What follows belongs to an exercise in optimizing a design on an open flow for small area; a production flow would make more cautious choices. Only simulation tests tie the RTL to the original design; equivalence was not proved. Not every run is shown, and edits may drop behaviour that the tests do not exercise.

==> flow/design.v <==
module MIPS(
	input clk,
	input rst_n,
	input cpu_en,
	input [7:0] data_read,
	input ram_send,
	input ram_receive,
	output reg cpu_send,
	output reg cpu_receive,
	output reg cpu_ready,
	output reg [15:0] data_addr,
	output reg [7:0] data_store,
	output reg [1:0] mem_ctrl, 
	output reg done
	);
	reg [15:0] R [7:0]; 
	reg [15:0] PC,IR;
	reg [3:0] OP;
	reg [2:0] funct; 
	reg [2:0] state,next_state;
	parameter IDLE = 3'b000,
				 IF = 3'b001,
				 ID = 3'b010,
				 EX = 3'b011,
				 MEM = 3'b100,
				 WB = 3'b101;
	always@(posedge clk)
	begin
		if(~(rst_n&cpu_en))
		begin
			state <= IDLE;
		end
		else
		begin
			case(next_state)
				IDLE:state <= IDLE;
				IF:state <= IF;
				ID:state <= ID;
				EX:state <= EX;
				MEM:state <= MEM;
				WB:state <= WB;
				default:state <= state;
			endcase
		end
	end
	reg [15:0] rs,rt;
	reg [5:0] im;
	reg [11:0] addr;
	reg [15:0] temp;
	reg [1:0] read_cnt;
	reg [1:0] write_cnt;
	reg delay_cnt;
	reg delay_en;
	always@(posedge clk) 
	begin
		if(~(rst_n&cpu_en))
		begin
			cpu_ready <= 1'b0;
			delay_cnt <= 1'b0;
		end
		else if(delay_en)
		begin
			if(delay_cnt)
				cpu_ready <= 1'b0; 
			else
			begin
				cpu_ready <= 1'b1;
				delay_cnt <= 1'b1;
			end
		end
		else
		begin
			cpu_ready <= 1'b0;
			delay_cnt <= 1'b0;
		end
	end
	wire [15:0]PC_1;
	assign PC_1 = PC + 16'd2;
	always@(posedge clk)
	begin
		if(~(rst_n&cpu_en))
		begin
			{R[0],R[1],R[2],R[3],R[4],R[5],R[6],R[7]} <= 128'd0;
			{PC,IR} <= 32'd0;
			{rs,rt} <= 32'd0;
			im <= 6'd0;
			addr <= 12'd0;
			temp <= 16'd0;
			{cpu_receive,cpu_send} <= 2'b00;
			next_state <= IDLE;
			data_addr <= 16'd0;
			data_store <= 8'd0;
			OP <= 4'd0;
			IR <= 16'd0;
			funct <= 3'd0;
			delay_en <= 1'b0;
			done <= 1'b0;
			mem_ctrl <= 2'd0; 
			read_cnt <= 2'd0;
			write_cnt <= 2'd0;
		end
		else
		begin
			case(state)
				IDLE:
				begin
					done <= 1'b0;
					next_state <= IF;
					read_cnt <= 2'd0;
					write_cnt <= 2'd0;
					{cpu_receive,cpu_send} <= 2'b00;
					mem_ctrl <= 2'b00; 
				end
				IF:
				begin
					mem_ctrl <= 2'b10; 
					{cpu_receive,cpu_send} <= 2'b00; 
					if(read_cnt == 2'd0)
					begin
						data_addr <= PC;
						delay_en <= 1'b1;
						if(cpu_receive && ram_send) 
						begin
							cpu_receive <= 1'b0;
							delay_en <= 1'b0;
							read_cnt <= 2'd1;
						end
						else if(ram_send) 
						begin
							IR[15:8] <= data_read;
							if(IR[15:8] == data_read)
								cpu_receive <= 1'b1;
							else
								cpu_receive <= 1'b0;
						end
						else
						begin
							IR[15:8] <= IR[15:8];
							read_cnt <= 2'd0;
						end
					end
					else if(read_cnt == 2'd1)
					begin
						data_addr <= PC + 16'd1;
						delay_en <= 1'b1;
						if(cpu_receive && ram_send) 
						begin
							cpu_receive <= 1'b0;
							delay_en <= 1'b0;
							read_cnt <= 2'd2;
						end
						else if(ram_send) 
						begin
							IR[7:0] <= data_read;
							if(IR[7:0] == data_read)
								cpu_receive <= 1'b1;
							else
								cpu_receive <= 1'b0;
						end
						else
						begin
							IR[7:0] <= IR[7:0];
							read_cnt <= 2'd1;
						end
					end
					else if(read_cnt == 2'd2)
					begin
						next_state <= ID;
						PC <= PC + 16'd2;
						read_cnt <= 2'd0;
						mem_ctrl <= 2'b00; 
						{cpu_receive,cpu_send} <= 2'b00;
					end
					else
					begin
						next_state <= IF;
						PC <= PC;
					end
				end
				ID:
				begin
					OP <= IR[15:12];
					case(IR[11:9])
						3'd0:rs <= R[0];
						3'd1:rs <= R[1];
						3'd2:rs <= R[2];
						3'd3:rs <= R[3];
						3'd4:rs <= R[4];
						3'd5:rs <= R[5];
						3'd6:rs <= R[6];
						3'd7:rs <= R[7];
						default:rs <= 16'd0;
					endcase
					case(IR[8:6])
						3'd0:rt <= R[0];
						3'd1:rt <= R[1];
						3'd2:rt <= R[2];
						3'd3:rt <= R[3];
						3'd4:rt <= R[4];
						3'd5:rt <= R[5];
						3'd6:rt <= R[6];
						3'd7:rt <= R[7];
						default:rt <= 16'd0;
					endcase
					funct <= IR[2:0];
					im <= IR[5:0];
					addr <= IR[11:0];
					next_state <= EX;
				end
				EX:
				begin
					if(OP == 4'b0000) 
					begin
						case(funct)
							3'b000,3'b001:temp <= rs + rt; 
							3'b010,3'b011:temp <= rs - rt; 
							3'b100:temp <= (rs < rt) ? 16'd1:16'd0; 
							3'b101:temp <= rs & rt; 
							3'b110:temp <= rs | rt; 
							3'b111:PC <= rs; 
							default:temp <= 16'd0;
						endcase
					end
					else if(OP[3]) 
					begin
						case(OP)
							4'b1000:temp <= rs + {10'd0,im}; 
							4'b1001:temp <= rs - {10'd0,im}; 
							4'b1010:temp <= rs & {10'd0,im}; 
							4'b1011:temp <= rs | {10'd0,im}; 
							4'b1110:PC <= (rs==rt) ? (PC+16'd2+im<<1):PC; 
							4'b1111:PC <= (rs!=rt) ? (PC+16'd2+im<<1):PC; 
							default:temp <= 16'd0;
						endcase
					end
					else if(OP[2]) 
					begin
						if(OP == 4'b0100) 
							PC <= {PC_1[15:12],addr};
						else if(OP == 4'b0101) 
						begin
							R[7] <= PC;
							PC <= {PC_1[15:12],addr};
						end
					end
					else
						next_state <= IDLE;
					next_state <= MEM;
					read_cnt <= 2'd0;
					write_cnt <= 2'd0;
					data_addr <= 16'd0;
				end
				MEM:
				begin
					case(OP)
						4'b1100: 
							begin
								mem_ctrl <= 2'b10; 
								{cpu_receive,cpu_send} <= 2'b00; 
								if(read_cnt == 2'd0)
								begin
									data_addr <= rs + {10'd0,im};
									delay_en <= 1'b1;
									if(cpu_receive && ram_send) 
									begin
										cpu_receive <= 1'b0;
										delay_en <= 1'b0;
										read_cnt <= 2'd1;
									end
									else if(ram_send) 
									begin
										temp[15:8] <= data_read;
										if(temp[15:8] == data_read)
											cpu_receive <= 1'b1;
										else
											cpu_receive <= 1'b0;
									end
									else
									begin
										temp[15:8] <= temp[15:8];
										read_cnt <= 2'd0;
									end
								end
								else if(read_cnt == 2'd1)
								begin
									data_addr <= rs + {10'd0,im} + 16'd1;
									delay_en <= 1'b1;
									if(cpu_receive && ram_send) 
									begin
										cpu_receive <= 1'b0;
										delay_en <= 1'b0;
										read_cnt <= 2'd2;
									end
									else if(ram_send) 
									begin
										temp[7:0] <= data_read;
										if(temp[7:0] == data_read)
											cpu_receive <= 1'b1;
										else
											cpu_receive <= 1'b0;
									end
									else
									begin
										temp[7:0] <= temp[7:0];
										read_cnt <= 2'd1;
									end
								end
								else if(read_cnt == 2'd2)
								begin
									next_state <= WB;
									read_cnt <= 2'd0;
									mem_ctrl <= 2'b00; 
									{cpu_receive,cpu_send} <= 2'b00;
								end
								else
								begin
									next_state <= MEM;
									temp <= temp;
								end
							end
						4'b1101: 
							begin
								mem_ctrl <= 2'b01; 
								{cpu_receive,cpu_send} <= 2'b00; 
								if(write_cnt == 2'd0)
								begin
									data_addr <= rs + {10'd0,im};
									data_store <= rt[15:8];
									if(cpu_send && ram_receive)
									begin
										cpu_send <= 1'b0;
										write_cnt <= 2'd1;
									end
									else if(data_store == rt[15:8])
										cpu_send <= 1'b1;
									else
									begin
										cpu_send <= 1'b0;
										write_cnt <= 2'd0;
									end
								end
								else if(write_cnt == 2'd1)
								begin
									data_addr <= rs + {10'd0,im} + 16'd1;
									data_store <= rt[7:0];
									if(cpu_send && ram_receive)
									begin
										cpu_send <= 1'b0;
										write_cnt <= 2'd2;
									end
									else if(data_store == rt[7:0])
										cpu_send <= 1'b1;
									else
									begin
										cpu_send <= 1'b0;
										write_cnt <= 2'd1;
									end
								end
								else if(write_cnt == 2'd2)
								begin
									next_state <= WB;
									write_cnt <= 2'd0;
									mem_ctrl <= 2'b00; 
									{cpu_receive,cpu_send} <= 2'b00;
								end
								else
								begin
									next_state <= MEM;
									write_cnt <= write_cnt;
								end
							end
						default:
							begin
								mem_ctrl <= 2'b00; 
								temp <= temp;
								data_store <= 8'd0;
								data_addr <= 8'd0;
								next_state <= WB;
							end
					endcase
				end
				WB:
				begin
					if(OP == 4'b0000) 
					begin
						case(IR[5:3])
							3'd0:R[0] <= temp;
							3'd1:R[1] <= temp;
							3'd2:R[2] <= temp;
							3'd3:R[3] <= temp;
							3'd4:R[4] <= temp;
							3'd5:R[5] <= temp;
							3'd6:R[6] <= temp;
							3'd7:R[7] <= temp;
						endcase
					end
					else if(OP[3]) 
					begin
						if((OP[3:2] == 2'b10) | (OP == 4'b1100)) 
						begin
							case(IR[8:6])
								3'd0:R[0] <= temp;
								3'd1:R[1] <= temp;
								3'd2:R[2] <= temp;
								3'd3:R[3] <= temp;
								3'd4:R[4] <= temp;
								3'd5:R[5] <= temp;
								3'd6:R[6] <= temp;
								3'd7:R[7] <= temp;
							endcase
						end
					end
					else 
						{R[0],R[1],R[2],R[3],R[4],R[5],R[6],R[7]} <= {R[0],R[1],R[2],R[3],R[4],R[5],R[6],R[7]};
					done <= 1'b1;
					next_state <= IDLE;
				end
			endcase
		end
	end
endmodule
==> flow/run.sh <==
#!/bin/bash
# synth_recipe.tcl (not shown) runs the flow's synth.tcl, then flattens the netlist and writes it again
# the make line also repeats each setting of config.mk as NAME=value (left out here)
make -C /OpenROAD-flow-scripts/flow DESIGN_CONFIG=/design/flow/config.mk WORK_HOME=/design/flow/orfs CLKGATE_MAP_FILE= SYNTH_SCRIPT=/design/flow/synth_recipe.tcl finish
==> flow/config.mk <==
export PLATFORM = sky130hd
export DESIGN_NAME = MIPS
export DESIGN_NICKNAME = MIPS
export VERILOG_FILES = /design/flow/design.v
export SDC_FILE = /design/flow/constraint.sdc
export NUM_CORES = 4
export LEC_CHECK = 0
export CAP_MARGIN = 20
export CORE_MARGIN = 2
export CORE_UTILIZATION = 40
export SLEW_MARGIN = 20
==> flow/constraint.sdc <==
create_clock -name core_clock -period 10.0 [get_ports {clk}]
set_input_delay 2.0000 -clock core_clock [delete_from_list [all_inputs] [get_ports {clk}]]
set_output_delay 2.0000 -clock core_clock [all_outputs]
set_load 0.01 [all_outputs]
**Run 1: placed cells, one color a class**

Fill, decap, tap and diode cells in gray.
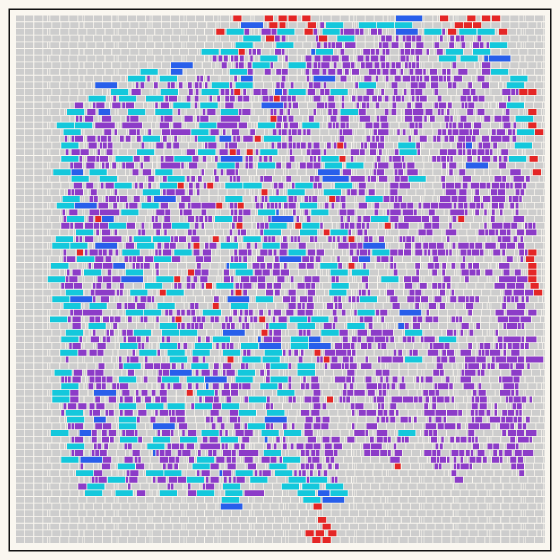
| color | class | cells | share of their area |
|---|---|---|---|
| blue | clock drivers and dummy loads | 57 | 5.4% |
| red | other buffers and delay cells | 84 | 3.7% |
| cyan | flops | 266 | 27% |
| purple | combinational and other logic | 1,926 | 64% |
Layout Cell Area excl Fill: 20,400 um2
proportion of cell area occupied by registers: 26.1%
number of placement rows: 79
Core Area: 46,300 um2
final core utilization: 44.1%

**Run 1: register map, names as in the netlist**

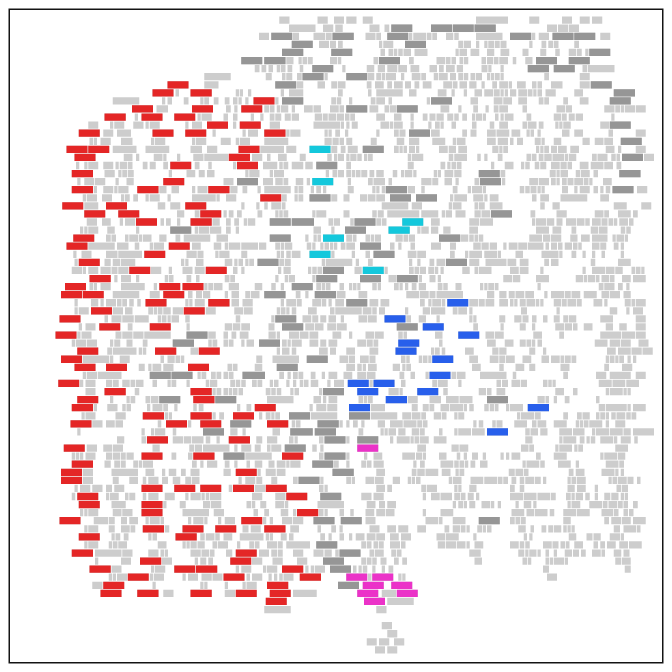
| color | signal | placed flops |
|---|---|---|
| red | R | 128 |
| cyan | addr | 7 |
| magenta | data_store | 8 |
| blue | temp | 16 |
not colored: 107
footprint of the flip-flops and latches: 5330 um2

**Run 1: logic cells by family**

Scale bar: 50 um.
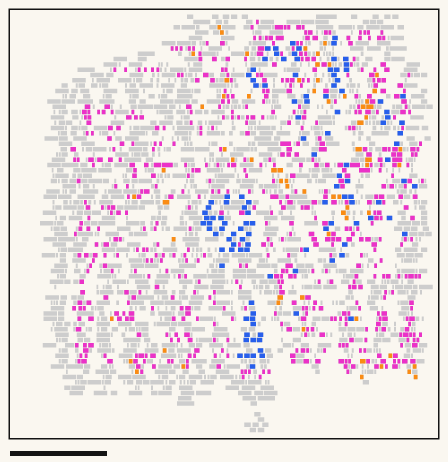
| color | family | cells |
|---|---|---|
| magenta | inverting AOI/OAI gates | 595 |
| blue | XOR/XNOR gates | 118 |
| orange | AND and OR gates | 67 |
multi-input gate share of the layout cell area: 59.9%
commonest non-fill, non-tap cell in the layout: sky130_fd_sc_hd__nor2_1
Layout Cells excl Fill: 2,940

**Run 1: routing congestion map**

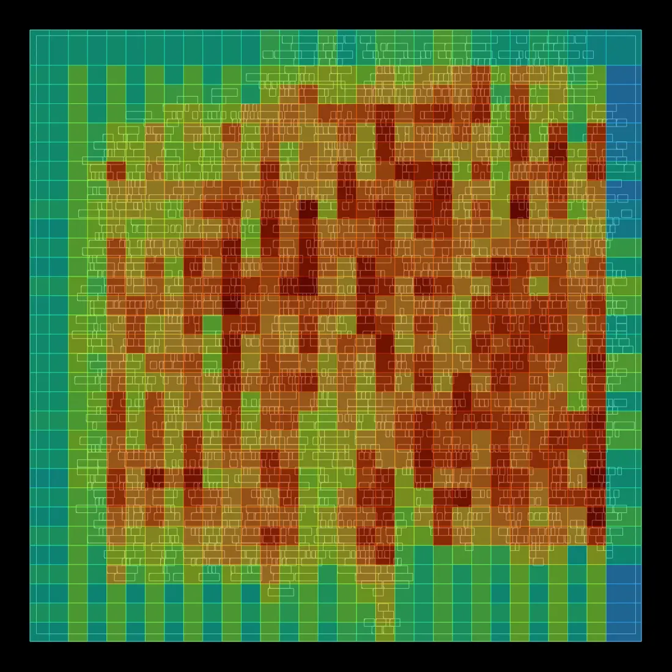
global-route usage over all layers: 29.1%
met1 capacity usage during global routing: 39.1%
met2 track demand over resource: 46.5%
mean routed wirelength per cell: 24.4 um
Most Crowded Layer GR: met2

==> results.py, run 1 <==
metrics = {
    "place": {
        "numPlacedInstances": 2883,
        "placement.setup.worst_slack_ps": 5360,
        "placement.cell_area_um2": 19300,
    },
    "cells_and_area": {
        "multi_input_cells": 1847,
        "num-clock-buffers": 50,
        "inv_count": 79,
        "clkCellAreaFrac_pct": 5.20,
        "layout-drive-gt1-share_pct": 6.86,
        "layout.filler_cells": 4665,
    },
    "logic_synthesis": {
        "syn_area_um2": 18600,
        "ys_seq_elements": 266,
        "postSynth.asyncResetShare_pct": 0,
        "synth_top_area_cell": "sky130_fd_sc_hd__dfxtp_1",
    },
    "sta": {
        "finalHoldViolations": 0,
        "timing.final.crit_share_pct": 41.9,
        "fin_crit_ps": 4190,
        "worst_pin_slew_ps": 1080,
        "slew_violations": 0,
    },
    "floorplanning": {
        "die-area_um2": 48300,
        "die_width_um": 220,
        "initial_util_pct": 40.2,
    },
    "clock_tree": {
        "post-cts-setup-buffers": 0,
        "cts_buffers": 31,
        "tritoncts": "done",
        "clk_pin_slew_worst_setup_hold_paths_ps": 60,
    },
    "setup_path": {
        "critical_path.cell_chain": "clkinv_1 -> ha_1 -> nor4_1 -> nand4b_1 -> or4_1 -> a31oi_1 -> a21oi_1 -> a21oi_4 -> a21boi_0 -> o22ai_1",
        "path_class": "reg2reg",
        "endpoint_kind": "register",
        "critical_path_at_ps": 4630,
        "timing.critical_path.from_type": "register",
        "cp.buffers_inverters": 1,
        "cell_family_with_most_cp_delay": "compound AO/OA/AOI/OAI gates",
        "crit_fanout": 27,
        "crit_slowest_cell": "sky130_fd_sc_hd__a21oi_4",
    },
    "flow_run": {
        "max-cap-violations": 0,
    },
    "run_status": {
        "outcome": "complete, no violations",
    },
    "drt": {
        "routed_wl_um": 71700,
        "initialDrtViolationCount": 2318,
    },
    "grt": {
        "global_route_wire_length_before_repair_um": 107000,
        "grt_start_max_net_pins": 84,
        "first_global_vias": 17100,
    },
    "min_path": {
        "holdCritPathClass": "reg2reg",
    },
}
==> run 1: routing by layer <==
layer / wire length [um] / part of all wire [%] / track usage (%) / vias to the layer above
li1: - / - / - / 8441
met1: 30200 / 42 / 39.1 / 8898
met2: 32500 / 45 / 46.5 / 946
met3: 6210 / 8.7 / 4.51 / 173
met4: 2820 / 3.9 / 11.7 / 0
met5: 0 / 0 / 0 / -
==> run 1: flip-flops by register name (all words and copies together) (netlist names), 3 cells and up <==
register,flops
OP,4
IR,16
data_store,8
R,128
im,3
rt,16
rs,16
PC,16
temp,16
state,3
next_state,3
addr,7
data_addr,16
==> run 1: logic make-up after synthesis <==
| kind of cell | share of synthesized area, % |
|---|---|
| compound gates | 23.4 |
| fa+ha+maj | 5.58 |
| flops | 28.6 |
| xor+xnor | 5.55 |
| mux | 11.7 |
| simple gates | 19.2 |
| buf+inv | 6.01 |
==> run 1: path summary, 6_finish.rpt <==
path	start	depth (start not counted)	endpoint	slack, ps
min	delay_cnt	1	cpu_ready	380
max reg2reg	rs[9]	10	PC[6]	5810
min reg2reg	delay_cnt	1	cpu_ready	380
max	rs[9]	10	PC[6]	5810
--- run 2 (changed files replaced; the others as in run 1) ---
==> flow/design.v <==
module MIPS(
	input clk,
	input rst_n,
	input cpu_en,
	input [7:0] data_read,
	input ram_send,
	input ram_receive,
	output reg cpu_send,
	output reg cpu_receive,
	output reg cpu_ready,
	output reg [15:0] data_addr,
	output reg [7:0] data_store,
	output reg [1:0] mem_ctrl,
	output reg done
	);
	localparam IDLE = 3'b000, IF = 3'b001, ID = 3'b011, EX = 3'b111, MEM = 3'b110, WB = 3'b100;
	wire rst = ~(rst_n & cpu_en);
	reg [15:0] R [7:0];
	reg [15:0] PC, IR, temp;
	reg [2:0] state;
	reg lv;
	reg [1:0] cnt;
	reg delay_cnt, delay_en;
	wire [3:0] OP = IR[15:12];
	wire [2:0] funct = IR[2:0];
	wire [5:0] im = IR[5:0];
	reg [15:0] rt;
	wire [15:0] rs = R[(state == ID) ? IR[8:6] : IR[11:9]];
	wire s_idle = state == IDLE;
	wire s_if   = state == IF;
	wire s_id   = state == ID;
	wire s_ex   = state == EX;
	wire s_mem  = state == MEM;
	wire s_wb   = state == WB;
	wire is_lw = OP == 4'b1100;
	wire is_sw = OP == 4'b1101;
	wire is_br = OP[3:1] == 3'b111;
	wire is_j  = OP[3:1] == 3'b010;
	wire [6:0] pc_b = s_ex ? ({1'b0, is_br ? im : 6'd0} + 7'd2) : {5'd0, cnt == 2'd2, cnt == 2'd1};
	wire [15:0] pc_sum = PC + {9'd0, pc_b};
	wire rtype = OP == 4'b0000;
	wire sub = s_ex & (rtype ? (funct[2:1] == 2'b01 || funct == 3'b100) : (OP[1:0] == 2'b01 || OP[2:1] == 2'b11));
	wire [15:0] alu_b0 = (s_ex & (rtype | is_br)) ? rt : {10'd0, im};
	wire eq = alu_sum[15:0] == 16'd0;
	wire [15:0] alu_b = sub ? ~alu_b0 : alu_b0;
	wire [16:0] alu_sum = {1'b0, rs} + {1'b0, alu_b} + {16'd0, sub | (cnt == 2'd1)};
	wire [15:0] logic_and = rs & alu_b0;
	wire [15:0] logic_or = rs | alu_b0;
	wire [7:0] cap_byte = s_if ? (cnt[0] ? IR[7:0] : IR[15:8]) : (cnt[0] ? temp[7:0] : temp[15:8]);
	wire cap_eq = cap_byte == data_read;
	wire [7:0] st_byte = cnt[0] ? rt[7:0] : rt[15:8];
	always @(posedge clk) begin
		if (rst) begin
			cpu_ready <= 1'b0;
			delay_cnt <= 1'b0;
		end else begin
			cpu_ready <= delay_en & ~delay_cnt;
			delay_cnt <= delay_en;
		end
	end
	always @(posedge clk)
		if (s_id) rt <= rs;
	wire wb_we = s_wb & (rtype | OP[3:2] == 2'b10 | is_lw);
	wire [2:0] wb_a = rtype ? IR[5:3] : IR[8:6];
	wire jal_we = s_ex & OP == 4'b0101;
	wire [15:0] wd = (jal_we ? PC : temp) & {16{~rst}};
	integer i;
	always @(posedge clk)
		for (i = 0; i < 8; i = i + 1)
			if (rst | (wb_we & wb_a == i) | (jal_we & i == 7))
				R[i] <= wd;
	always @(posedge clk) begin
		if (rst) begin
			PC <= 16'd0;
			IR <= 16'd0;
			temp <= 16'd0;
			{cpu_receive, cpu_send} <= 2'b00;
			lv <= 1'b0;
			state <= IDLE;
			data_addr <= 16'd0;
			data_store <= 8'd0;
			delay_en <= 1'b0;
			done <= 1'b0;
			mem_ctrl <= 2'd0;
			cnt <= 2'd0;
		end else begin
			if (lv) state <= {state[1:0], ~state[2]};
			lv <= ~lv & (cnt == 2'd2 | ~(s_if | (s_mem & (is_lw | is_sw))));
			case (state)
			IDLE: begin
				done <= 1'b0;
				cnt <= 2'd0;
				{cpu_receive, cpu_send} <= 2'b00;
				mem_ctrl <= 2'b00;
			end
			IF, MEM: begin
				if (s_if | is_lw) begin
					mem_ctrl <= 2'b10;
					{cpu_receive, cpu_send} <= 2'b00;
					if (cnt != 2'd2) begin
						data_addr <= s_if ? pc_sum : alu_sum[15:0];
						delay_en <= 1'b1;
						if (cpu_receive && ram_send) begin
							delay_en <= 1'b0;
							cnt <= cnt + 2'd1;
						end else if (ram_send) begin
							case ({s_if, cnt[0]})
							2'b11: IR[7:0] <= data_read;
							2'b10: IR[15:8] <= data_read;
							2'b01: temp[7:0] <= data_read;
							2'b00: temp[15:8] <= data_read;
							endcase
							cpu_receive <= cap_eq;
						end
					end else begin
						if (s_if) PC <= pc_sum;
						cnt <= 2'd0;
						mem_ctrl <= 2'b00;
					end
				end else if (is_sw) begin
					mem_ctrl <= 2'b01;
					{cpu_receive, cpu_send} <= 2'b00;
					if (cnt != 2'd2) begin
						data_addr <= alu_sum[15:0];
						data_store <= st_byte;
						if (cpu_send && ram_receive)
							cnt <= cnt + 2'd1;
						else if (data_store == st_byte)
							cpu_send <= 1'b1;
					end else begin
						cnt <= 2'd0;
						mem_ctrl <= 2'b00;
					end
				end else begin
					mem_ctrl <= 2'b00;
					data_store <= 8'd0;
					data_addr <= 16'd0;
				end
			end
			ID: begin
			end
			EX: begin
				if (rtype) begin
					case (funct)
					3'b000, 3'b001, 3'b010, 3'b011: temp <= alu_sum[15:0];
					3'b100: temp <= {15'd0, ~alu_sum[16]};
					3'b101: temp <= logic_and;
					3'b110: temp <= logic_or;
					3'b111: PC <= rs;
					endcase
				end else if (OP[3]) begin
					case (OP[2:0])
					3'b000, 3'b001: temp <= alu_sum[15:0];
					3'b010: temp <= logic_and;
					3'b011: temp <= logic_or;
					3'b110: if (eq) PC <= {pc_sum[14:0], 1'b0};
					3'b111: if (!eq) PC <= {pc_sum[14:0], 1'b0};
					default: temp <= 16'd0;
					endcase
				end else if (is_j) begin
					PC <= {pc_sum[15:12], IR[11:0]};
				end
				cnt <= 2'd0;
				data_addr <= 16'd0;
			end
			WB: begin
				done <= 1'b1;
			end
			default: ;
			endcase
		end
	end
endmodule
**Run 2: logic cells by family**

Scale bar: 50 um.
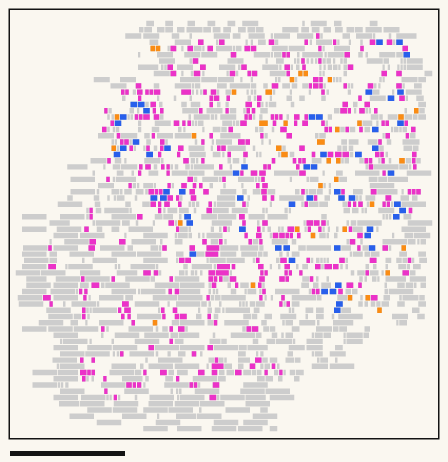
| color | family | cells |
|---|---|---|
| magenta | inverting AOI/OAI gates | 373 |
| blue | XOR/XNOR gates | 57 |
| orange | AND and OR gates | 37 |
Layout Cells excl Fill: 1,904
multi-input gate share of the layout cell area: 45.3%

**Run 2: register map, names as in the netlist**

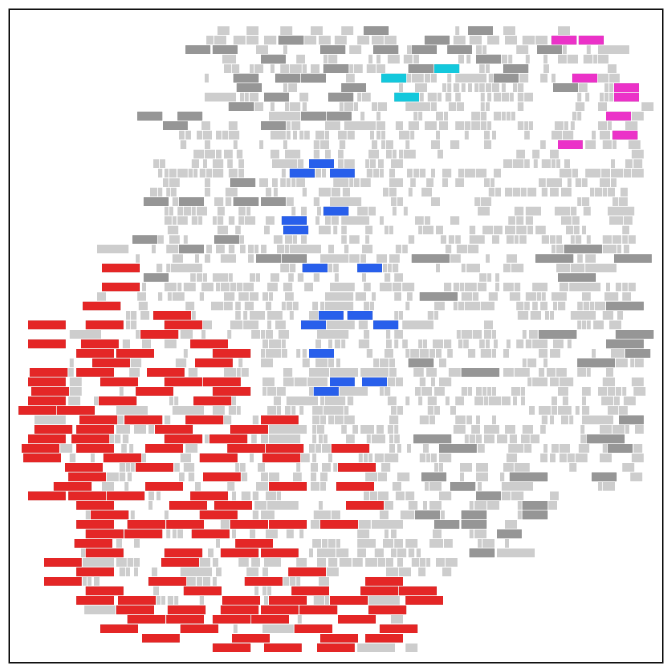
| color | signal | placed flops |
|---|---|---|
| blue | temp | 16 |
| magenta | data_store | 8 |
| cyan | state | 3 |
| red | R | 128 |
not colored: 75
proportion of cell area occupied by registers: 39.9%
footprint of the flip-flops and latches: 6050 um2
final core utilization: 46.3%

==> run 2 against run 1 <==
Effect of this change:
- critical path depth up 13
- wire length down 35%
- maximum frequency down 44%
- flip-flop and latch count down 36
- highest routed layer unchanged
==> results.py, run 2 <==
metrics = {
    "run_status": {
        "outcome": "complete, no violations",
    },
    "floorplanning": {
        "fp.dieH_um": 187,
        "row_count": 66,
        "die_width_um": 187,
        "die-area_um2": 34900,
        "io-pin-count": 43,
        "fp.coreArea_um2": 32700,
        "initial_util_pct": 40.9,
    },
    "logic_synthesis": {
        "synth-warning-count": 2,
        "synth_instances": 1438,
        "synth_top_area_cell": "sky130_fd_sc_hd__edfxtp_1",
        "yosysMostFrequentCell": "sky130_fd_sc_hd__nor2_1",
        "ys_seq_elements": 230,
        "post_synth_top_area_share_pct": 32.4,
        "syn-num-nets": 1475,
        "postSynth.asyncResetShare_pct": 0,
        "synth_commonest_cells": "sky130_fd_sc_hd__nor2_1, sky130_fd_sc_hd__edfxtp_1, sky130_fd_sc_hd__nand2_1",
        "syn_area_um2": 13400,
        "synthesized_area_per_cell_um2": 9.29,
        "synth_enable_flop_cells": 144,
        "synth_area_leaders": "sky130_fd_sc_hd__edfxtp_1, sky130_fd_sc_hd__dfxtp_1, sky130_fd_sc_hd__nor2_1, sky130_fd_sc_hd__mux2i_1, sky130_fd_sc_hd__a21oi_1",
    },
    "place": {
        "placement.io_buffers": 42,
        "globalplace.congestion": 0.958,
        "placement.setup.worst_slack_ps": 2720,
        "post-dp-hpwl_um": 32800,
        "placement.cell_area_um2": 14200,
        "numPlacedInstances": 1856,
    },
    "drt": {
        "dr_wl_met3_um": 4370,
        "top_layer_used": "met4",
        "routed-wl-met2_um": 20800,
        "routed_wl_um": 46900,
        "route.detailed.wl_per_inst_um": 24.6,
        "post-route-drc-count": 0,
        "drt_first_pass_iters": 6,
        "initialDrtViolationCount": 1374,
        "met1_routed_length_um": 19600,
    },
    "clock_tree": {
        "clock_latency_at_the_later_pin_of_the_worst_skew_pair_ps": 560,
        "cts_buffers": 27,
        "tritoncts": "done",
        "post_cts_resize_count": 0,
        "post-cts-setup-buffers": 0,
        "cts-htree-levels": 1,
        "clk_pin_slew_worst_setup_hold_paths_ps": 60,
        "cts_hold_buf": 0,
    },
    "cells_and_area": {
        "regMostFlops": "R",
        "largest_reg_flops": 128,
        "layout-drive-gt1-share_pct": 8.82,
        "commonest_cells_after_routing_fill_and_taps_aside": "sky130_fd_sc_hd__nor2_1, sky130_fd_sc_hd__edfxtp_1, sky130_fd_sc_hd__nand2_1",
        "antenna_cells_inserted": 0,
        "fin_area_um2": 15200,
        "layout.cells.most_common": "sky130_fd_sc_hd__nor2_1",
        "nets": 1480,
        "area_growth_syn_to_layout_pct": 13.4,
    },
    "grt": {
        "congestion_overflow_gr": 0,
        "first_global_vias": 11000,
        "global_route.usage.total_pct": 26.3,
        "global_route_wire_length_before_repair_um": 71000,
        "grt_start_max_net_pins": 52,
    },
    "setup_path": {
        "cp.buffers_inverters": 3,
        "endpoint_kind": "register",
        "critical_path.cell_chain": "nand3b_4 -> inv_2 -> mux2i_2 -> buf_4 -> nor2_1 -> nand2_1 -> a21oi_1 -> o22ai_1 -> inv_1 -> ha_1 -> a21o_1 -> a21o_1 -> a21o_1 -> a21oi_1 -> o31ai_1 -> o31a_1 -> a311o_1 -> a21oi_1 -> nand3_1 -> or4_4 -> nand3_2 -> nor2_1 -> a211oi_2",
        "startpoint_of_the_lowest_slack_register_to_register_path": "state[0]",
        "regToRegSetupSlack_ps": 2560,
        "critical_path_at_ps": 7910,
        "path_class": "reg2reg",
        "crit_slowest_cell": "sky130_fd_sc_hd__inv_2",
        "cell_family_with_most_cp_delay": "compound AO/OA/AOI/OAI gates",
        "crit_fanout": 29,
        "reg2reg_to": "PC[1]",
        "timing.critical_path.slowest_cell_delay_ps": 670,
        "r2r_cells": 23,
        "critPathRequiredTime_ps": 10470,
        "timing.critical_path.from_type": "register",
    },
    "sta": {
        "grt_setup_unrepaired": "false",
        "final_critical_path_setup_slack_ps": 2560,
        "timing.final.crit_share_pct": 74.4,
        "slew_violations": 0,
        "finalHoldViolations": 0,
        "timing.max_slew.rel_slack_pct": 27.0,
        "worst_pin_slew_ps": 1100,
        "fmax_ghz": 0.134,
        "timing.hold.ws_ps": 379,
        "fin_skew_ps": 14.1,
        "fin_crit_ps": 7440,
    },
    "min_path": {
        "holdCritPathClass": "reg2reg",
        "worst_min_delay_path_endpoint": "cpu_ready",
        "number_of_instances_on_the_worst_hold_path": 1,
        "min_from": "delay_cnt",
    },
    "flow_run": {
        "max-cap-violations": 0,
    },
}
## run 2: how the worst max path moves through the flow
stage	from	slack, ps	to	cells past startpoint
2_1_floorplan	state[2]	4510	PC[2]	25
3_3_place_gp	state[0]	2910	PC[1]	23
3_5_place_dp	state[0]	2720	PC[1]	23
4_1_cts	state[0]	2670	PC[1]	23
5_1_grt	state[0]	1940	PC[9]	23
6_report	state[0]	2560	PC[1]	23
## run 2: metal layers
layer | vias up | track usage (%)
li1 | 5333 | -
met1 | 5760 | 36.5
met2 | 627 | 40.4
met3 | 128 | 4.89
met4 | 0 | 10.9
met5 | - | 0
## run 2: kinds of logic after synthesis
family	count (synthesis)	synth area share [%]
AOI/OAI and AO/OA	419	20.1
DFF	230	45.2
buffers and inverters	128	4.01
muxes	84	7.21
and+or+nand+nor	494	17.2
xor gates and xnor gates	57	3.74
adders and majority gates	26	2.52
## run 2: layout make-up
class | instances | area, um2
multi-input cells | 1080 | 6870
well taps | 442 | 553
repair buffers | 78 | 691
clock inverters | 15 | 174
fillers | 3151 | 17500
flip-flops and latches | 230 | 6050
clock buffers | 33 | 719
inverters | 26 | 100
## Run 3: files that changed since run 2, shown whole
==> flow/design.v <==
module MIPS(
	input clk,
	input rst_n,
	input cpu_en,
	input [7:0] data_read,
	input ram_send,
	input ram_receive,
	output reg cpu_send,
	output reg cpu_receive,
	output reg cpu_ready,
	output reg [15:0] data_addr,
	output reg [7:0] data_store,
	output reg [1:0] mem_ctrl,
	output reg done
	);
	localparam IDLE = 3'b000, IF = 3'b001, ID = 3'b011, EX = 3'b111, MEM = 3'b110, WB = 3'b100;
	wire rst = ~(rst_n & cpu_en);
	reg [15:0] R [7:0];
	reg [15:0] PC, IR, temp, rt;
	reg [2:0] state;
	reg lv;
	reg [1:0] cnt;
	reg delay_cnt, delay_en;
	wire s_idle = state == IDLE;
	wire s_if   = state == IF;
	wire s_id   = state == ID;
	wire s_ex   = state == EX;
	wire s_mem  = state == MEM;
	wire s_wb   = state == WB;
	wire [3:0] OP = IR[15:12];
	wire [2:0] funct = IR[2:0];
	wire [5:0] im = IR[5:0];
	wire rtype = OP == 4'b0000;
	wire is_lw = OP == 4'b1100;
	wire is_sw = OP == 4'b1101;
	wire is_br = OP[3:1] == 3'b111;
	wire is_j  = OP[3:1] == 3'b010;
	wire c0 = cnt == 2'd0;
	wire c1 = cnt == 2'd1;
	wire c2 = cnt == 2'd2;
	wire bus_rd = s_if | (s_mem & is_lw);
	wire bus_wr = s_mem & is_sw;
	wire rd_hs = cpu_receive & ram_send;
	wire rd_cap = bus_rd & ~c2 & ram_send & ~cpu_receive;
	wire wr_hs = cpu_send & ram_receive;
	wire [15:0] rs = R[s_id ? IR[8:6] : IR[11:9]];
	wire is_jr = rtype & funct == 3'b111;
	wire ex1 = s_ex & ~lv;
	reg taken;
	wire br_step = is_br & taken & ((s_ex & lv) | s_mem | (s_wb & ~lv));
	wire a_pc = s_if | (s_ex & is_j) | br_step;
	wire b_rt = ex1 & ((rtype & ~is_jr) | is_br);
	wire b_im = (ex1 & OP[3:2] == 2'b10) | (s_mem & (is_lw | is_sw)) | (br_step & lv);
	wire b_two = (s_if & c2) | (s_ex & is_j);
	wire sub = ex1 & (rtype ? (funct[2:1] == 2'b01 || funct == 3'b100) : (OP[3] & (OP[1:0] == 2'b01 || OP[2:1] == 2'b11)));
	wire [15:0] alu_b0 = b_rt ? rt : {10'd0, im & {6{b_im}}};
	wire [15:0] alu_b = (sub ? ~alu_b0 : alu_b0) | {14'd0, b_two, 1'b0};
	wire [15:0] alu_a = a_pc ? PC : rs;
	wire [16:0] alu_sum = {1'b0, alu_a} + {1'b0, alu_b} + {16'd0, sub | (c1 & (s_if | s_mem)) | br_step};
	wire eq = alu_sum[15:0] == 16'd0;
	wire op_and = rtype ? funct == 3'b101 : OP[2:0] == 3'b010;
	wire op_or  = rtype ? funct == 3'b110 : OP[2:0] == 3'b011;
	wire op_slt = rtype & funct == 3'b100;
	wire op_zero = ~rtype & OP[2];
	wire [15:0] alu_res = op_zero ? 16'd0 :
	                      op_and ? (rs & alu_b0) :
	                      op_or  ? (rs | alu_b0) :
	                      op_slt ? {15'd0, ~alu_sum[16]} : alu_sum[15:0];
	wire ex_temp = ex1 & (rtype ? ~is_jr : (OP[3] & ~is_br));
	wire [7:0] cap_byte = s_if ? (cnt[0] ? IR[7:0] : IR[15:8]) : (cnt[0] ? temp[7:0] : temp[15:8]);
	wire cap_eq = cap_byte == data_read;
	wire [7:0] st_byte = cnt[0] ? rt[7:0] : rt[15:8];
	wire [7:0] dr = data_read & {8{~rst}};
	always @(posedge clk) begin
		cpu_ready <= ~rst & delay_en & ~delay_cnt;
		delay_cnt <= ~rst & delay_en;
	end
	always @(posedge clk)
		if (s_id) rt <= rs;
	wire wb_we = s_wb & (rtype | OP[3:2] == 2'b10 | is_lw);
	wire [2:0] wb_a = rtype ? IR[5:3] : IR[8:6];
	wire jal_we = s_ex & OP == 4'b0101;
	wire [15:0] wd = (jal_we ? PC : temp) & {16{~rst}};
	integer i;
	always @(posedge clk)
		for (i = 0; i < 8; i = i + 1)
			if (rst | (wb_we & wb_a == i) | (jal_we & i == 7))
				R[i] <= wd;
	always @(posedge clk) begin
		if (rst | (rd_cap & s_if & ~cnt[0])) IR[15:8] <= dr;
		if (rst | (rd_cap & s_if & cnt[0])) IR[7:0] <= dr;
		if (rst | ex_temp | (rd_cap & ~s_if & ~cnt[0])) temp[15:8] <= ex_temp ? alu_res[15:8] & {8{~rst}} : dr;
		if (rst | ex_temp | (rd_cap & ~s_if & cnt[0])) temp[7:0] <= ex_temp ? alu_res[7:0] & {8{~rst}} : dr;
	end
	always @(posedge clk)
		if (ex1) taken <= eq ^ OP[0];
	wire pc_j = s_ex & is_j;
	wire pc_sh = br_step & ~lv;
	wire pc_en = (s_if & c2) | (s_ex & is_jr) | pc_j | br_step;
	wire [15:0] pc_d = pc_j ? {alu_sum[15:12], IR[11:0]} : pc_sh ? {alu_sum[14:0], 1'b0} : alu_sum[15:0];
	always @(posedge clk)
		if (rst | pc_en) PC <= pc_d & {16{~rst}};
	wire da_zero = rst | s_ex | (s_mem & ~is_lw & ~is_sw);
	always @(posedge clk)
		if (da_zero | ((bus_rd | bus_wr) & ~c2)) data_addr <= alu_sum[15:0] & {16{~da_zero}};
	always @(posedge clk) begin
		if (rst | (s_mem & ~is_lw & ~c2)) data_store <= st_byte & {8{is_sw & ~rst}};
	end
	always @(posedge clk) begin
		if (rst) begin
			{cpu_receive, cpu_send} <= 2'b00;
			lv <= 1'b0;
			state <= IDLE;
			delay_en <= 1'b0;
			done <= 1'b0;
			mem_ctrl <= 2'd0;
			cnt <= 2'd0;
		end else begin
			if (lv) state <= {state[1:0], ~state[2]};
			lv <= ~lv & (c2 | ~(bus_rd | bus_wr));
			if (~s_wb) cpu_send <= bus_wr & ~c2 & ~wr_hs & (data_store == st_byte);
			if (s_idle | bus_rd | bus_wr) cpu_receive <= rd_cap & cap_eq;
			if (bus_rd & ~c2) delay_en <= ~rd_hs;
			if (s_idle | bus_rd | s_mem) mem_ctrl <= {bus_rd & ~c2, bus_wr & ~c2};
			if (bus_rd | bus_wr) cnt <= c2 ? 2'd0 : cnt + {1'b0, bus_rd ? rd_hs : wr_hs};
			if (s_wb | s_idle) done <= s_wb;
		end
	end
endmodule
**Run 3: clock network drawn from the DEF**

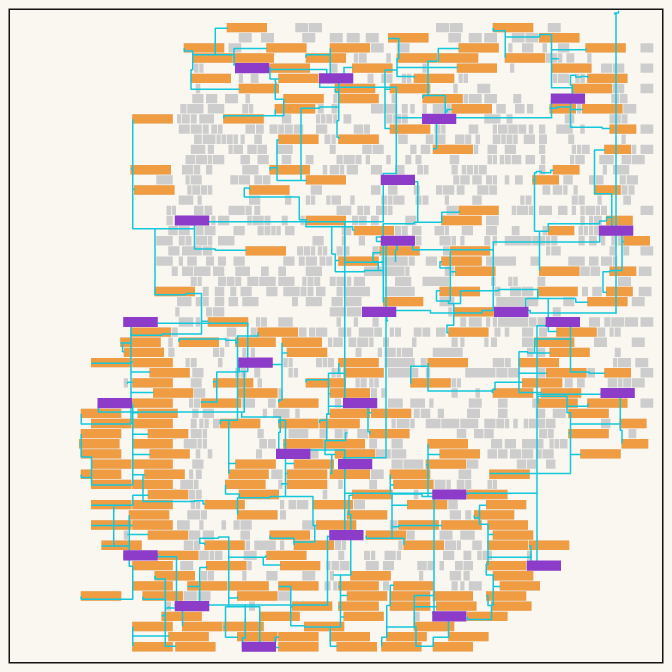
[cyan] clock wires | length: 3,130 um
[purple] clock drivers | count: 25
[orange] flip-flops | count: 231
routed clock nets: 26
flops lie: all over the die
clock latency at the later pin of the worst-skew pair: 560 ps

**Run 3: routing congestion map**

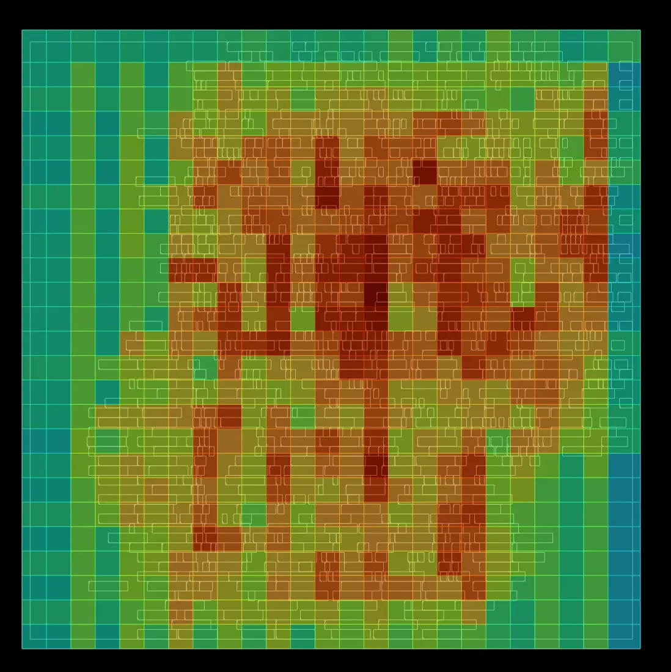
met1 capacity usage during global routing: 34.8%
final core utilization: 46.4%

==> run 3 against run 2 <==
Effect of this change:
- utilization about the same
- cell count decreased by 24%
- non-clock buffer count decreased by 14
- critical path depth decreased by 5
- worst setup slack improved by 1400 ps
- area after synthesis decreased by 13%
- first-iteration DRC count decreased by 11%
- flip-flop and latch count increased by 1
- die area decreased by 13%
- count of clock-buffer cells in the layout unchanged
==> results.py, run 3 <==
metrics = {
    "cells_and_area": {
        "antenna_cells_inserted": 0,
        "layout.cells.most_common": "sky130_fd_sc_hd__edfxtp_1",
        "area_growth_syn_to_layout_pct": 14.2,
        "largest_reg_flops": 128,
        "commonest_cells_after_routing_fill_and_taps_aside": "sky130_fd_sc_hd__edfxtp_1, sky130_fd_sc_hd__nand2_1, sky130_fd_sc_hd__nor2_1",
    },
    "sta": {
        "fin_skew_ps": 16.6,
        "fmax_ghz": 0.165,
        "finalHoldViolations": 0,
        "timing.hold.ws_ps": 387,
        "worst_pin_slew_ps": 1200,
    },
    "setup_path": {
        "path_class": "reg2reg",
        "endpoint_kind": "register",
        "critPathRequiredTime_ps": 10300,
        "timing.critical_path.slowest_cell_delay_ps": 690,
        "crit_fanout": 20,
        "critical_path_at_ps": 6350,
        "regToRegSetupSlack_ps": 3960,
    },
    "logic_synthesis": {
        "synth_top_family_by_area": "compound AO/OA/AOI/OAI gates",
        "synth_top_area_cell": "sky130_fd_sc_hd__edfxtp_1",
        "synth_instances": 1003,
        "syn-num-nets": 1034,
        "synth_simple_gate_area_share_pct": 12.9,
        "synth_area_leaders": "sky130_fd_sc_hd__edfxtp_1, sky130_fd_sc_hd__nand2_1, sky130_fd_sc_hd__a21oi_1, sky130_fd_sc_hd__nor2_1, sky130_fd_sc_hd__o21ai_0",
        "synth_enable_flop_cells": 217,
        "syn_area_um2": 11700,
        "post_synthesis_compound_gate_area_fraction_pct": 15.8,
        "synth-xor-area-share_pct": 3.53,
    },
    "place": {
        "post-dp-hpwl_um": 26200,
        "placement.cell_area_um2": 12500,
        "placement.setup.worst_slack_ps": 4010,
        "numPlacedInstances": 1398,
        "placement.io_buffers": 42,
    },
    "floorplanning": {
        "die_width_um": 175,
        "fp.dieH_um": 175,
        "die-area_um2": 30500,
        "initial_util_pct": 40.6,
    },
    "drt": {
        "met1_routed_length_um": 15800,
        "drt_first_pass_iters": 5,
        "initialDrtViolationCount": 1217,
    },
    "run_status": {
        "outcome": "complete, no violations",
    },
    "flow_run": {
        "max-cap-violations": 0,
    },
    "grt": {
        "grt_busiest_layer": "met2",
        "global_route.usage.total_pct": 24.4,
    },
    "clock_tree": {
        "cts-htree-levels": 1,
        "post_cts_resize_count": 0,
        "tritoncts": "done",
    },
}
==> run 3: cell count changes after synthesis, moves of 17 or more <==
cell | previous run | this run
sky130_fd_sc_hd__a21oi_1 | 118 | 70
sky130_fd_sc_hd__a22oi_1 | 33 | 11
sky130_fd_sc_hd__clkbuf_1 | 84 | 37
sky130_fd_sc_hd__dfxtp_1 | 86 | 14
sky130_fd_sc_hd__edfxtp_1 | 144 | 217
sky130_fd_sc_hd__mux2i_1 | 61 | 22
sky130_fd_sc_hd__nand2_1 | 141 | 116
sky130_fd_sc_hd__nor2_1 | 178 | 82
sky130_fd_sc_hd__o21ai_0 | 93 | 60
sky130_fd_sc_hd__xnor2_1 | 36 | 19
==> run 3: cell type report <==
class                      count  area [um2]  area share [%]
sequential                   231        6800            51.1
multi-input combinational    702        4620            34.7
clock buffer                  33         656            4.92
timing repair buffer          64         593            4.45
tap                          384         480            3.61
clock inverter                13         106           0.799
inverter                      17        63.8           0.479
==> run 3: path summary, 6_finish.rpt <==
kind,cells after the start,to,startpoint
worst max-delay path,18,taken,state[0]
worst max register to register,18,taken,state[0]
worst min-delay path,1,cpu_ready,delay_cnt
worst min register to register,1,cpu_ready,delay_cnt
--- run 4 (changed files replaced; the others as in run 3) ---
==> flow/design.v <==
module MIPS(
	input clk,
	input rst_n,
	input cpu_en,
	input [7:0] data_read,
	input ram_send,
	input ram_receive,
	output reg cpu_send,
	output reg cpu_receive,
	output reg cpu_ready,
	output reg [15:0] data_addr,
	output reg [7:0] data_store,
	output reg [1:0] mem_ctrl,
	output reg done
	);
	localparam IDLE = 3'b000, IF = 3'b001, ID = 3'b011, EX = 3'b111, MEM = 3'b110, WB = 3'b100;
	wire rst = ~(rst_n & cpu_en);
	reg [15:0] PC, IR, temp, rt, rsr;
	reg [2:0] state;
	reg lv;
	reg [1:0] cnt;
	reg delay_cnt, delay_en;
	wire s_idle = state == IDLE;
	wire s_if   = state == IF;
	wire s_id   = state == ID;
	wire s_ex   = state == EX;
	wire s_mem  = state == MEM;
	wire s_wb   = state == WB;
	wire [3:0] OP = IR[15:12];
	wire [2:0] funct = IR[2:0];
	wire [5:0] im = IR[5:0];
	wire rtype = OP == 4'b0000;
	wire is_lw = OP == 4'b1100;
	wire is_sw = OP == 4'b1101;
	wire is_br = OP[3:1] == 3'b111;
	wire is_j  = OP[3:1] == 3'b010;
	wire c0 = cnt == 2'd0;
	wire c1 = cnt == 2'd1;
	wire c2 = cnt == 2'd2;
	wire bus_rd = s_if | (s_mem & is_lw);
	wire bus_wr = s_mem & is_sw;
	wire rd_hs = cpu_receive & ram_send;
	wire rd_cap = bus_rd & ~c2 & ram_send & ~cpu_receive;
	wire wr_hs = cpu_send & ram_receive;
	reg [15:0] S0, S1, S2, S3, S4, S5, S6, S7;
	reg [2:0] rot;
	reg [1:0] clr;
	wire [2:0] rs_pos = IR[11:9] + rot;
	wire [2:0] rt_pos = IR[8:6] + rot;
	wire rw_win = s_id | s_ex;
	wire [15:0] rs = rsr;
	wire is_jr = rtype & funct == 3'b111;
	wire ex1 = s_ex & ~lv;
	reg taken;
	wire mem1 = s_mem & ~lv;
	wire br_step = is_br & taken & ((s_mem & lv) | s_wb | (s_idle & ~lv));
	wire j_step1 = ex1 & is_j;
	wire j_step2 = is_j & ((s_ex & lv) | s_mem | (s_wb & ~lv)) & (rot[1:0] == 2'd0);
	wire a_pc = s_if | j_step1 | j_step2 | br_step;
	wire b_rt = mem1 & ((rtype & ~is_jr) | is_br);
	wire b_im = (mem1 & OP[3:2] == 2'b10) | (s_mem & (is_lw | is_sw)) | (br_step & lv);
	wire b_two = (s_if & c2) | j_step1 | j_step2;
	wire sub = mem1 & (rtype ? (funct[2:1] == 2'b01 || funct == 3'b100) : (OP[3] & (OP[2:0] == 3'b001 || OP[2:1] == 2'b11)));
	wire [15:0] alu_b0 = b_rt ? rt : {10'd0, im & {6{b_im}}};
	wire [15:0] alu_b = (sub ? ~alu_b0 : alu_b0) | {14'd0, b_two, 1'b0};
	wire [15:0] alu_a = a_pc ? PC : rs;
	wire [16:0] alu_sum = {1'b0, alu_a} + {1'b0, alu_b} + {16'd0, sub | (c1 & (s_if | s_mem)) | br_step};
	wire eq = alu_sum[15:0] == 16'd0;
	wire op_and = rtype ? funct == 3'b101 : OP[2:0] == 3'b010;
	wire op_or  = rtype ? funct == 3'b110 : OP[2:0] == 3'b011;
	wire op_slt = rtype & funct == 3'b100;
	wire op_zero = ~rtype & OP[2];
	wire s_and = op_and & ~op_zero;
	wire s_or = op_or & ~op_zero;
	wire s_slt = op_slt;
	wire s_sum = ~op_and & ~op_or & ~op_slt & ~op_zero;
	wire [15:0] alu_res = ({16{s_sum}} & alu_sum[15:0]) | ({16{s_and}} & rs & alu_b0) | ({16{s_or}} & (rs | alu_b0)) | {15'd0, s_slt & ~alu_sum[16]};
	wire ex_temp = (mem1 & (rtype ? ~is_jr : OP[3:2] == 2'b10)) | (ex1 & OP[3:1] == 3'b110);
	wire [7:0] cap_byte = s_if ? (cnt[0] ? IR[7:0] : IR[15:8]) : (cnt[0] ? temp[7:0] : temp[15:8]);
	wire cap_eq = cap_byte == data_read;
	wire [7:0] st_byte = cnt[0] ? rt[7:0] : rt[15:8];
	wire [7:0] dr = data_read & {8{~rst}};
	always @(posedge clk) begin
		cpu_ready <= ~rst & delay_en & ~delay_cnt;
		delay_cnt <= ~rst & delay_en;
	end
	always @(posedge clk) begin
		if (rw_win & rs_pos[1:0] == 2'd0) rsr <= rs_pos[2] ? S4 : S0;
		if (rw_win & rt_pos[1:0] == 2'd0) rt <= rt_pos[2] ? S4 : S0;
	end
	wire wb_we = (s_wb | s_idle) & (rtype | OP[3:2] == 2'b10 | is_lw);
	wire jal_we = j_step2 & OP[0];
	wire [2:0] wa = jal_we ? 3'd7 : rtype ? IR[5:3] : IR[8:6];
	wire [2:0] w_pos = wa + rot;
	wire zap = rst | (clr != 2'd0);
	wire w_any = (wb_we | jal_we) & w_pos[1:0] == 2'd3;
	wire w0 = zap | (w_any & w_pos[2]);
	wire w4 = zap | (w_any & ~w_pos[2]);
	wire [15:0] wd = (jal_we ? PC : temp) & {16{~zap}};
	always @(posedge clk) begin
		S0 <= w0 ? wd : S7;
		S1 <= S0;
		S2 <= S1;
		S3 <= S2;
		S4 <= w4 ? wd : S3;
		S5 <= S4;
		S6 <= S5;
		S7 <= S6;
		rot <= rst ? 3'd0 : rot + 3'd1;
		clr <= rst ? 2'd3 : clr - {1'b0, clr != 2'd0};
	end
	always @(posedge clk) begin
		if (rst | (rd_cap & s_if & ~cnt[0])) IR[15:8] <= dr;
		if (rst | (rd_cap & s_if & cnt[0])) IR[7:0] <= dr;
		if (rst | ex_temp | (rd_cap & ~s_if & ~cnt[0])) temp[15:8] <= ex_temp ? alu_res[15:8] & {8{~rst}} : dr;
		if (rst | ex_temp | (rd_cap & ~s_if & cnt[0])) temp[7:0] <= ex_temp ? alu_res[7:0] & {8{~rst}} : dr;
	end
	always @(posedge clk)
		if (mem1) taken <= eq ^ OP[0];
	wire pc_j = j_step1 | j_step2;
	wire pc_sh = br_step & ~lv;
	wire pc_en = (s_if & c2) | (mem1 & is_jr) | pc_j | br_step;
	wire [15:0] pc_d = pc_j ? {alu_sum[15:12], IR[11:0]} : pc_sh ? {alu_sum[14:0], 1'b0} : alu_sum[15:0];
	always @(posedge clk)
		if (rst | pc_en) PC <= pc_d & {16{~rst}};
	wire da_zero = rst | s_ex | (s_mem & ~is_lw & ~is_sw);
	always @(posedge clk)
		if (da_zero | ((bus_rd | bus_wr) & ~c2)) data_addr <= alu_sum[15:0] & {16{~da_zero}};
	always @(posedge clk) begin
		if (rst | (s_mem & ~is_lw & ~c2)) data_store <= st_byte & {8{is_sw & ~rst}};
	end
	always @(posedge clk) begin
		if (rst) begin
			{cpu_receive, cpu_send} <= 2'b00;
			lv <= 1'b0;
			state <= IDLE;
			delay_en <= 1'b0;
			done <= 1'b0;
			mem_ctrl <= 2'd0;
			cnt <= 2'd0;
		end else begin
			if (lv) state <= {state[1:0], ~state[2]};
			lv <= ~lv & (c2 | ~(bus_rd | bus_wr));
			if (~s_wb) cpu_send <= bus_wr & ~c2 & ~wr_hs & (data_store == st_byte);
			if (s_idle | bus_rd | bus_wr) cpu_receive <= rd_cap & cap_eq;
			if (bus_rd & ~c2) delay_en <= ~rd_hs;
			if (s_idle | bus_rd | s_mem) mem_ctrl <= {bus_rd & ~c2, bus_wr & ~c2};
			if (bus_rd | bus_wr) cnt <= c2 ? 2'd0 : cnt + {1'b0, bus_rd ? rd_hs : wr_hs};
			if (s_wb | s_idle) done <= s_wb;
		end
	end
endmodule
**Run 4: clock network drawn from the DEF**

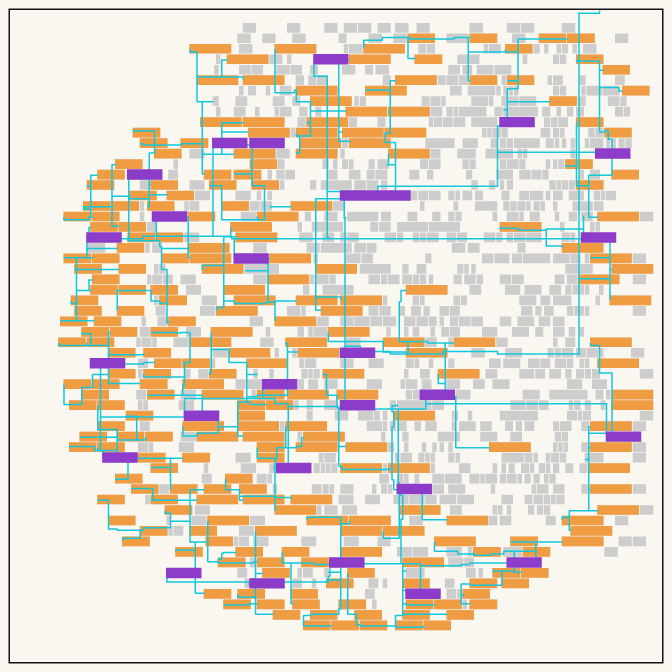
[cyan] clock wires | length: 3,020 um
[orange] flip-flops | count: 252
[purple] clock drivers | count: 27
routed clock nets: 28
flops lie: all over the die
final setup skew: 9.45 ps

**Run 4: clock nets**

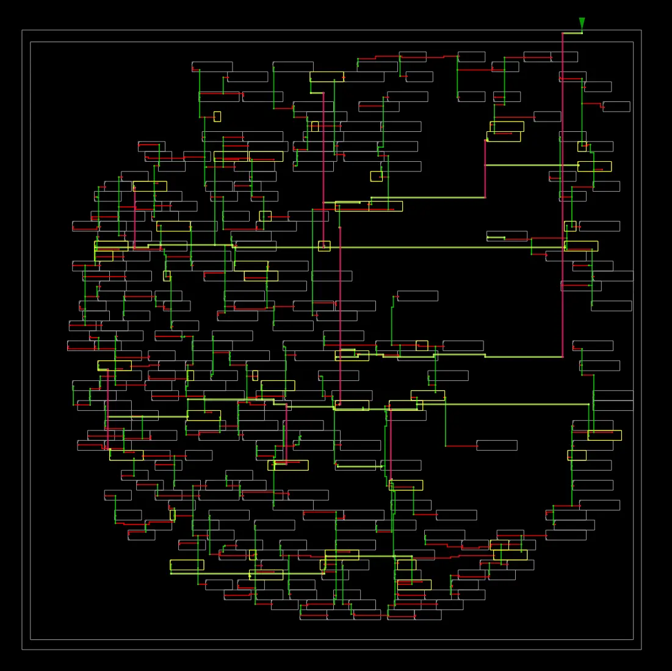
Sinks on Clock Net: 252
clk_buf instances: 37
sequential cell count of the final layout: 252

==> run 4 against run 3 <==
Effect of this change:
- worst hold slack worse by 66 ps
- count of clock-buffer cells in the layout up 4
- largest cell class unchanged
- via count down 14%
- die area down 6.2%
==> results.py, run 4 <==
metrics = {
    "clock_tree": {
        "cts_buffers": 27,
        "tritoncts": "done",
    },
    "setup_path": {
        "path_class": "reg2reg",
        "crit_fanout": 16,
        "critical_path_at_ps": 6100,
        "reg2reg_to": "temp[12]",
        "critical_path.cell_chain": "nand3_1 -> or4b_1 -> o211ai_1 -> a22oi_1 -> xnor2_1 -> fa_1 -> inv_1 -> fa_1 -> nor2b_4 -> o31a_1 -> o2111a_1 -> o41ai_2 -> xnor2_1 -> nor2_1 -> a2111oi_0 -> nor2_1",
        "r2r_cells": 16,
        "timing.critical_path.from_type": "register",
        "startpoint_of_the_lowest_slack_register_to_register_path": "IR[14]",
        "timing.critical_path.slowest_cell_delay_ps": 730,
        "critPathRequiredTime_ps": 10260,
        "worst_setup_path_startpoint": "IR[14]",
    },
    "cells_and_area": {
        "final.signal_buffer_count": 55,
        "fin_cells": 1352,
        "seqCellArea_um2": 6100,
        "final_core_utilization_pct": 46.8,
        "buf_share_pct": 4.12,
        "multi_input_cells": 635,
        "area_dominant_class": "registers",
    },
    "place": {
        "post-dp-hpwl_um": 21100,
        "numPlacedInstances": 1303,
    },
    "drt": {
        "post-route-drc-count": 0,
        "route.detailed.wl_per_inst_um": 21.6,
        "routed_wl_um": 29200,
    },
    "floorplanning": {
        "die_width_um": 169,
        "io-pin-count": 43,
        "tap_cells": 341,
        "fp.coreArea_um2": 26900,
    },
    "run_status": {
        "outcome": "complete, no violations",
    },
    "sta": {
        "final_critical_path_setup_slack_ps": 4160,
        "fin_crit_ps": 5840,
        "worst_pin_slew_ps": 1130,
    },
    "grt": {
        "met2_track_demand_over_resource_pct": 30.5,
        "grt_start_max_net_pins": 33,
        "globalRouteMet1Util_pct": 29.1,
        "first_global_vias": 7221,
        "grt_busiest_layer": "met2",
        "congestion_overflow_gr": 0,
    },
    "logic_synthesis": {
        "synth_commonest_cells": "sky130_fd_sc_hd__dfxtp_1, sky130_fd_sc_hd__nor2_1, sky130_fd_sc_hd__edfxtp_1",
        "syn_area_um2": 10900,
        "synth_top_area_cell": "sky130_fd_sc_hd__edfxtp_1",
    },
}
-- run 4: kinds of logic (layout without fill, tap and decap cells) --
| kind of cell | Yosys count | count (layout) | synth area share, % |
|---|---|---|---|
| flip-flops | 252 | 252 | 55.9 |
| XOR/XNOR | 47 | 47 | 3.77 |
| AO/OA/AOI/OAI | 213 | 213 | 13.5 |
| buffers and inverters | 74 | 124 | 2.77 |
| adder cells (fa/ha/maj) | 26 | 26 | 3.32 |
| multiplexers | 81 | 81 | 8.90 |
| AND/OR/NAND/NOR | 268 | 268 | 11.9 |
-- run 4: how the worst max path moves through the flow --
| stage | end | slack (ps) | cells past startpoint |
|---|---|---|---|
| 5_1_grt | temp[12] | 3980 | 17 |
| 6_report | temp[12] | 4160 | 16 |
| 2_1_floorplan | temp[12] | 5160 | 19 |
| 4_1_cts | temp[12] | 4350 | 17 |
| 3_5_place_dp | temp[12] | 4350 | 17 |
| 3_3_place_gp | temp[12] | 4470 | 19 |
-- run 4: critical path: cells and delay by family (launching register included) --
kind                       cells  cell delay [ps]
AOI/OAI and AO/OA              6             2340
and+or+nand+nor                5             1140
DFF                            1              730
adders and majority gates      2              720
xor gates and xnor gates       2              530
buffers and inverters          1              110
## Run 5: what changed since run 4
--- a/flow/design.v
+++ b/flow/design.v
@@ -57,4 +57,8 @@
 	wire j_step1 = ex1 & is_j;
 	wire j_step2 = is_j & ((s_ex & lv) | s_mem | (s_wb & ~lv)) & (rot[1:0] == 2'd0);
+	wire op_and = rtype ? funct == 3'b101 : OP[2:0] == 3'b010;
+	wire op_or  = rtype ? funct == 3'b110 : OP[2:0] == 3'b011;
+	wire op_slt = rtype & funct == 3'b100;
+	wire op_zero = ~rtype & OP[2];
 	wire a_pc = s_if | j_step1 | j_step2 | br_step;
 	wire b_rt = mem1 & ((rtype & ~is_jr) | is_br);
@@ -65,15 +69,26 @@
 	wire [15:0] alu_b = (sub ? ~alu_b0 : alu_b0) | {14'd0, b_two, 1'b0};
 	wire [15:0] alu_a = a_pc ? PC : rs;
-	wire [16:0] alu_sum = {1'b0, alu_a} + {1'b0, alu_b} + {16'd0, sub | (c1 & (s_if | s_mem)) | br_step};
+	wire [16:0] alu_sum;
+	wire [16:0] alu_c;
+	wire [15:0] alu_co;
+	wire lop = mem1 & (op_and | op_or) & ~op_zero;
+	wire lval = op_or;
+	assign alu_c[0] = lop ? lval : (sub | (c1 & (s_if | s_mem)) | br_step);
+	genvar gi;
+	generate for (gi = 0; gi < 16; gi = gi + 1) begin : g_add
+		assign alu_sum[gi] = alu_a[gi] ^ alu_b[gi] ^ alu_c[gi];
+		assign alu_co[gi] = (alu_a[gi] & alu_b[gi]) | (alu_c[gi] & (alu_a[gi] ^ alu_b[gi]));
+		if (gi < 15) begin : g_c
+			assign alu_c[gi+1] = lop ? lval : alu_co[gi];
+		end
+	end endgenerate
+	assign alu_c[16] = alu_co[15];
+	assign alu_sum[16] = alu_c[16];
 	wire eq = alu_sum[15:0] == 16'd0;
-	wire op_and = rtype ? funct == 3'b101 : OP[2:0] == 3'b010;
-	wire op_or  = rtype ? funct == 3'b110 : OP[2:0] == 3'b011;
-	wire op_slt = rtype & funct == 3'b100;
-	wire op_zero = ~rtype & OP[2];
 	wire s_and = op_and & ~op_zero;
 	wire s_or = op_or & ~op_zero;
 	wire s_slt = op_slt;
 	wire s_sum = ~op_and & ~op_or & ~op_slt & ~op_zero;
-	wire [15:0] alu_res = ({16{s_sum}} & alu_sum[15:0]) | ({16{s_and}} & rs & alu_b0) | ({16{s_or}} & (rs | alu_b0)) | {15'd0, s_slt & ~alu_sum[16]};
+	wire [15:0] alu_res = ({16{s_sum}} & alu_sum[15:0]) | ({16{s_and | s_or}} & alu_co) | {15'd0, s_slt & ~alu_sum[16]};
 	wire ex_temp = (mem1 & (rtype ? ~is_jr : OP[3:2] == 2'b10)) | (ex1 & OP[3:1] == 3'b110);
 	wire [7:0] cap_byte = s_if ? (cnt[0] ? IR[7:0] : IR[15:8]) : (cnt[0] ? temp[7:0] : temp[15:8]);
--- a/flow/config.mk
+++ b/flow/config.mk
@@ -9,3 +9,6 @@
 export CORE_MARGIN = 2
 export CORE_UTILIZATION = 40
+export CTS_BUF_LIST = sky130_fd_sc_hd__clkbuf_8
+export CTS_CLUSTER_DIAMETER = 60
+export CTS_CLUSTER_SIZE = 16
 export SLEW_MARGIN = 20
**Run 5: routing congestion map**

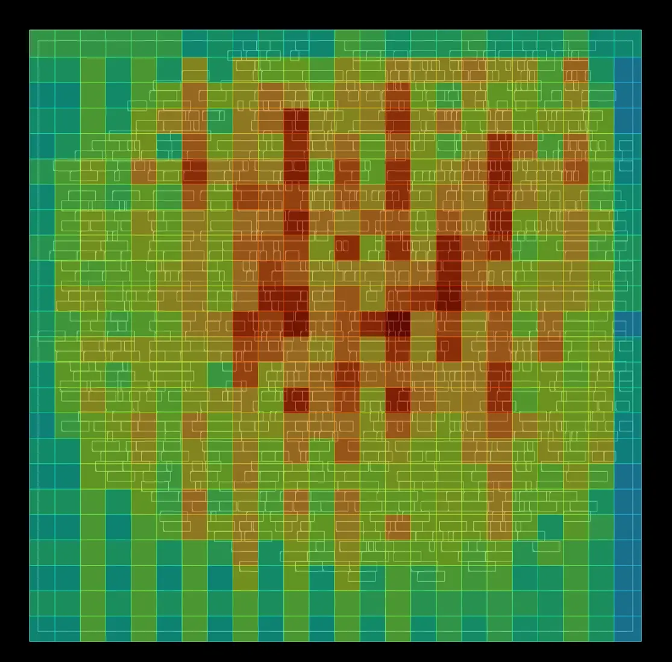
met1 capacity usage during global routing: 28.1%
met2 track demand over resource: 29.5%
mean routed wirelength per cell: 20.4 um
global-route usage over all layers: 19.1%
final core utilization: 47.7%

**Run 5: clock network drawn from the DEF**

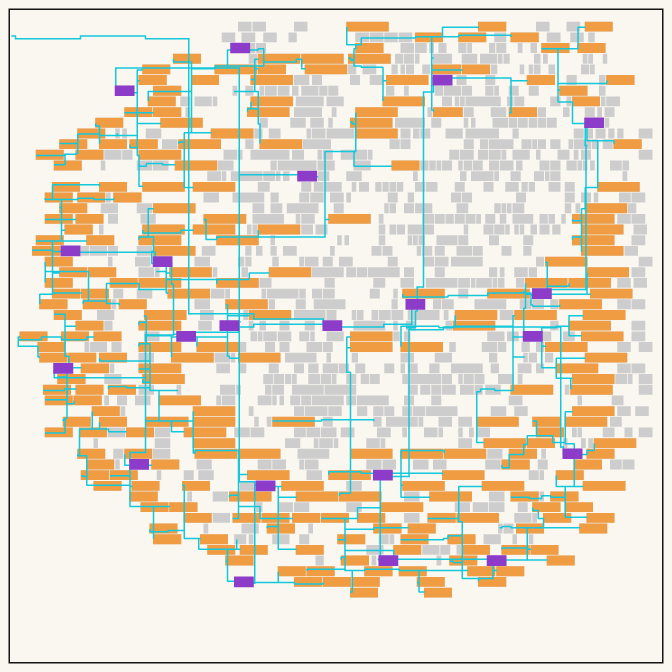
final setup skew: 18.9 ps

==> run 5 against run 4 <==
Effect of this change:
- now fails the layout checks on setup timing
- flip-flop and latch count unchanged
- die area down 3.6%
- critical endpoint is now taken
- largest cell class unchanged
- highest routed layer unchanged
==> results.py, run 5 <==
metrics = {
    "run_status": {
        "outcome": "complete, but fails checks",
        "so_faults": "setup timing",
    },
    "cells_and_area": {
        "nets": 983,
        "commonest_cells_after_routing_fill_and_taps_aside": "sky130_fd_sc_hd__dfxtp_1, sky130_fd_sc_hd__edfxtp_1, sky130_fd_sc_hd__nor2_1",
        "layout.cells.most_common": "sky130_fd_sc_hd__dfxtp_1",
        "fin_cells": 1293,
        "area_growth_syn_to_layout_pct": 17.5,
        "antenna_cells_inserted": 0,
    },
    "clock_tree": {
        "clock_sink_count": 252,
        "cts_buffers": 21,
        "cts-htree-levels": 1,
        "tritoncts": "done",
        "clk_pin_slew_worst_setup_hold_paths_ps": 100,
        "cts_hold_buf": 0,
        "clock_latency_at_the_later_pin_of_the_worst_skew_pair_ps": 560,
    },
    "place": {
        "post-dp-hpwl_um": 19100,
        "placement.io_buffers": 42,
        "numPlacedInstances": 1246,
        "globalplace.congestion": 0.946,
        "placement.setup.worst_slack_ps": -594,
        "placement.cell_area_um2": 11800,
    },
    "setup_path": {
        "r2r_cells": 43,
        "endpoint_kind": "register",
        "timing.critical_path.from_type": "register",
        "critical_path_at_ps": 10680,
        "crit_slowest_cell": "sky130_fd_sc_hd__fa_2",
        "crit_fanout": 2,
        "critPathRequiredTime_ps": 10320,
        "cp.buffers_inverters": 3,
        "crit_cells": 43,
        "path_class": "reg2reg",
        "cell_family_with_most_cp_delay": "adder cells",
        "timing.critical_path.slowest_cell_delay_ps": 440,
    },
    "sta": {
        "timing.final.crit_share_pct": 104,
        "final_critical_path_setup_slack_ps": -366,
        "timing.max_slew.rel_slack_pct": 32.8,
        "finalHoldViolations": 0,
        "fin_crit_ps": 10370,
        "grt_setup_unrepaired": "true",
        "fmax_ghz": 0.0965,
        "total_of_endpoints_with_negative_setup_slack_in_the_final_report": 5,
        "slew_violations": 0,
        "timing.hold.ws_ps": 321,
        "worst_pin_slew_ps": 1010,
    },
    "logic_synthesis": {
        "synth_simple_gate_area_share_pct": 10.4,
        "synth-xor-area-share_pct": 2.67,
        "share_of_synthesized_area_spent_on_multiplexers_pct": 11.4,
        "synth_top_area_cell": "sky130_fd_sc_hd__edfxtp_1",
        "post_synth_top_area_share_pct": 30.0,
        "synth_cell_types": 60,
        "fraction_of_the_mapped_netlist_area_in_adder_cells_pct": 4.43,
        "yosysMostFrequentCell": "sky130_fd_sc_hd__dfxtp_1",
        "synth_commonest_cells": "sky130_fd_sc_hd__dfxtp_1, sky130_fd_sc_hd__edfxtp_1, sky130_fd_sc_hd__nor2_1",
        "post_synthesis_compound_gate_area_fraction_pct": 10.0,
        "synth_area_leaders": "sky130_fd_sc_hd__edfxtp_1, sky130_fd_sc_hd__dfxtp_1, sky130_fd_sc_hd__mux2_2, sky130_fd_sc_hd__mux2i_1, sky130_fd_sc_hd__fa_1",
        "synth_top_family_by_area": "multiplexers",
        "postSynth.asyncResetShare_pct": 0,
        "ys_seq_elements": 252,
        "synth-warning-count": 1,
        "syn-num-nets": 883,
        "synthesized_area_per_cell_um2": 12.4,
        "syn_area_um2": 10500,
        "synth_enable_flop_cells": 105,
    },
    "drt": {
        "drt_first_pass_iters": 5,
        "met1_routed_length_um": 12300,
        "post-route-drc-count": 0,
        "routed-wl-met2_um": 11600,
        "dr_wl_met3_um": 1760,
        "top_layer_used": "met4",
    },
    "floorplanning": {
        "die_width_um": 166,
        "die-area_um2": 27600,
        "row_count": 59,
        "fp.coreArea_um2": 25900,
        "io-pin-count": 43,
        "fp.dieH_um": 166,
        "initial_util_pct": 40.6,
    },
    "grt": {
        "grt_start_max_net_pins": 34,
        "congestion_overflow_gr": 0,
        "global_route_wire_length_before_repair_um": 40900,
        "grt_busiest_layer": "met2",
        "global_route.usage.met3_pct": 2.79,
        "first_global_vias": 6871,
    },
    "flow_run": {
        "max-cap-violations": 0,
    },
    "min_path": {
        "number_of_instances_on_the_worst_hold_path": 0,
        "holdCritPathClass": "reg2reg",
    },
}
## run 5: cell count changes after synthesis, moves of 16 or more
cell	before	now
sky130_fd_sc_hd__a211oi_1	44	20
sky130_fd_sc_hd__a211oi_2	0	16
sky130_fd_sc_hd__a21oi_1	52	29
sky130_fd_sc_hd__a22oi_1	3	22
sky130_fd_sc_hd__and2_1	2	19
sky130_fd_sc_hd__mux2i_1	25	45
sky130_fd_sc_hd__nor2_1	112	86
sky130_fd_sc_hd__o21ai_0	41	22
## run 5: final cells by class
type / instances / area [um2]
timing repair buffer: 128 / 1080
inverter: 16 / 60.1
clock inverter: 14 / 76.3
clock buffer: 22 / 303
tap: 335 / 419
multi-input combinational: 526 / 4310
fill: 2348 / 13600
sequential: 252 / 6100
## run 5: path summary, 6_finish.rpt
path,startpoint,end,slack [ps]
worst min register to register,S6[11],S7[11],320
worst max-delay path,rot[1],taken,-370
worst min-delay path,S6[11],S7[11],320
worst max register to register,rot[1],taken,-370
## run 5: repair_timing
item	CTS	global route
pin swaps	26	8
cloned	0	0
setup buffers	4	8
gates resized for setup	8	12
setup endpoints to repair	7	8
==> run 6: a larger rewrite; changed files in full <==
==> flow/design.v <==
module MIPS(
	input clk,
	input rst_n,
	input cpu_en,
	input [7:0] data_read,
	input ram_send,
	input ram_receive,
	output reg cpu_send,
	output reg cpu_receive,
	output reg cpu_ready,
	output reg [15:0] data_addr,
	output reg [7:0] data_store,
	output reg [1:0] mem_ctrl,
	output reg done
	);
	localparam IDLE = 3'b000, IF = 3'b001, ID = 3'b011, EX = 3'b111, MEM = 3'b110, WB = 3'b100;
	wire rst = ~(rst_n & cpu_en);
	reg [15:0] PC, IR, temp, rt, rsr;
	reg [2:0] state;
	reg lv;
	reg [1:0] cnt;
	reg delay_cnt, delay_en;
	wire s_idle = state == IDLE;
	wire s_if   = state == IF;
	wire s_id   = state == ID;
	wire s_ex   = state == EX;
	wire s_mem  = state == MEM;
	wire s_wb   = state == WB;
	wire [3:0] OP = IR[15:12];
	wire [2:0] funct = IR[2:0];
	wire [5:0] im = IR[5:0];
	wire rtype = OP == 4'b0000;
	wire is_lw = OP == 4'b1100;
	wire is_sw = OP == 4'b1101;
	wire is_br = OP[3:1] == 3'b111;
	wire is_j  = OP[3:1] == 3'b010;
	wire c0 = cnt == 2'd0;
	wire c1 = cnt == 2'd1;
	wire c2 = cnt == 2'd2;
	wire bus_rd = s_if | (s_mem & is_lw);
	wire bus_wr = s_mem & is_sw;
	wire rd_hs = cpu_receive & ram_send;
	wire rd_cap = bus_rd & ~c2 & ram_send & ~cpu_receive;
	wire wr_hs = cpu_send & ram_receive;
	reg [15:0] S0, S1, S2, S3, S4, S5, S6, S7;
	reg [2:0] q;
	reg [1:0] clr;
	wire rw_win = s_id | s_ex;
	wire [15:0] rs = rsr;
	wire is_jr = rtype & funct == 3'b111;
	wire ex1 = s_ex & ~lv;
	reg taken;
	wire mem1 = s_mem & ~lv;
	wire br_step = is_br & taken & ((s_mem & lv) | s_wb | (s_idle & ~lv));
	wire j_step1 = ex1 & is_j;
	wire j_step2 = is_j & ((s_ex & lv) | s_mem | (s_wb & ~lv)) & (q[1:0] == 2'd3);
	wire op_and = rtype ? funct == 3'b101 : OP[2:0] == 3'b010;
	wire op_or  = rtype ? funct == 3'b110 : OP[2:0] == 3'b011;
	wire op_slt = rtype & funct == 3'b100;
	wire op_zero = ~rtype & OP[2];
	wire a_pc = s_if | j_step1 | j_step2 | br_step;
	reg b_rt, sub;
	always @(posedge clk) begin
		b_rt <= ~rst & s_ex & lv & ((rtype & ~is_jr) | is_br);
		sub <= ~rst & s_ex & lv & (rtype ? (funct[2:1] == 2'b01 || funct == 3'b100) : (OP[3] & (OP[2:0] == 3'b001 || OP[2:1] == 2'b11)));
	end
	wire b_im = (mem1 & OP[3:2] == 2'b10) | (s_mem & (is_lw | is_sw)) | (br_step & lv);
	wire b_two = (s_if & c2) | j_step1 | j_step2;
	wire [15:0] alu_b0 = b_rt ? rt : {10'd0, im & {6{b_im}}};
	wire [15:0] alu_b = (sub ? ~alu_b0 : alu_b0) | {14'd0, b_two, 1'b0};
	wire [15:0] alu_a = a_pc ? PC : rs;
	wire [16:0] alu_sum;
	wire [16:0] alu_c;
	assign alu_c[0] = sub | (c1 & (s_if | s_mem)) | br_step;
	genvar gi;
	generate for (gi = 0; gi < 16; gi = gi + 1) begin : g_add
		assign alu_sum[gi] = alu_a[gi] ^ alu_b[gi] ^ alu_c[gi];
		assign alu_c[gi+1] = (alu_a[gi] & alu_b[gi]) | (alu_c[gi] & (alu_a[gi] ^ alu_b[gi]));
	end endgenerate
	assign alu_sum[16] = alu_c[16];
	wire eq = alu_sum[15:0] == 16'd0;
	wire s_and = op_and & ~op_zero;
	wire s_or = op_or & ~op_zero;
	wire s_slt = op_slt;
	wire s_sum = ~op_and & ~op_or & ~op_slt & ~op_zero;
	wire [15:0] alu_res = ({16{s_sum}} & alu_sum[15:0]) | ({16{s_and}} & rs & alu_b0) | ({16{s_or}} & (rs | alu_b0)) | {15'd0, s_slt & ~alu_sum[16]};
	wire ex_temp = (mem1 & (rtype ? ~is_jr : OP[3:2] == 2'b10)) | (ex1 & OP[3:1] == 3'b110);
	wire [7:0] cap_byte = s_if ? (cnt[0] ? IR[7:0] : IR[15:8]) : (cnt[0] ? temp[7:0] : temp[15:8]);
	wire cap_eq = cap_byte == data_read;
	wire [7:0] st_byte = cnt[0] ? rt[7:0] : rt[15:8];
	wire [7:0] dr = data_read & {8{~rst}};
	always @(posedge clk) begin
		cpu_ready <= ~rst & delay_en & ~delay_cnt;
		delay_cnt <= ~rst & delay_en;
	end
	always @(posedge clk) begin
		if (rw_win & IR[10:9] == q[1:0]) rsr <= (IR[11] ^ q[2]) ? S4 : S0;
		if (rw_win & IR[7:6] == q[1:0]) rt <= (IR[8] ^ q[2]) ? S4 : S0;
	end
	wire wb_we = (s_wb | s_idle) & (rtype | OP[3:2] == 2'b10 | is_lw);
	wire jal_we = j_step2 & OP[0];
	wire [2:0] wa = jal_we ? 3'd7 : rtype ? IR[5:3] : IR[8:6];
	wire zap = rst | (clr != 2'd0);
	wire w_any = (wb_we | jal_we) & wa[1:0] == q[1:0];
	wire w1 = zap | (w_any & ~(wa[2] ^ q[2]));
	wire w5 = zap | (w_any & (wa[2] ^ q[2]));
	wire [15:0] wd = (jal_we ? PC : temp) & {16{~zap}};
	always @(posedge clk) begin
		S0 <= S7;
		S1 <= w1 ? wd : S0;
		S2 <= S1;
		S3 <= S2;
		S4 <= S3;
		S5 <= w5 ? wd : S4;
		S6 <= S5;
		S7 <= S6;
		q <= rst ? 3'd0 : q - 3'd1;
		clr <= rst ? 2'd3 : clr - {1'b0, clr != 2'd0};
	end
	always @(posedge clk) begin
		if (rst | (rd_cap & s_if & ~cnt[0])) IR[15:8] <= dr;
		if (rst | (rd_cap & s_if & cnt[0])) IR[7:0] <= dr;
		if (rst | ex_temp | (rd_cap & ~s_if & ~cnt[0])) temp[15:8] <= ex_temp ? alu_res[15:8] & {8{~rst}} : dr;
		if (rst | ex_temp | (rd_cap & ~s_if & cnt[0])) temp[7:0] <= ex_temp ? alu_res[7:0] & {8{~rst}} : dr;
	end
	always @(posedge clk)
		if (mem1) taken <= eq ^ OP[0];
	wire pc_j = j_step1 | j_step2;
	wire pc_sh = br_step & ~lv;
	wire pc_en = (s_if & c2) | (mem1 & is_jr) | pc_j | br_step;
	wire [15:0] pc_d = pc_j ? {alu_sum[15:12], IR[11:0]} : pc_sh ? {alu_sum[14:0], 1'b0} : alu_sum[15:0];
	always @(posedge clk)
		if (rst | pc_en) PC <= pc_d & {16{~rst}};
	wire da_zero = rst | s_ex | (s_mem & ~is_lw & ~is_sw);
	always @(posedge clk)
		if (da_zero | ((bus_rd | bus_wr) & ~c2)) data_addr <= alu_sum[15:0] & {16{~da_zero}};
	always @(posedge clk) begin
		if (rst | (s_mem & ~is_lw & ~c2)) data_store <= st_byte & {8{is_sw & ~rst}};
	end
	always @(posedge clk) begin
		if (rst) begin
			{cpu_receive, cpu_send} <= 2'b00;
			lv <= 1'b0;
			state <= IDLE;
			delay_en <= 1'b0;
			done <= 1'b0;
			mem_ctrl <= 2'd0;
			cnt <= 2'd0;
		end else begin
			if (lv) state <= {state[1:0], ~state[2]};
			lv <= ~lv & (c2 | ~(bus_rd | bus_wr));
			if (~s_wb) cpu_send <= bus_wr & ~c2 & ~wr_hs & (data_store == st_byte);
			if (s_idle | bus_rd | bus_wr) cpu_receive <= rd_cap & cap_eq;
			if (bus_rd & ~c2) delay_en <= ~rd_hs;
			if (s_idle | bus_rd | s_mem) mem_ctrl <= {bus_rd & ~c2, bus_wr & ~c2};
			if (bus_rd | bus_wr) cnt <= c2 ? 2'd0 : cnt + {1'b0, bus_rd ? rd_hs : wr_hs};
			if (s_wb | s_idle) done <= s_wb;
		end
	end
endmodule
**Run 6: logic cells by family**

Scale bar: 50 um.
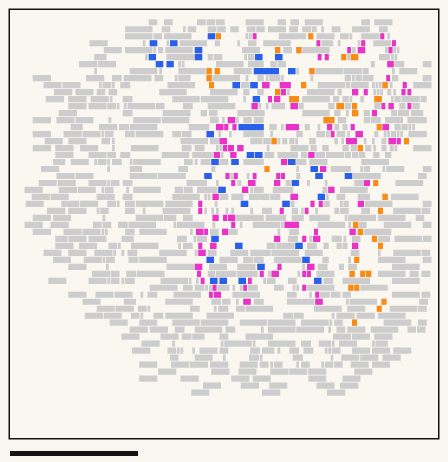
| color | family | cells |
|---|---|---|
| blue | XOR/XNOR gates | 41 |
| magenta | inverting AOI/OAI gates | 105 |
| orange | AND and OR gates | 41 |
Layout Cells excl Fill: 1,264
multi-input gate share of the layout cell area: 35.8%

**Run 6: signal wires on met3**

Scale bar: 50 um.
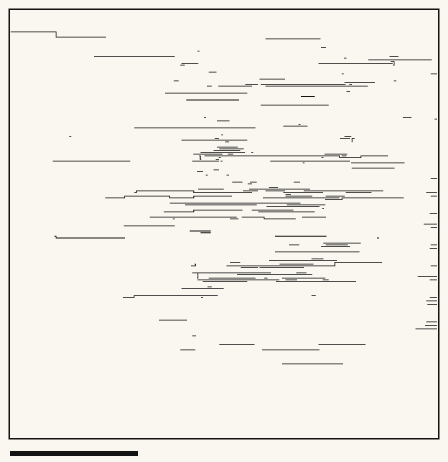
main direction: horizontal
nets with wire on the layer: 107
met3 GRT Util: 3.56%
aggregate routed wire length: 26,500 um
routed vias: 6,893

==> run 6 against run 5 <==
Effect of this change:
- now clean on timing, DRC and antenna
- cell area down 3.6%
- synthesized cell count rose by 2.8%
- worst hold slack got worse by 0.91 ps
- area after synthesis up 0.65%
- cell count decreased by 2.2%
- critical path type unchanged
- count of clock-buffer cells in the layout down 1
- largest cell class unchanged
- critical path depth fell by 18
- highest routed layer unchanged
- utilization is 1.8 points lower
==> results.py, run 6 <==
metrics = {
    "cells_and_area": {
        "fin_area_um2": 11900,
        "seqCellArea_um2": 6140,
        "n_sequential_cell": 254,
        "final_core_utilization_pct": 45.8,
        "layout-drive-gt1-share_pct": 17.0,
        "proportion_of_cell_area_occupied_by_registers_pct": 51.6,
        "layout.filler_cells": 2432,
        "nets": 949,
        "clkCellAreaFrac_pct": 3.09,
        "multiInputGateArea_um2": 4270,
        "num-clock-buffers": 21,
    },
    "clock_tree": {
        "cts_buffers": 21,
        "cts_hold_buf": 0,
        "clock_sink_count": 254,
        "clk_pin_slew_worst_setup_hold_paths_ps": 110,
        "post-cts-setup-buffers": 0,
        "post_cts_resize_count": 3,
    },
    "min_path": {
        "holdCritPathClass": "reg2reg",
        "worst_min_delay_path_endpoint": "S6[6]",
        "min_from": "S5[6]",
    },
    "setup_path": {
        "regToRegSetupSlack_ps": 430,
        "endpoint_kind": "register",
        "crit_fanout": 4,
        "worst_setup_path_startpoint": "lv",
        "timing.critical_path.from_type": "register",
        "r2r_cells": 25,
    },
    "place": {
        "placement.cell_area_um2": 11500,
        "numPlacedInstances": 1228,
        "placement.io_buffers": 42,
    },
    "sta": {
        "timing.hold.ws_ps": 320,
        "slew_violations": 0,
        "grt_setup_unrepaired": "false",
        "worst_pin_slew_ps": 1040,
        "timing.max_slew.rel_slack_pct": 30.1,
        "finalHoldViolations": 0,
    },
    "logic_synthesis": {
        "synth_commonest_cells": "sky130_fd_sc_hd__dfxtp_1, sky130_fd_sc_hd__edfxtp_1, sky130_fd_sc_hd__nand2_1",
        "synth_area_leaders": "sky130_fd_sc_hd__edfxtp_1, sky130_fd_sc_hd__dfxtp_1, sky130_fd_sc_hd__mux2_2, sky130_fd_sc_hd__mux2i_1, sky130_fd_sc_hd__nand2_1",
        "syn-num-nets": 901,
        "synth_enable_flop_cells": 105,
        "synth_cell_types": 59,
        "share_of_synthesized_area_spent_on_multiplexers_pct": 14.2,
        "syn_area_um2": 10600,
        "synth_top_area_cell": "sky130_fd_sc_hd__edfxtp_1",
        "ys_seq_elements": 254,
        "post_synth_top_area_share_pct": 29.8,
        "fraction_of_the_mapped_netlist_area_in_adder_cells_pct": 3.38,
        "synth_instances": 869,
    },
    "floorplanning": {
        "tap_cells": 335,
        "fp.coreArea_um2": 26000,
        "row_count": 59,
        "io-pin-count": 43,
    },
    "grt": {
        "global_route_wire_length_before_repair_um": 40700,
        "global_route.usage.total_pct": 19.0,
        "congestion_overflow_gr": 0,
        "grt_start_max_net_pins": 49,
    },
    "drt": {
        "post-route-drc-count": 0,
        "route.detailed.wl_per_inst_um": 21.0,
    },
    "run_status": {
        "outcome": "complete, no violations",
    },
}
run 6: changes by cell type after synthesis, moves of 12 or more:
cell / change
sky130_fd_sc_hd__a21o_1: -14
sky130_fd_sc_hd__a22oi_1: -17
sky130_fd_sc_hd__nor2_1: -29
sky130_fd_sc_hd__mux2_2: +16
sky130_fd_sc_hd__xnor2_1: +20
sky130_fd_sc_hd__nand2_1: +54
sky130_fd_sc_hd__clkbuf_1: +12
sky130_fd_sc_hd__a211oi_2: -16
sky130_fd_sc_hd__o21ai_0: +15
sky130_fd_sc_hd__a21oi_1: -13
sky130_fd_sc_hd__mux2i_1: +12
run 6: routing by layer:
metal / vias to the layer above / wire length (um) / GRT usage (%) / part of all wire [%]
met5: - / 0 / 0 / 0
met4: 0 / 858 / 6.48 / 3.2
met3: 59 / 1940 / 3.56 / 7.3
met2: 276 / 11800 / 29.2 / 44
met1: 3351 / 11900 / 27.0 / 45
li1: 3207 / - / - / -
run 6: logic make-up (layout without fill, tap and decap cells):
kind of cell	count (synthesis)	after routing
flops	254	254
simple gates	245	245
mux	131	131
compound gates	118	118
buf+inv	61	121
xor+xnor	41	41
fa+ha+maj	19	19
## Run 7: what changed since run 6
==> flow/flow/run.sh (new file) <==
#!/bin/bash
# The standard layout (standard.sh: standard synthesis through finish),
# except that the port buffers are the platform's smallest buffer, buf_1.
# make's full output goes to standard.log; ORFS keeps each step's log under
# orfs/logs.
set -euo pipefail
export BUFFER_PORTS_ARGS="-buffer_cell sky130_fd_sc_hd__buf_1"
bash standard.sh > standard.log 2>&1
==> flow/standard.sh (new file) <==
#!/bin/bash
# synth_recipe.tcl (not shown) runs the flow's synth.tcl, then flattens the netlist and writes it again
# the make line also repeats each setting of config.mk as NAME=value (left out here)
make -C /OpenROAD-flow-scripts/flow DESIGN_CONFIG=/design/flow/config.mk WORK_HOME=/design/flow/orfs CLKGATE_MAP_FILE= SYNTH_SCRIPT=/design/flow/synth_recipe.tcl "${@:-finish}"
--- a/flow/config.mk
+++ b/flow/config.mk
@@ -8,5 +8,5 @@
 export CAP_MARGIN = 20
 export CORE_MARGIN = 2
-export CORE_UTILIZATION = 40
+export CORE_UTILIZATION = 65
 export CTS_BUF_LIST = sky130_fd_sc_hd__clkbuf_8
 export CTS_CLUSTER_DIAMETER = 60
removed: flow/run.sh
**Run 7: clock network drawn from the DEF**

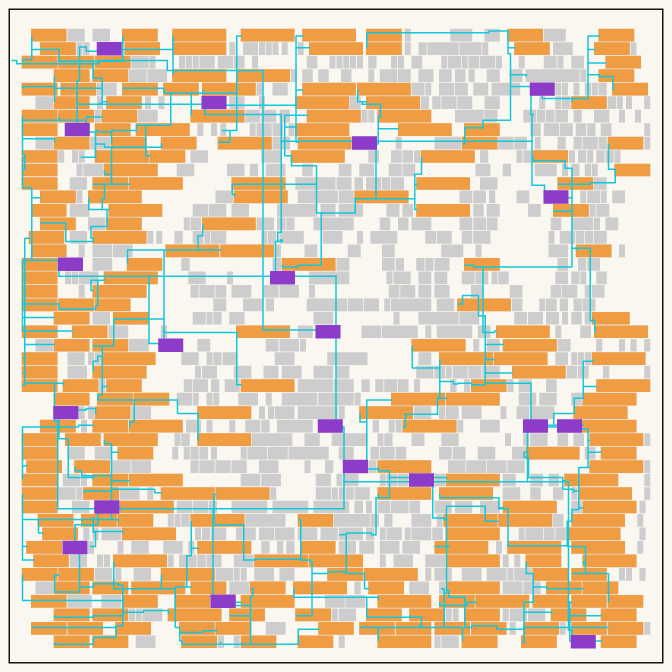
[orange] flip-flops | count: 254
[purple] clock drivers | count: 20
[cyan] clock wires | length: 2,650 um
flops lie: all over the die
clock latency at the later pin of the worst-skew pair: 530 ps

**Run 7: clock nets**

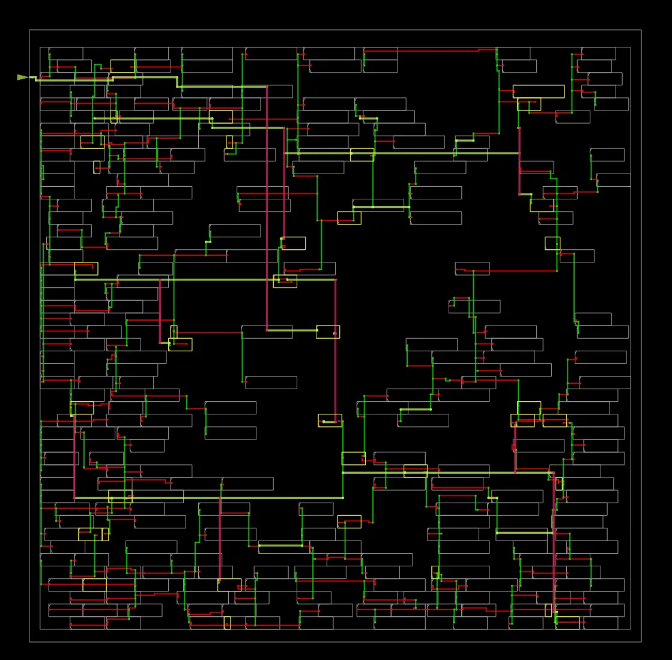
sequential cell count of the final layout: 254
final setup skew: 15.9 ps
clk_buf instances: 25
Sinks on Clock Net: 254

==> run 7 against run 6 <==
Effect of this change:
- count of clock-buffer cells in the layout up 4
- wire length up 9.9%
- maximum frequency down 1.3%
- flip-flop and latch count unchanged
- synthesized cell count unchanged
==> results.py, run 7 <==
metrics = {
    "run_status": {
        "outcome": "complete, no violations",
    },
    "grt": {
        "grt_start_max_net_pins": 49,
        "global_route.usage.total_pct": 33.7,
        "first_global_vias": 7314,
        "global_route_wire_length_before_repair_um": 44200,
        "congestion_overflow_gr": 0,
    },
    "clock_tree": {
        "cts_buffers": 20,
        "clk_pin_slew_worst_setup_hold_paths_ps": 100,
        "cts-htree-levels": 1,
        "tritoncts": "done",
    },
    "drt": {
        "via_count": 7395,
        "route.detailed.wl_per_inst_um": 25.3,
        "drt_first_pass_iters": 5,
        "initialDrtViolationCount": 836,
    },
    "place": {
        "placement.setup.worst_slack_ps": 40.2,
        "numPlacedInstances": 1116,
        "post-dp-hpwl_um": 20800,
        "placement.cell_area_um2": 11100,
        "placement.io_buffers": 42,
        "globalplace.congestion": 1.01,
    },
    "cells_and_area": {
        "layout-drive-gt1-share_pct": 17.1,
        "nets": 955,
        "area_growth_syn_to_layout_pct": 9.19,
        "multiInputGateArea_um2": 4220,
        "layout.filler_cells": 1105,
        "seqCellArea_um2": 6140,
        "commonest_cells_after_routing_fill_and_taps_aside": "sky130_fd_sc_hd__dfxtp_1, sky130_fd_sc_hd__edfxtp_1, sky130_fd_sc_hd__nand2_1",
        "final_core_utilization_pct": 72.7,
        "antenna_cells_inserted": 0,
        "layout.cells.most_common": "sky130_fd_sc_hd__dfxtp_1",
        "fin_cells": 1153,
        "fin_area_um2": 11500,
    },
    "floorplanning": {
        "initial_util_pct": 66.6,
        "io-pin-count": 43,
        "die_width_um": 132,
        "fp.coreArea_um2": 15900,
        "die-area_um2": 17300,
        "row_count": 46,
        "fp.dieH_um": 132,
    },
    "sta": {
        "grt_setup_unrepaired": "false",
        "worst_pin_slew_ps": 1130,
        "timing.hold.ws_ps": 325,
        "slew_violations": 0,
        "final_critical_path_setup_slack_ps": 302,
        "finalHoldViolations": 0,
        "total_of_endpoints_with_negative_setup_slack_in_the_final_report": 0,
        "timing.max_slew.rel_slack_pct": 24.7,
        "fmax_ghz": 0.103,
    },
    "setup_path": {
        "crit_fanout": 2,
        "cp.buffers_inverters": 0,
        "r2r_cells": 27,
        "endpoint_kind": "register",
        "crit_slowest_cell": "sky130_fd_sc_hd__fa_1",
        "cell_family_with_most_cp_delay": "adder cells",
        "timing.critical_path.slowest_cell_delay_ps": 480,
        "critPathRequiredTime_ps": 10390,
        "timing.critical_path.from_type": "register",
    },
    "logic_synthesis": {
        "synth_area_leaders": "sky130_fd_sc_hd__edfxtp_1, sky130_fd_sc_hd__dfxtp_1, sky130_fd_sc_hd__mux2_2, sky130_fd_sc_hd__mux2i_1, sky130_fd_sc_hd__nand2_1",
        "postSynth.asyncResetShare_pct": 0,
        "synth_enable_flop_cells": 105,
        "synth_instances": 869,
        "post_synth_top_area_share_pct": 29.8,
        "syn-num-nets": 901,
        "ys_seq_elements": 254,
        "synthesized_area_per_cell_um2": 12.2,
        "synth_commonest_cells": "sky130_fd_sc_hd__dfxtp_1, sky130_fd_sc_hd__edfxtp_1, sky130_fd_sc_hd__nand2_1",
        "synth_cell_types": 59,
    },
    "min_path": {
        "number_of_instances_on_the_worst_hold_path": 0,
        "holdCritPathClass": "reg2reg",
    },
    "flow_run": {
        "max-cap-violations": 0,
    },
}
[run 7: path summary, 6_finish.rpt]
check	slack, ps	startpoint	end
worst max-delay path	300	state[2]	temp[0]
worst min-delay path	330	S3[0]	S4[0]
worst min register to register	330	S3[0]	S4[0]
worst max register to register	300	state[2]	temp[0]
[run 7: timing repair]
item                       CTS  global route
pin swaps                    0             1
setup endpoints to repair    1             4
hold buffers                 0             0
gates resized for setup      1             6
buffers inserted             0             1
[run 7: cell families (layout without fill, tap and decap cells)]
logic type,after synthesis,in the layout,synth area share (%)
xor gates and xnor gates,41,41,3.39
muxes,131,131,14.2
and+or+nand+nor,245,245,10.9
buffers and inverters,61,129,2.55
AOI/OAI and AO/OA,118,118,7.62
adders and majority gates,19,19,3.38
DFF,254,254,58.0
[run 7: layout make-up]
class	instances	share of cell area, %
inverter	10	0.325
multi-input combinational	554	36.6
sequential	254	53.1
clock inverter	11	0.628
timing repair buffer	83	4.03
clock buffer	25	2.98
tap	216	2.34
[run 7: per-layer routing]
layer / GRT usage [%] / wire [um] / vias to the layer above
met2: 53.0 / 13200 / 479
met5: 0 / 13 / -
met3: 4.67 / 2780 / 95
met4: 14.3 / 1410 / 2
met1: 47.4 / 11700 / 3596
li1: - / - / 3223
## Run 8: what changed since run 7
==> flow/flow/run.sh (replaced) <==
#!/bin/bash
# The standard layout (standard.sh: standard synthesis through finish),
# with two changes:
#  - the port buffers are the platform's smallest buffer, buf_1;
#  - clock tree synthesis uses clkbuf_8 with clusters of up to 16 sinks
#    within 60 um, and inserts no dummy loads.
# make's full output goes to standard.log; ORFS keeps each step's log under
# orfs/logs.
set -euo pipefail
export BUFFER_PORTS_ARGS="-buffer_cell sky130_fd_sc_hd__buf_1"
export CTS_ARGS="-sink_clustering_enable -repair_clock_nets -buf_list sky130_fd_sc_hd__clkbuf_8 -sink_clustering_size 16 -sink_clustering_max_diameter 60 -dont_use_dummy_load"
bash standard.sh > standard.log 2>&1
--- a/flow/config.mk
+++ b/flow/config.mk
@@ -9,6 +9,3 @@
 export CORE_MARGIN = 2
 export CORE_UTILIZATION = 65
-export CTS_BUF_LIST = sky130_fd_sc_hd__clkbuf_8
-export CTS_CLUSTER_DIAMETER = 60
-export CTS_CLUSTER_SIZE = 16
 export SLEW_MARGIN = 20
**Run 8: clock nets**

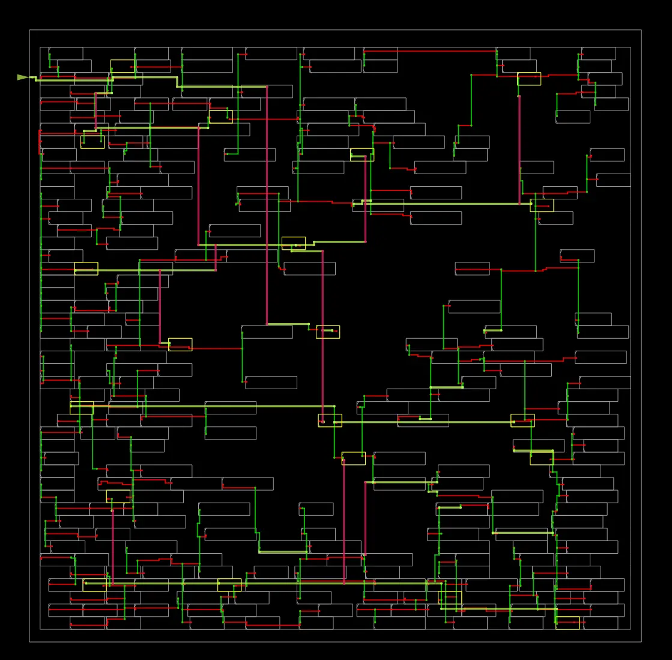
total CTS buffers: 20
clock latency at the later pin of the worst-skew pair: 540 ps

**Run 8: placed cells, one color a class**

Fill, decap, tap and diode cells in gray.
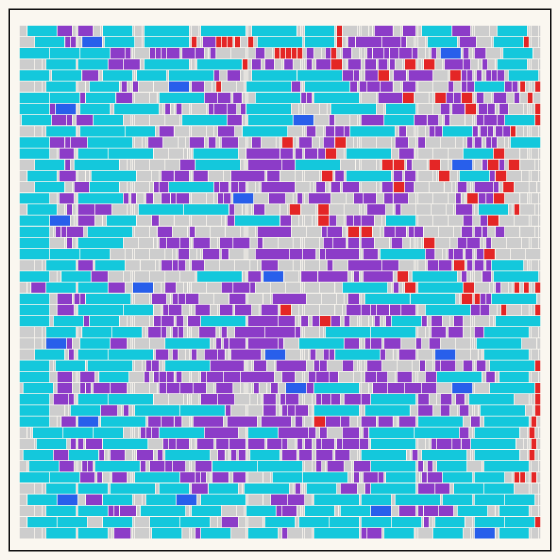
number of placement rows: 46
final core utilization: 71.8%
Layout Cell Area excl Fill: 11,400 um2

==> run 8 against run 7 <==
Effect of this change:
- first-iteration DRC count up 10%
- cell count down 1.4%
- flip-flop and latch count unchanged
- critical path type unchanged
- non-clock buffer count unchanged
==> results.py, run 8 <==
metrics = {
    "run_status": {
        "outcome": "complete, no violations",
    },
    "cells_and_area": {
        "layout-drive-gt1-share_pct": 16.5,
        "antenna_cells_inserted": 0,
        "area_growth_syn_to_layout_pct": 7.83,
        "nets": 955,
        "layout.filler_cells": 1120,
        "layout.cells.most_common": "sky130_fd_sc_hd__dfxtp_1",
    },
    "floorplanning": {
        "die_width_um": 132,
        "fp.dieH_um": 132,
        "fp.coreArea_um2": 15900,
        "initial_util_pct": 66.6,
        "io-pin-count": 43,
        "die-area_um2": 17300,
    },
    "min_path": {
        "number_of_instances_on_the_worst_hold_path": 0,
        "min_from": "S3[0]",
        "holdCritPathClass": "reg2reg",
        "worst_min_delay_path_endpoint": "S4[0]",
    },
    "sta": {
        "slew_violations": 0,
        "final_critical_path_setup_slack_ps": 278,
        "timing.max_slew.rel_slack_pct": 24.5,
        "fin_skew_ps": 25.6,
        "fmax_ghz": 0.103,
        "finalHoldViolations": 0,
        "timing.hold.ws_ps": 325,
        "timing.final.crit_share_pct": 97.2,
        "grt_setup_unrepaired": "false",
        "worst_pin_slew_ps": 1130,
        "total_of_endpoints_with_negative_setup_slack_in_the_final_report": 0,
        "fin_crit_ps": 9720,
    },
    "drt": {
        "initialDrtViolationCount": 921,
        "routed-wl-met2_um": 13000,
        "drt_first_pass_iters": 5,
        "routed_wl_um": 28900,
        "route.detailed.wl_per_inst_um": 25.4,
        "top_layer_used": "met4",
        "via_count": 7310,
        "met1_routed_length_um": 11700,
        "dr_wl_met3_um": 2860,
    },
    "clock_tree": {
        "tritoncts": "done",
        "clock_sink_count": 254,
        "cts-htree-levels": 1,
        "clk_pin_slew_worst_setup_hold_paths_ps": 100,
    },
    "setup_path": {
        "timing.critical_path.slowest_cell_delay_ps": 480,
        "crit_fanout": 2,
        "cp.buffers_inverters": 1,
        "r2r_cells": 28,
        "regToRegSetupSlack_ps": 280,
        "crit_slowest_cell": "sky130_fd_sc_hd__fa_1",
        "critical_path_at_ps": 10110,
        "reg2reg_to": "temp[0]",
        "critPathRequiredTime_ps": 10390,
        "endpoint_kind": "register",
        "path_class": "reg2reg",
        "startpoint_of_the_lowest_slack_register_to_register_path": "state[1]",
        "cell_family_with_most_cp_delay": "adder cells",
    },
    "place": {
        "numPlacedInstances": 1116,
        "post-dp-hpwl_um": 20800,
        "placement.cell_area_um2": 11100,
        "placement.io_buffers": 42,
        "globalplace.congestion": 1.01,
        "placement.setup.worst_slack_ps": 40.2,
    },
    "logic_synthesis": {
        "ys_seq_elements": 254,
        "post_synthesis_compound_gate_area_fraction_pct": 7.62,
        "synth_simple_gate_area_share_pct": 10.9,
        "syn-num-nets": 901,
        "postSynth.asyncResetShare_pct": 0,
        "fraction_of_the_mapped_netlist_area_in_adder_cells_pct": 3.38,
        "synth_instances": 869,
        "synth-xor-area-share_pct": 3.39,
        "synth_cell_types": 59,
        "share_of_synthesized_area_spent_on_multiplexers_pct": 14.2,
        "post_synth_top_area_share_pct": 29.8,
        "synth_enable_flop_cells": 105,
        "synth_commonest_cells": "sky130_fd_sc_hd__dfxtp_1, sky130_fd_sc_hd__edfxtp_1, sky130_fd_sc_hd__nand2_1",
        "synth_top_family_by_area": "multiplexers",
        "yosysMostFrequentCell": "sky130_fd_sc_hd__dfxtp_1",
        "synth-warning-count": 1,
        "syn_area_um2": 10600,
    },
    "grt": {
        "global_route_wire_length_before_repair_um": 43800,
        "global_route.usage.total_pct": 33.4,
        "met2_track_demand_over_resource_pct": 51.9,
        "global_route.usage.met3_pct": 5.71,
        "first_global_vias": 7282,
        "grt_busiest_layer": "met2",
        "globalRouteMet1Util_pct": 47.0,
        "congestion_overflow_gr": 0,
        "grt_start_max_net_pins": 49,
    },
    "flow_run": {
        "max-cap-violations": 0,
    },
}
[run 8: cell count changes in the layout (fill, tap and decap cells not counted), sizes merged]
cell and delta:
clkbuf -5, clkinv -1, inv -9, bufinv -1
[run 8: layout make-up]
class	count	area, um2	share of cell area, %
Timing Repair Buffer	83	465	4.08
Clock buffer	20	275	2.41
Tap cell	216	270	2.37
Sequential cell	254	6140	53.8
Multi-Input combinational cell	554	4220	37.0
Inverter	10	37.5	0.329
[run 8: worst max-delay path by stage]
stage               startpoint       to  slack [ps]  cells after the start
global placement      state[2]  temp[0]         130                     27
floorplan             state[1]  temp[0]          50                     30
finish                state[1]  temp[0]         280                     28
CTS                         lv  temp[0]          30                     27
global route          state[2]  temp[0]           7                     27
detailed placement    state[1]  temp[0]          40                     27
[run 8: repair_timing]
action / in CTS / in global routing
buffers inserted: 0 / 1
pin swaps: 0 / 1
endpoints found under the setup margin: 1 / 3
resized for setup: 1 / 5
[run 8: logic make-up (layout without fill, tap and decap cells)]
family / Yosys count / count (layout)
xor gates and xnor gates: 41 / 41
and+or+nand+nor: 245 / 245
adders and majority gates: 19 / 19
buffers and inverters: 61 / 113
muxes: 131 / 131
DFF: 254 / 254
AOI/OAI and AO/OA: 118 / 118
## Run 9: what changed since run 8
--- a/flow/design.v
+++ b/flow/design.v
@@ -59,12 +59,28 @@
 	wire op_slt = rtype & funct == 3'b100;
 	wire op_zero = ~rtype & OP[2];
-	wire a_pc = s_if | j_step1 | j_step2 | br_step;
-	reg b_rt, sub;
+	wire [2:0] n_st = rst ? IDLE : lv ? {state[1:0], ~state[2]} : state;
+	wire n_lv = ~rst & ~lv & (c2 | ~(bus_rd | bus_wr));
+	wire [1:0] n_cnt = rst ? 2'd0 : (bus_rd | bus_wr) ? (c2 ? 2'd0 : cnt + {1'b0, bus_rd ? rd_hs : wr_hs}) : cnt;
+	wire n_taken = mem1 ? eq ^ OP[0] : taken;
+	wire [2:0] n_q = rst ? 3'd0 : q - 3'd1;
+	wire n_idle = n_st == IDLE;
+	wire n_if = n_st == IF;
+	wire n_ex = n_st == EX;
+	wire n_mem = n_st == MEM;
+	wire n_wb = n_st == WB;
+	wire n_ex1 = n_ex & ~n_lv;
+	wire n_mem1 = n_mem & ~n_lv;
+	wire n_br_step = is_br & n_taken & ((n_mem & n_lv) | n_wb | (n_idle & ~n_lv));
+	wire n_j_step = is_j & (n_ex1 | (((n_ex & n_lv) | n_mem | (n_wb & ~n_lv)) & n_q[1:0] == 2'd3));
+	reg b_rt, sub, a_pc, b_im, b_two, cin;
+	wire n_sub = ~rst & s_ex & lv & (rtype ? (funct[2:1] == 2'b01 || funct == 3'b100) : (OP[3] & (OP[2:0] == 3'b001 || OP[2:1] == 2'b11)));
 	always @(posedge clk) begin
 		b_rt <= ~rst & s_ex & lv & ((rtype & ~is_jr) | is_br);
-		sub <= ~rst & s_ex & lv & (rtype ? (funct[2:1] == 2'b01 || funct == 3'b100) : (OP[3] & (OP[2:0] == 3'b001 || OP[2:1] == 2'b11)));
+		sub <= n_sub;
+		a_pc <= ~rst & (n_if | n_j_step | n_br_step);
+		b_im <= ~rst & ((n_mem1 & OP[3:2] == 2'b10) | (n_mem & (is_lw | is_sw)) | (n_br_step & n_lv));
+		b_two <= ~rst & ((n_if & n_cnt == 2'd2) | n_j_step);
+		cin <= ~rst & (n_sub | (n_cnt == 2'd1 & (n_if | n_mem)) | n_br_step);
 	end
-	wire b_im = (mem1 & OP[3:2] == 2'b10) | (s_mem & (is_lw | is_sw)) | (br_step & lv);
-	wire b_two = (s_if & c2) | j_step1 | j_step2;
 	wire [15:0] alu_b0 = b_rt ? rt : {10'd0, im & {6{b_im}}};
 	wire [15:0] alu_b = (sub ? ~alu_b0 : alu_b0) | {14'd0, b_two, 1'b0};
@@ -72,5 +88,5 @@
 	wire [16:0] alu_sum;
 	wire [16:0] alu_c;
-	assign alu_c[0] = sub | (c1 & (s_if | s_mem)) | br_step;
+	assign alu_c[0] = cin;
 	genvar gi;
 	generate for (gi = 0; gi < 16; gi = gi + 1) begin : g_add
**Run 9: routing congestion map**

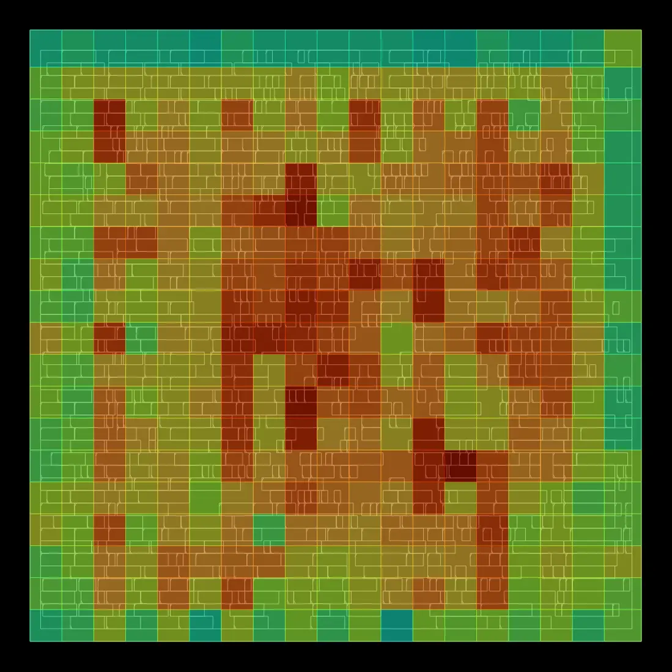
final core utilization: 70.6%
met3 GRT Util: 6.07%
global-route usage over all layers: 30.8%
met1 capacity usage during global routing: 44.8%

**Run 9: logic cells by family**

Scale bar: 50 um.
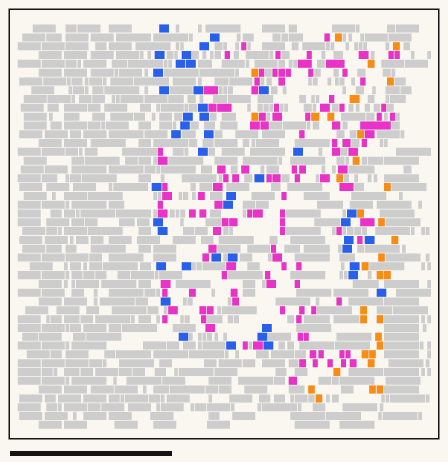
| color | family | cells |
|---|---|---|
| magenta | inverting AOI/OAI gates | 120 |
| orange | AND and OR gates | 33 |
| blue | XOR/XNOR gates | 43 |
multi-input gate share of the layout cell area: 37.2%
commonest non-fill, non-tap cell in the layout: sky130_fd_sc_hd__dfxtp_1
Layout Cells excl Fill: 1,124

==> run 9 against run 8 <==
Effect of this change:
- still clean on timing, DRC and antenna
- non-clock buffer count down 24
- global-route usage down 2.6 points
- utilization down 1.2 points
- maximum frequency up 4.8%
- critical path type unchanged
- critical endpoint is now cin
==> results.py, run 9 <==
metrics = {
    "run_status": {
        "outcome": "complete, no violations",
    },
    "place": {
        "post-dp-hpwl_um": 19500,
        "placement.io_buffers": 42,
    },
    "logic_synthesis": {
        "synth_simple_gate_area_share_pct": 11.8,
        "synthesized_area_per_cell_um2": 12.1,
        "synth_instances": 883,
        "synth_top_family_by_area": "multiplexers",
        "synth-xor-area-share_pct": 3.52,
        "syn_area_um2": 10700,
        "synth_cell_types": 65,
        "postSynth.asyncResetShare_pct": 0,
        "synth_enable_flop_cells": 104,
        "post_synth_top_area_share_pct": 29.2,
        "synth_area_leaders": "sky130_fd_sc_hd__edfxtp_1, sky130_fd_sc_hd__dfxtp_1, sky130_fd_sc_hd__mux2_2, sky130_fd_sc_hd__mux2i_1, sky130_fd_sc_hd__nand2_1",
        "fraction_of_the_mapped_netlist_area_in_adder_cells_pct": 3.35,
        "synth_commonest_cells": "sky130_fd_sc_hd__dfxtp_1, sky130_fd_sc_hd__edfxtp_1, sky130_fd_sc_hd__nand2_1",
        "post_synthesis_compound_gate_area_fraction_pct": 7.81,
        "synth_top_area_cell": "sky130_fd_sc_hd__edfxtp_1",
        "ys_seq_elements": 258,
    },
    "setup_path": {
        "r2r_cells": 26,
        "path_class": "reg2reg",
        "worst_setup_path_startpoint": "b_im",
        "crit_fanout": 6,
        "cp.buffers_inverters": 1,
        "regToRegSetupSlack_ps": 720,
        "critical_path_at_ps": 9750,
        "timing.critical_path.from_type": "register",
        "endpoint_kind": "register",
        "startpoint_of_the_lowest_slack_register_to_register_path": "b_im",
        "timing.critical_path.to": "cin",
        "crit_slowest_cell": "sky130_fd_sc_hd__fa_1",
        "timing.critical_path.slowest_cell_delay_ps": 490,
        "cell_family_with_most_cp_delay": "adder cells",
    },
    "cells_and_area": {
        "area_growth_syn_to_layout_pct": 5.69,
        "layout.filler_cells": 1177,
        "nets": 942,
        "layout-drive-gt1-share_pct": 13.9,
        "commonest_cells_after_routing_fill_and_taps_aside": "sky130_fd_sc_hd__dfxtp_1, sky130_fd_sc_hd__edfxtp_1, sky130_fd_sc_hd__nand2_1",
    },
    "clock_tree": {
        "cts_buffers": 21,
        "tritoncts": "done",
        "cts-htree-levels": 1,
        "post-cts-setup-buffers": 0,
        "clk_pin_slew_worst_setup_hold_paths_ps": 100,
        "clock_sink_count": 258,
        "clock_latency_at_the_later_pin_of_the_worst_skew_pair_ps": 550,
    },
    "floorplanning": {
        "row_count": 46,
        "fp.dieH_um": 132,
        "die_width_um": 132,
        "fp.coreArea_um2": 16000,
        "initial_util_pct": 66.8,
    },
    "drt": {
        "initialDrtViolationCount": 732,
        "dr_wl_met3_um": 2500,
        "met1_routed_length_um": 11400,
        "via_count": 7152,
        "top_layer_used": "met4",
        "post-route-drc-count": 0,
        "routed_wl_um": 26800,
        "drt_first_pass_iters": 5,
        "routed-wl-met2_um": 12300,
    },
    "sta": {
        "worst_pin_slew_ps": 1110,
        "grt_setup_unrepaired": "false",
        "slew_violations": 0,
        "fmax_ghz": 0.108,
        "timing.max_slew.rel_slack_pct": 26.2,
        "fin_crit_ps": 9280,
        "timing.final.crit_share_pct": 92.8,
        "finalHoldViolations": 0,
    },
    "grt": {
        "first_global_vias": 6995,
        "congestion_overflow_gr": 0,
        "grt_start_max_net_pins": 49,
    },
    "flow_run": {
        "max-cap-violations": 0,
    },
}
## run 9: metrics by stage
stage | setup slack, ps | cell area (um2) | hold WS (ps)
after floorplan | 1200 | 10700 | 310
after global placement | 966 | 11000 | 310
final | 720 | 11300 | 280
after global routing | 389 | 11300 | 285
after detailed placement | 802 | 11000 | 312
after CTS | 741 | 11300 | 284
## run 9: metal layers
metal / up-vias / global-route usage (%)
li1: 3191 / -
met3: 53 / 6.07
met4: 0 / 7.83
met1: 3531 / 44.8
met5: - / 0
met2: 377 / 48.1
## run 9: final cells by class
cell class,instances,share of cell area (%)
Clock buffer,21,2.56
Inverter,11,0.366
Multi-Input combinational cell,559,37.2
Sequential cell,258,54.9
Tap cell,216,2.39
Timing Repair Buffer,59,2.56
## run 9: worst min-delay path by stage
stage	start	end	slack [ps]	cells after the start
finish	S6[6]	S7[6]	280	0
global route	S2[6]	S3[6]	290	0
CTS	S6[6]	S7[6]	280	0
detailed placement	S7[0]	S0[0]	310	0
global placement	S3[4]	S4[4]	310	0
floorplan	S7[0]	S0[0]	310	0
## Run 10: what changed since run 9
==> flow/run.sh (new file) <==
#!/bin/bash
# synth_recipe.tcl (not shown) runs the flow's synth.tcl, then flattens the netlist and writes it again
# the make line also repeats each setting of config.mk as NAME=value (left out here)
make -C /OpenROAD-flow-scripts/flow DESIGN_CONFIG=/design/flow/config.mk WORK_HOME=/design/flow/orfs CLKGATE_MAP_FILE= SYNTH_SCRIPT=/design/flow/synth_recipe.tcl finish
--- a/flow/config.mk
+++ b/flow/config.mk
@@ -9,3 +9,6 @@
 export CORE_MARGIN = 2
 export CORE_UTILIZATION = 65
+export CTS_BUF_LIST = sky130_fd_sc_hd__clkbuf_8
+export CTS_CLUSTER_DIAMETER = 60
+export CTS_CLUSTER_SIZE = 16
 export SLEW_MARGIN = 20
removed: flow/flow/run.sh
removed: flow/standard.sh
**Run 10: placed cells, one color a class**

Fill, decap, tap and diode cells in gray.
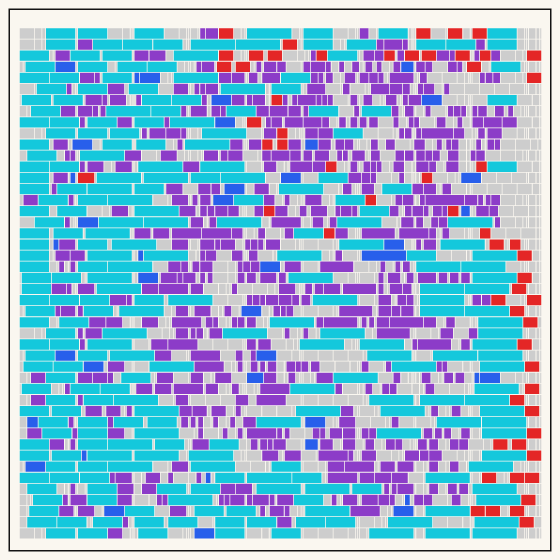
proportion of cell area occupied by registers: 53.0%
Layout Cell Area excl Fill: 11,700 um2
Core Area: 16,000 um2

**Run 10: routing congestion map**

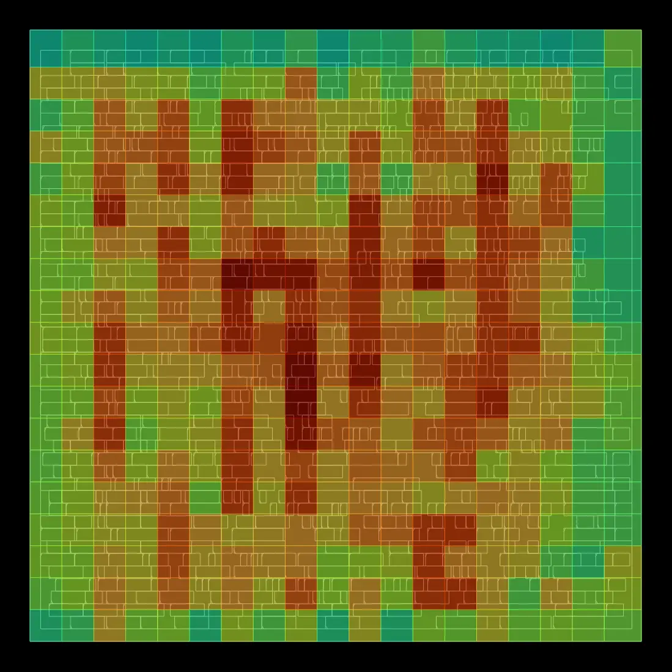
mean routed wirelength per cell: 24.2 um
final core utilization: 73.2%

==> run 10 against run 9 <==
Effect of this change:
- global-route usage rose by 0.83 points
- die area did not move
- sequential share of layout area fell by 2.0 points
- critical path depth did not move
- critical endpoint unchanged
==> results.py, run 10 <==
metrics = {
    "cells_and_area": {
        "buf_share_pct": 4.71,
        "multi_input_cells": 559,
        "seqCellArea_um2": 6210,
        "multiInputGateArea_um2": 4210,
        "layout.cells.most_common": "sky130_fd_sc_hd__dfxtp_1",
        "multi_input_area_share_pct": 35.9,
        "clkCellAreaFrac_pct": 3.77,
        "area_dominant_class": "registers",
        "final.signal_buffer_count": 59,
        "inv_count": 11,
        "area_growth_syn_to_layout_pct": 9.65,
        "nets": 943,
        "antenna_cells_inserted": 0,
        "fin_cells": 1142,
        "layout-drive-gt1-share_pct": 14.7,
        "commonest_cells_after_routing_fill_and_taps_aside": "sky130_fd_sc_hd__dfxtp_1, sky130_fd_sc_hd__edfxtp_1, sky130_fd_sc_hd__nand2_1",
        "num-clock-buffers": 24,
    },
    "sta": {
        "timing.hold.ws_ps": 306,
        "fin_crit_ps": 9270,
        "slew_violations": 0,
        "fin_skew_ps": 46.2,
        "worst_pin_slew_ps": 995,
        "fmax_ghz": 0.108,
        "final_critical_path_setup_slack_ps": 735,
        "finalHoldViolations": 0,
        "timing.final.crit_share_pct": 92.7,
        "timing.max_slew.rel_slack_pct": 33.2,
        "grt_setup_unrepaired": "false",
    },
    "place": {
        "placement.cell_area_um2": 11300,
        "globalplace.congestion": 0.981,
        "placement.setup.worst_slack_ps": 864,
        "numPlacedInstances": 1103,
        "placement.io_buffers": 42,
        "post-dp-hpwl_um": 19700,
    },
    "setup_path": {
        "r2r_cells": 26,
        "regToRegSetupSlack_ps": 730,
        "timing.critical_path.from_type": "register",
        "worst_setup_path_startpoint": "b_im",
        "crit_fanout": 6,
        "crit_slowest_cell": "sky130_fd_sc_hd__fa_1",
        "timing.critical_path.slowest_cell_delay_ps": 490,
        "path_class": "reg2reg",
        "timing.critical_path.to": "cin",
        "critPathRequiredTime_ps": 10460,
        "endpoint_kind": "register",
        "startpoint_of_the_lowest_slack_register_to_register_path": "b_im",
        "critical_path_at_ps": 9730,
        "crit_cells": 26,
        "cp.buffers_inverters": 1,
        "cell_family_with_most_cp_delay": "adder cells",
    },
    "logic_synthesis": {
        "synth_commonest_cells": "sky130_fd_sc_hd__dfxtp_1, sky130_fd_sc_hd__edfxtp_1, sky130_fd_sc_hd__nand2_1",
        "postSynth.asyncResetShare_pct": 0,
        "syn_area_um2": 10700,
        "post_synth_top_area_share_pct": 29.2,
        "ys_seq_elements": 258,
        "synth-warning-count": 1,
        "synth_instances": 883,
        "synth_area_leaders": "sky130_fd_sc_hd__edfxtp_1, sky130_fd_sc_hd__dfxtp_1, sky130_fd_sc_hd__mux2_2, sky130_fd_sc_hd__mux2i_1, sky130_fd_sc_hd__nand2_1",
        "yosysMostFrequentCell": "sky130_fd_sc_hd__dfxtp_1",
        "synth_top_area_cell": "sky130_fd_sc_hd__edfxtp_1",
        "synth_enable_flop_cells": 104,
        "synthesized_area_per_cell_um2": 12.1,
    },
    "floorplanning": {
        "io-pin-count": 43,
        "initial_util_pct": 66.8,
        "row_count": 46,
        "tap_cells": 216,
        "die-area_um2": 17500,
        "fp.dieH_um": 132,
    },
    "drt": {
        "routed_wl_um": 27600,
        "via_count": 7311,
        "met1_routed_length_um": 11700,
        "routed-wl-met2_um": 12300,
        "drt_first_pass_iters": 5,
    },
    "grt": {
        "globalRouteMet1Util_pct": 45.7,
        "congestion_overflow_gr": 0,
        "global_route.usage.total_pct": 31.6,
        "first_global_vias": 7071,
        "grt_start_max_net_pins": 49,
        "grt_busiest_layer": "met2",
    },
    "clock_tree": {
        "cts_hold_buf": 0,
        "cts_buffers": 22,
        "post-cts-setup-buffers": 0,
        "clock_sink_count": 258,
        "tritoncts": "done",
        "clk_pin_slew_worst_setup_hold_paths_ps": 100,
        "clock_latency_at_the_later_pin_of_the_worst_skew_pair_ps": 570,
    },
    "run_status": {
        "outcome": "complete, no violations",
    },
    "min_path": {
        "number_of_instances_on_the_worst_hold_path": 0,
        "holdCritPathClass": "reg2reg",
    },
    "flow_run": {
        "max-cap-violations": 0,
    },
}
==> run 10: worst min path at each step <==
| stage | slack, ps | startpoint | endpoint |
|---|---|---|---|
| after floorplan | 310 | S7[0] | S0[0] |
| after global placement | 310 | S5[13] | S6[13] |
| after detailed placement | 310 | S6[13] | S7[13] |
| after CTS | 310 | S6[4] | S7[4] |
| after global routing | 320 | S3[7] | S4[7] |
| final | 310 | S6[4] | S7[4] |
==> run 10: cells by family after synthesis <==
kind of cell | share of synthesized area (%)
AND/OR/NAND/NOR | 11.8
multiplexers | 12.6
flip-flops | 58.1
AO/OA/AOI/OAI | 7.81
XOR/XNOR | 3.52
adder cells (fa/ha/maj) | 3.35
buffers and inverters | 2.91

-- port drivers added, routing unchanged --
The results above use ideal ports. As a check the final layouts listed here were re-extracted and re-timed, cells and wires unchanged. Step 1 sets driving cells, clkbuf_16 on the clock port and buf_2 on the other inputs (assumed; they add their load-dependent delay and slew). Step 2 adds t to the input delays and takes it off the output delays; t is the mean of the earliest and latest rising clock arrival at the registers after step 1. Input paths then give back, and output paths get back, about the clock's delay inside the block. a / b / c = no drivers / after step 1 / after step 2; a / b = the first two.
| run | shift t [ns] | slack for setup (ns) | latest minus earliest clock arrival (ns) |
|---|---|---|---|
| run 1 | 0.639 | 5.807 / 5.807 / 5.264 | 0.020 / 0.021 |
| run 2 | 0.604 | 2.561 / 2.561 / 2.561 | 0.014 / 0.014 |
| run 3 | 0.603 | 3.957 / 3.957 / 3.957 | 0.017 / 0.017 |
| run 4 | 0.585 | 4.161 / 4.161 / 4.161 | 0.010 / 0.009 |
| run 5 | 0.591 | -0.366 / -0.366 / -0.366 | 0.019 / 0.019 |
| run 6 | 0.593 | 0.426 / 0.426 / 0.426 | 0.035 / 0.035 |
| run 7 | 0.564 | 0.302 / 0.302 / 0.302 | 0.017 / 0.017 |
| run 8 | 0.563 | 0.278 / 0.278 / 0.278 | 0.025 / 0.026 |
| run 9 | 0.558 | 0.720 / 0.720 / 0.720 | 0.053 / 0.053 |
| run 10 | 0.589 | 0.735 / 0.735 / 0.735 | 0.046 / 0.046 |
The setup slack of run 1, which loses most, moves by 0.000 ns with the drivers and by -0.543 ns with both steps.
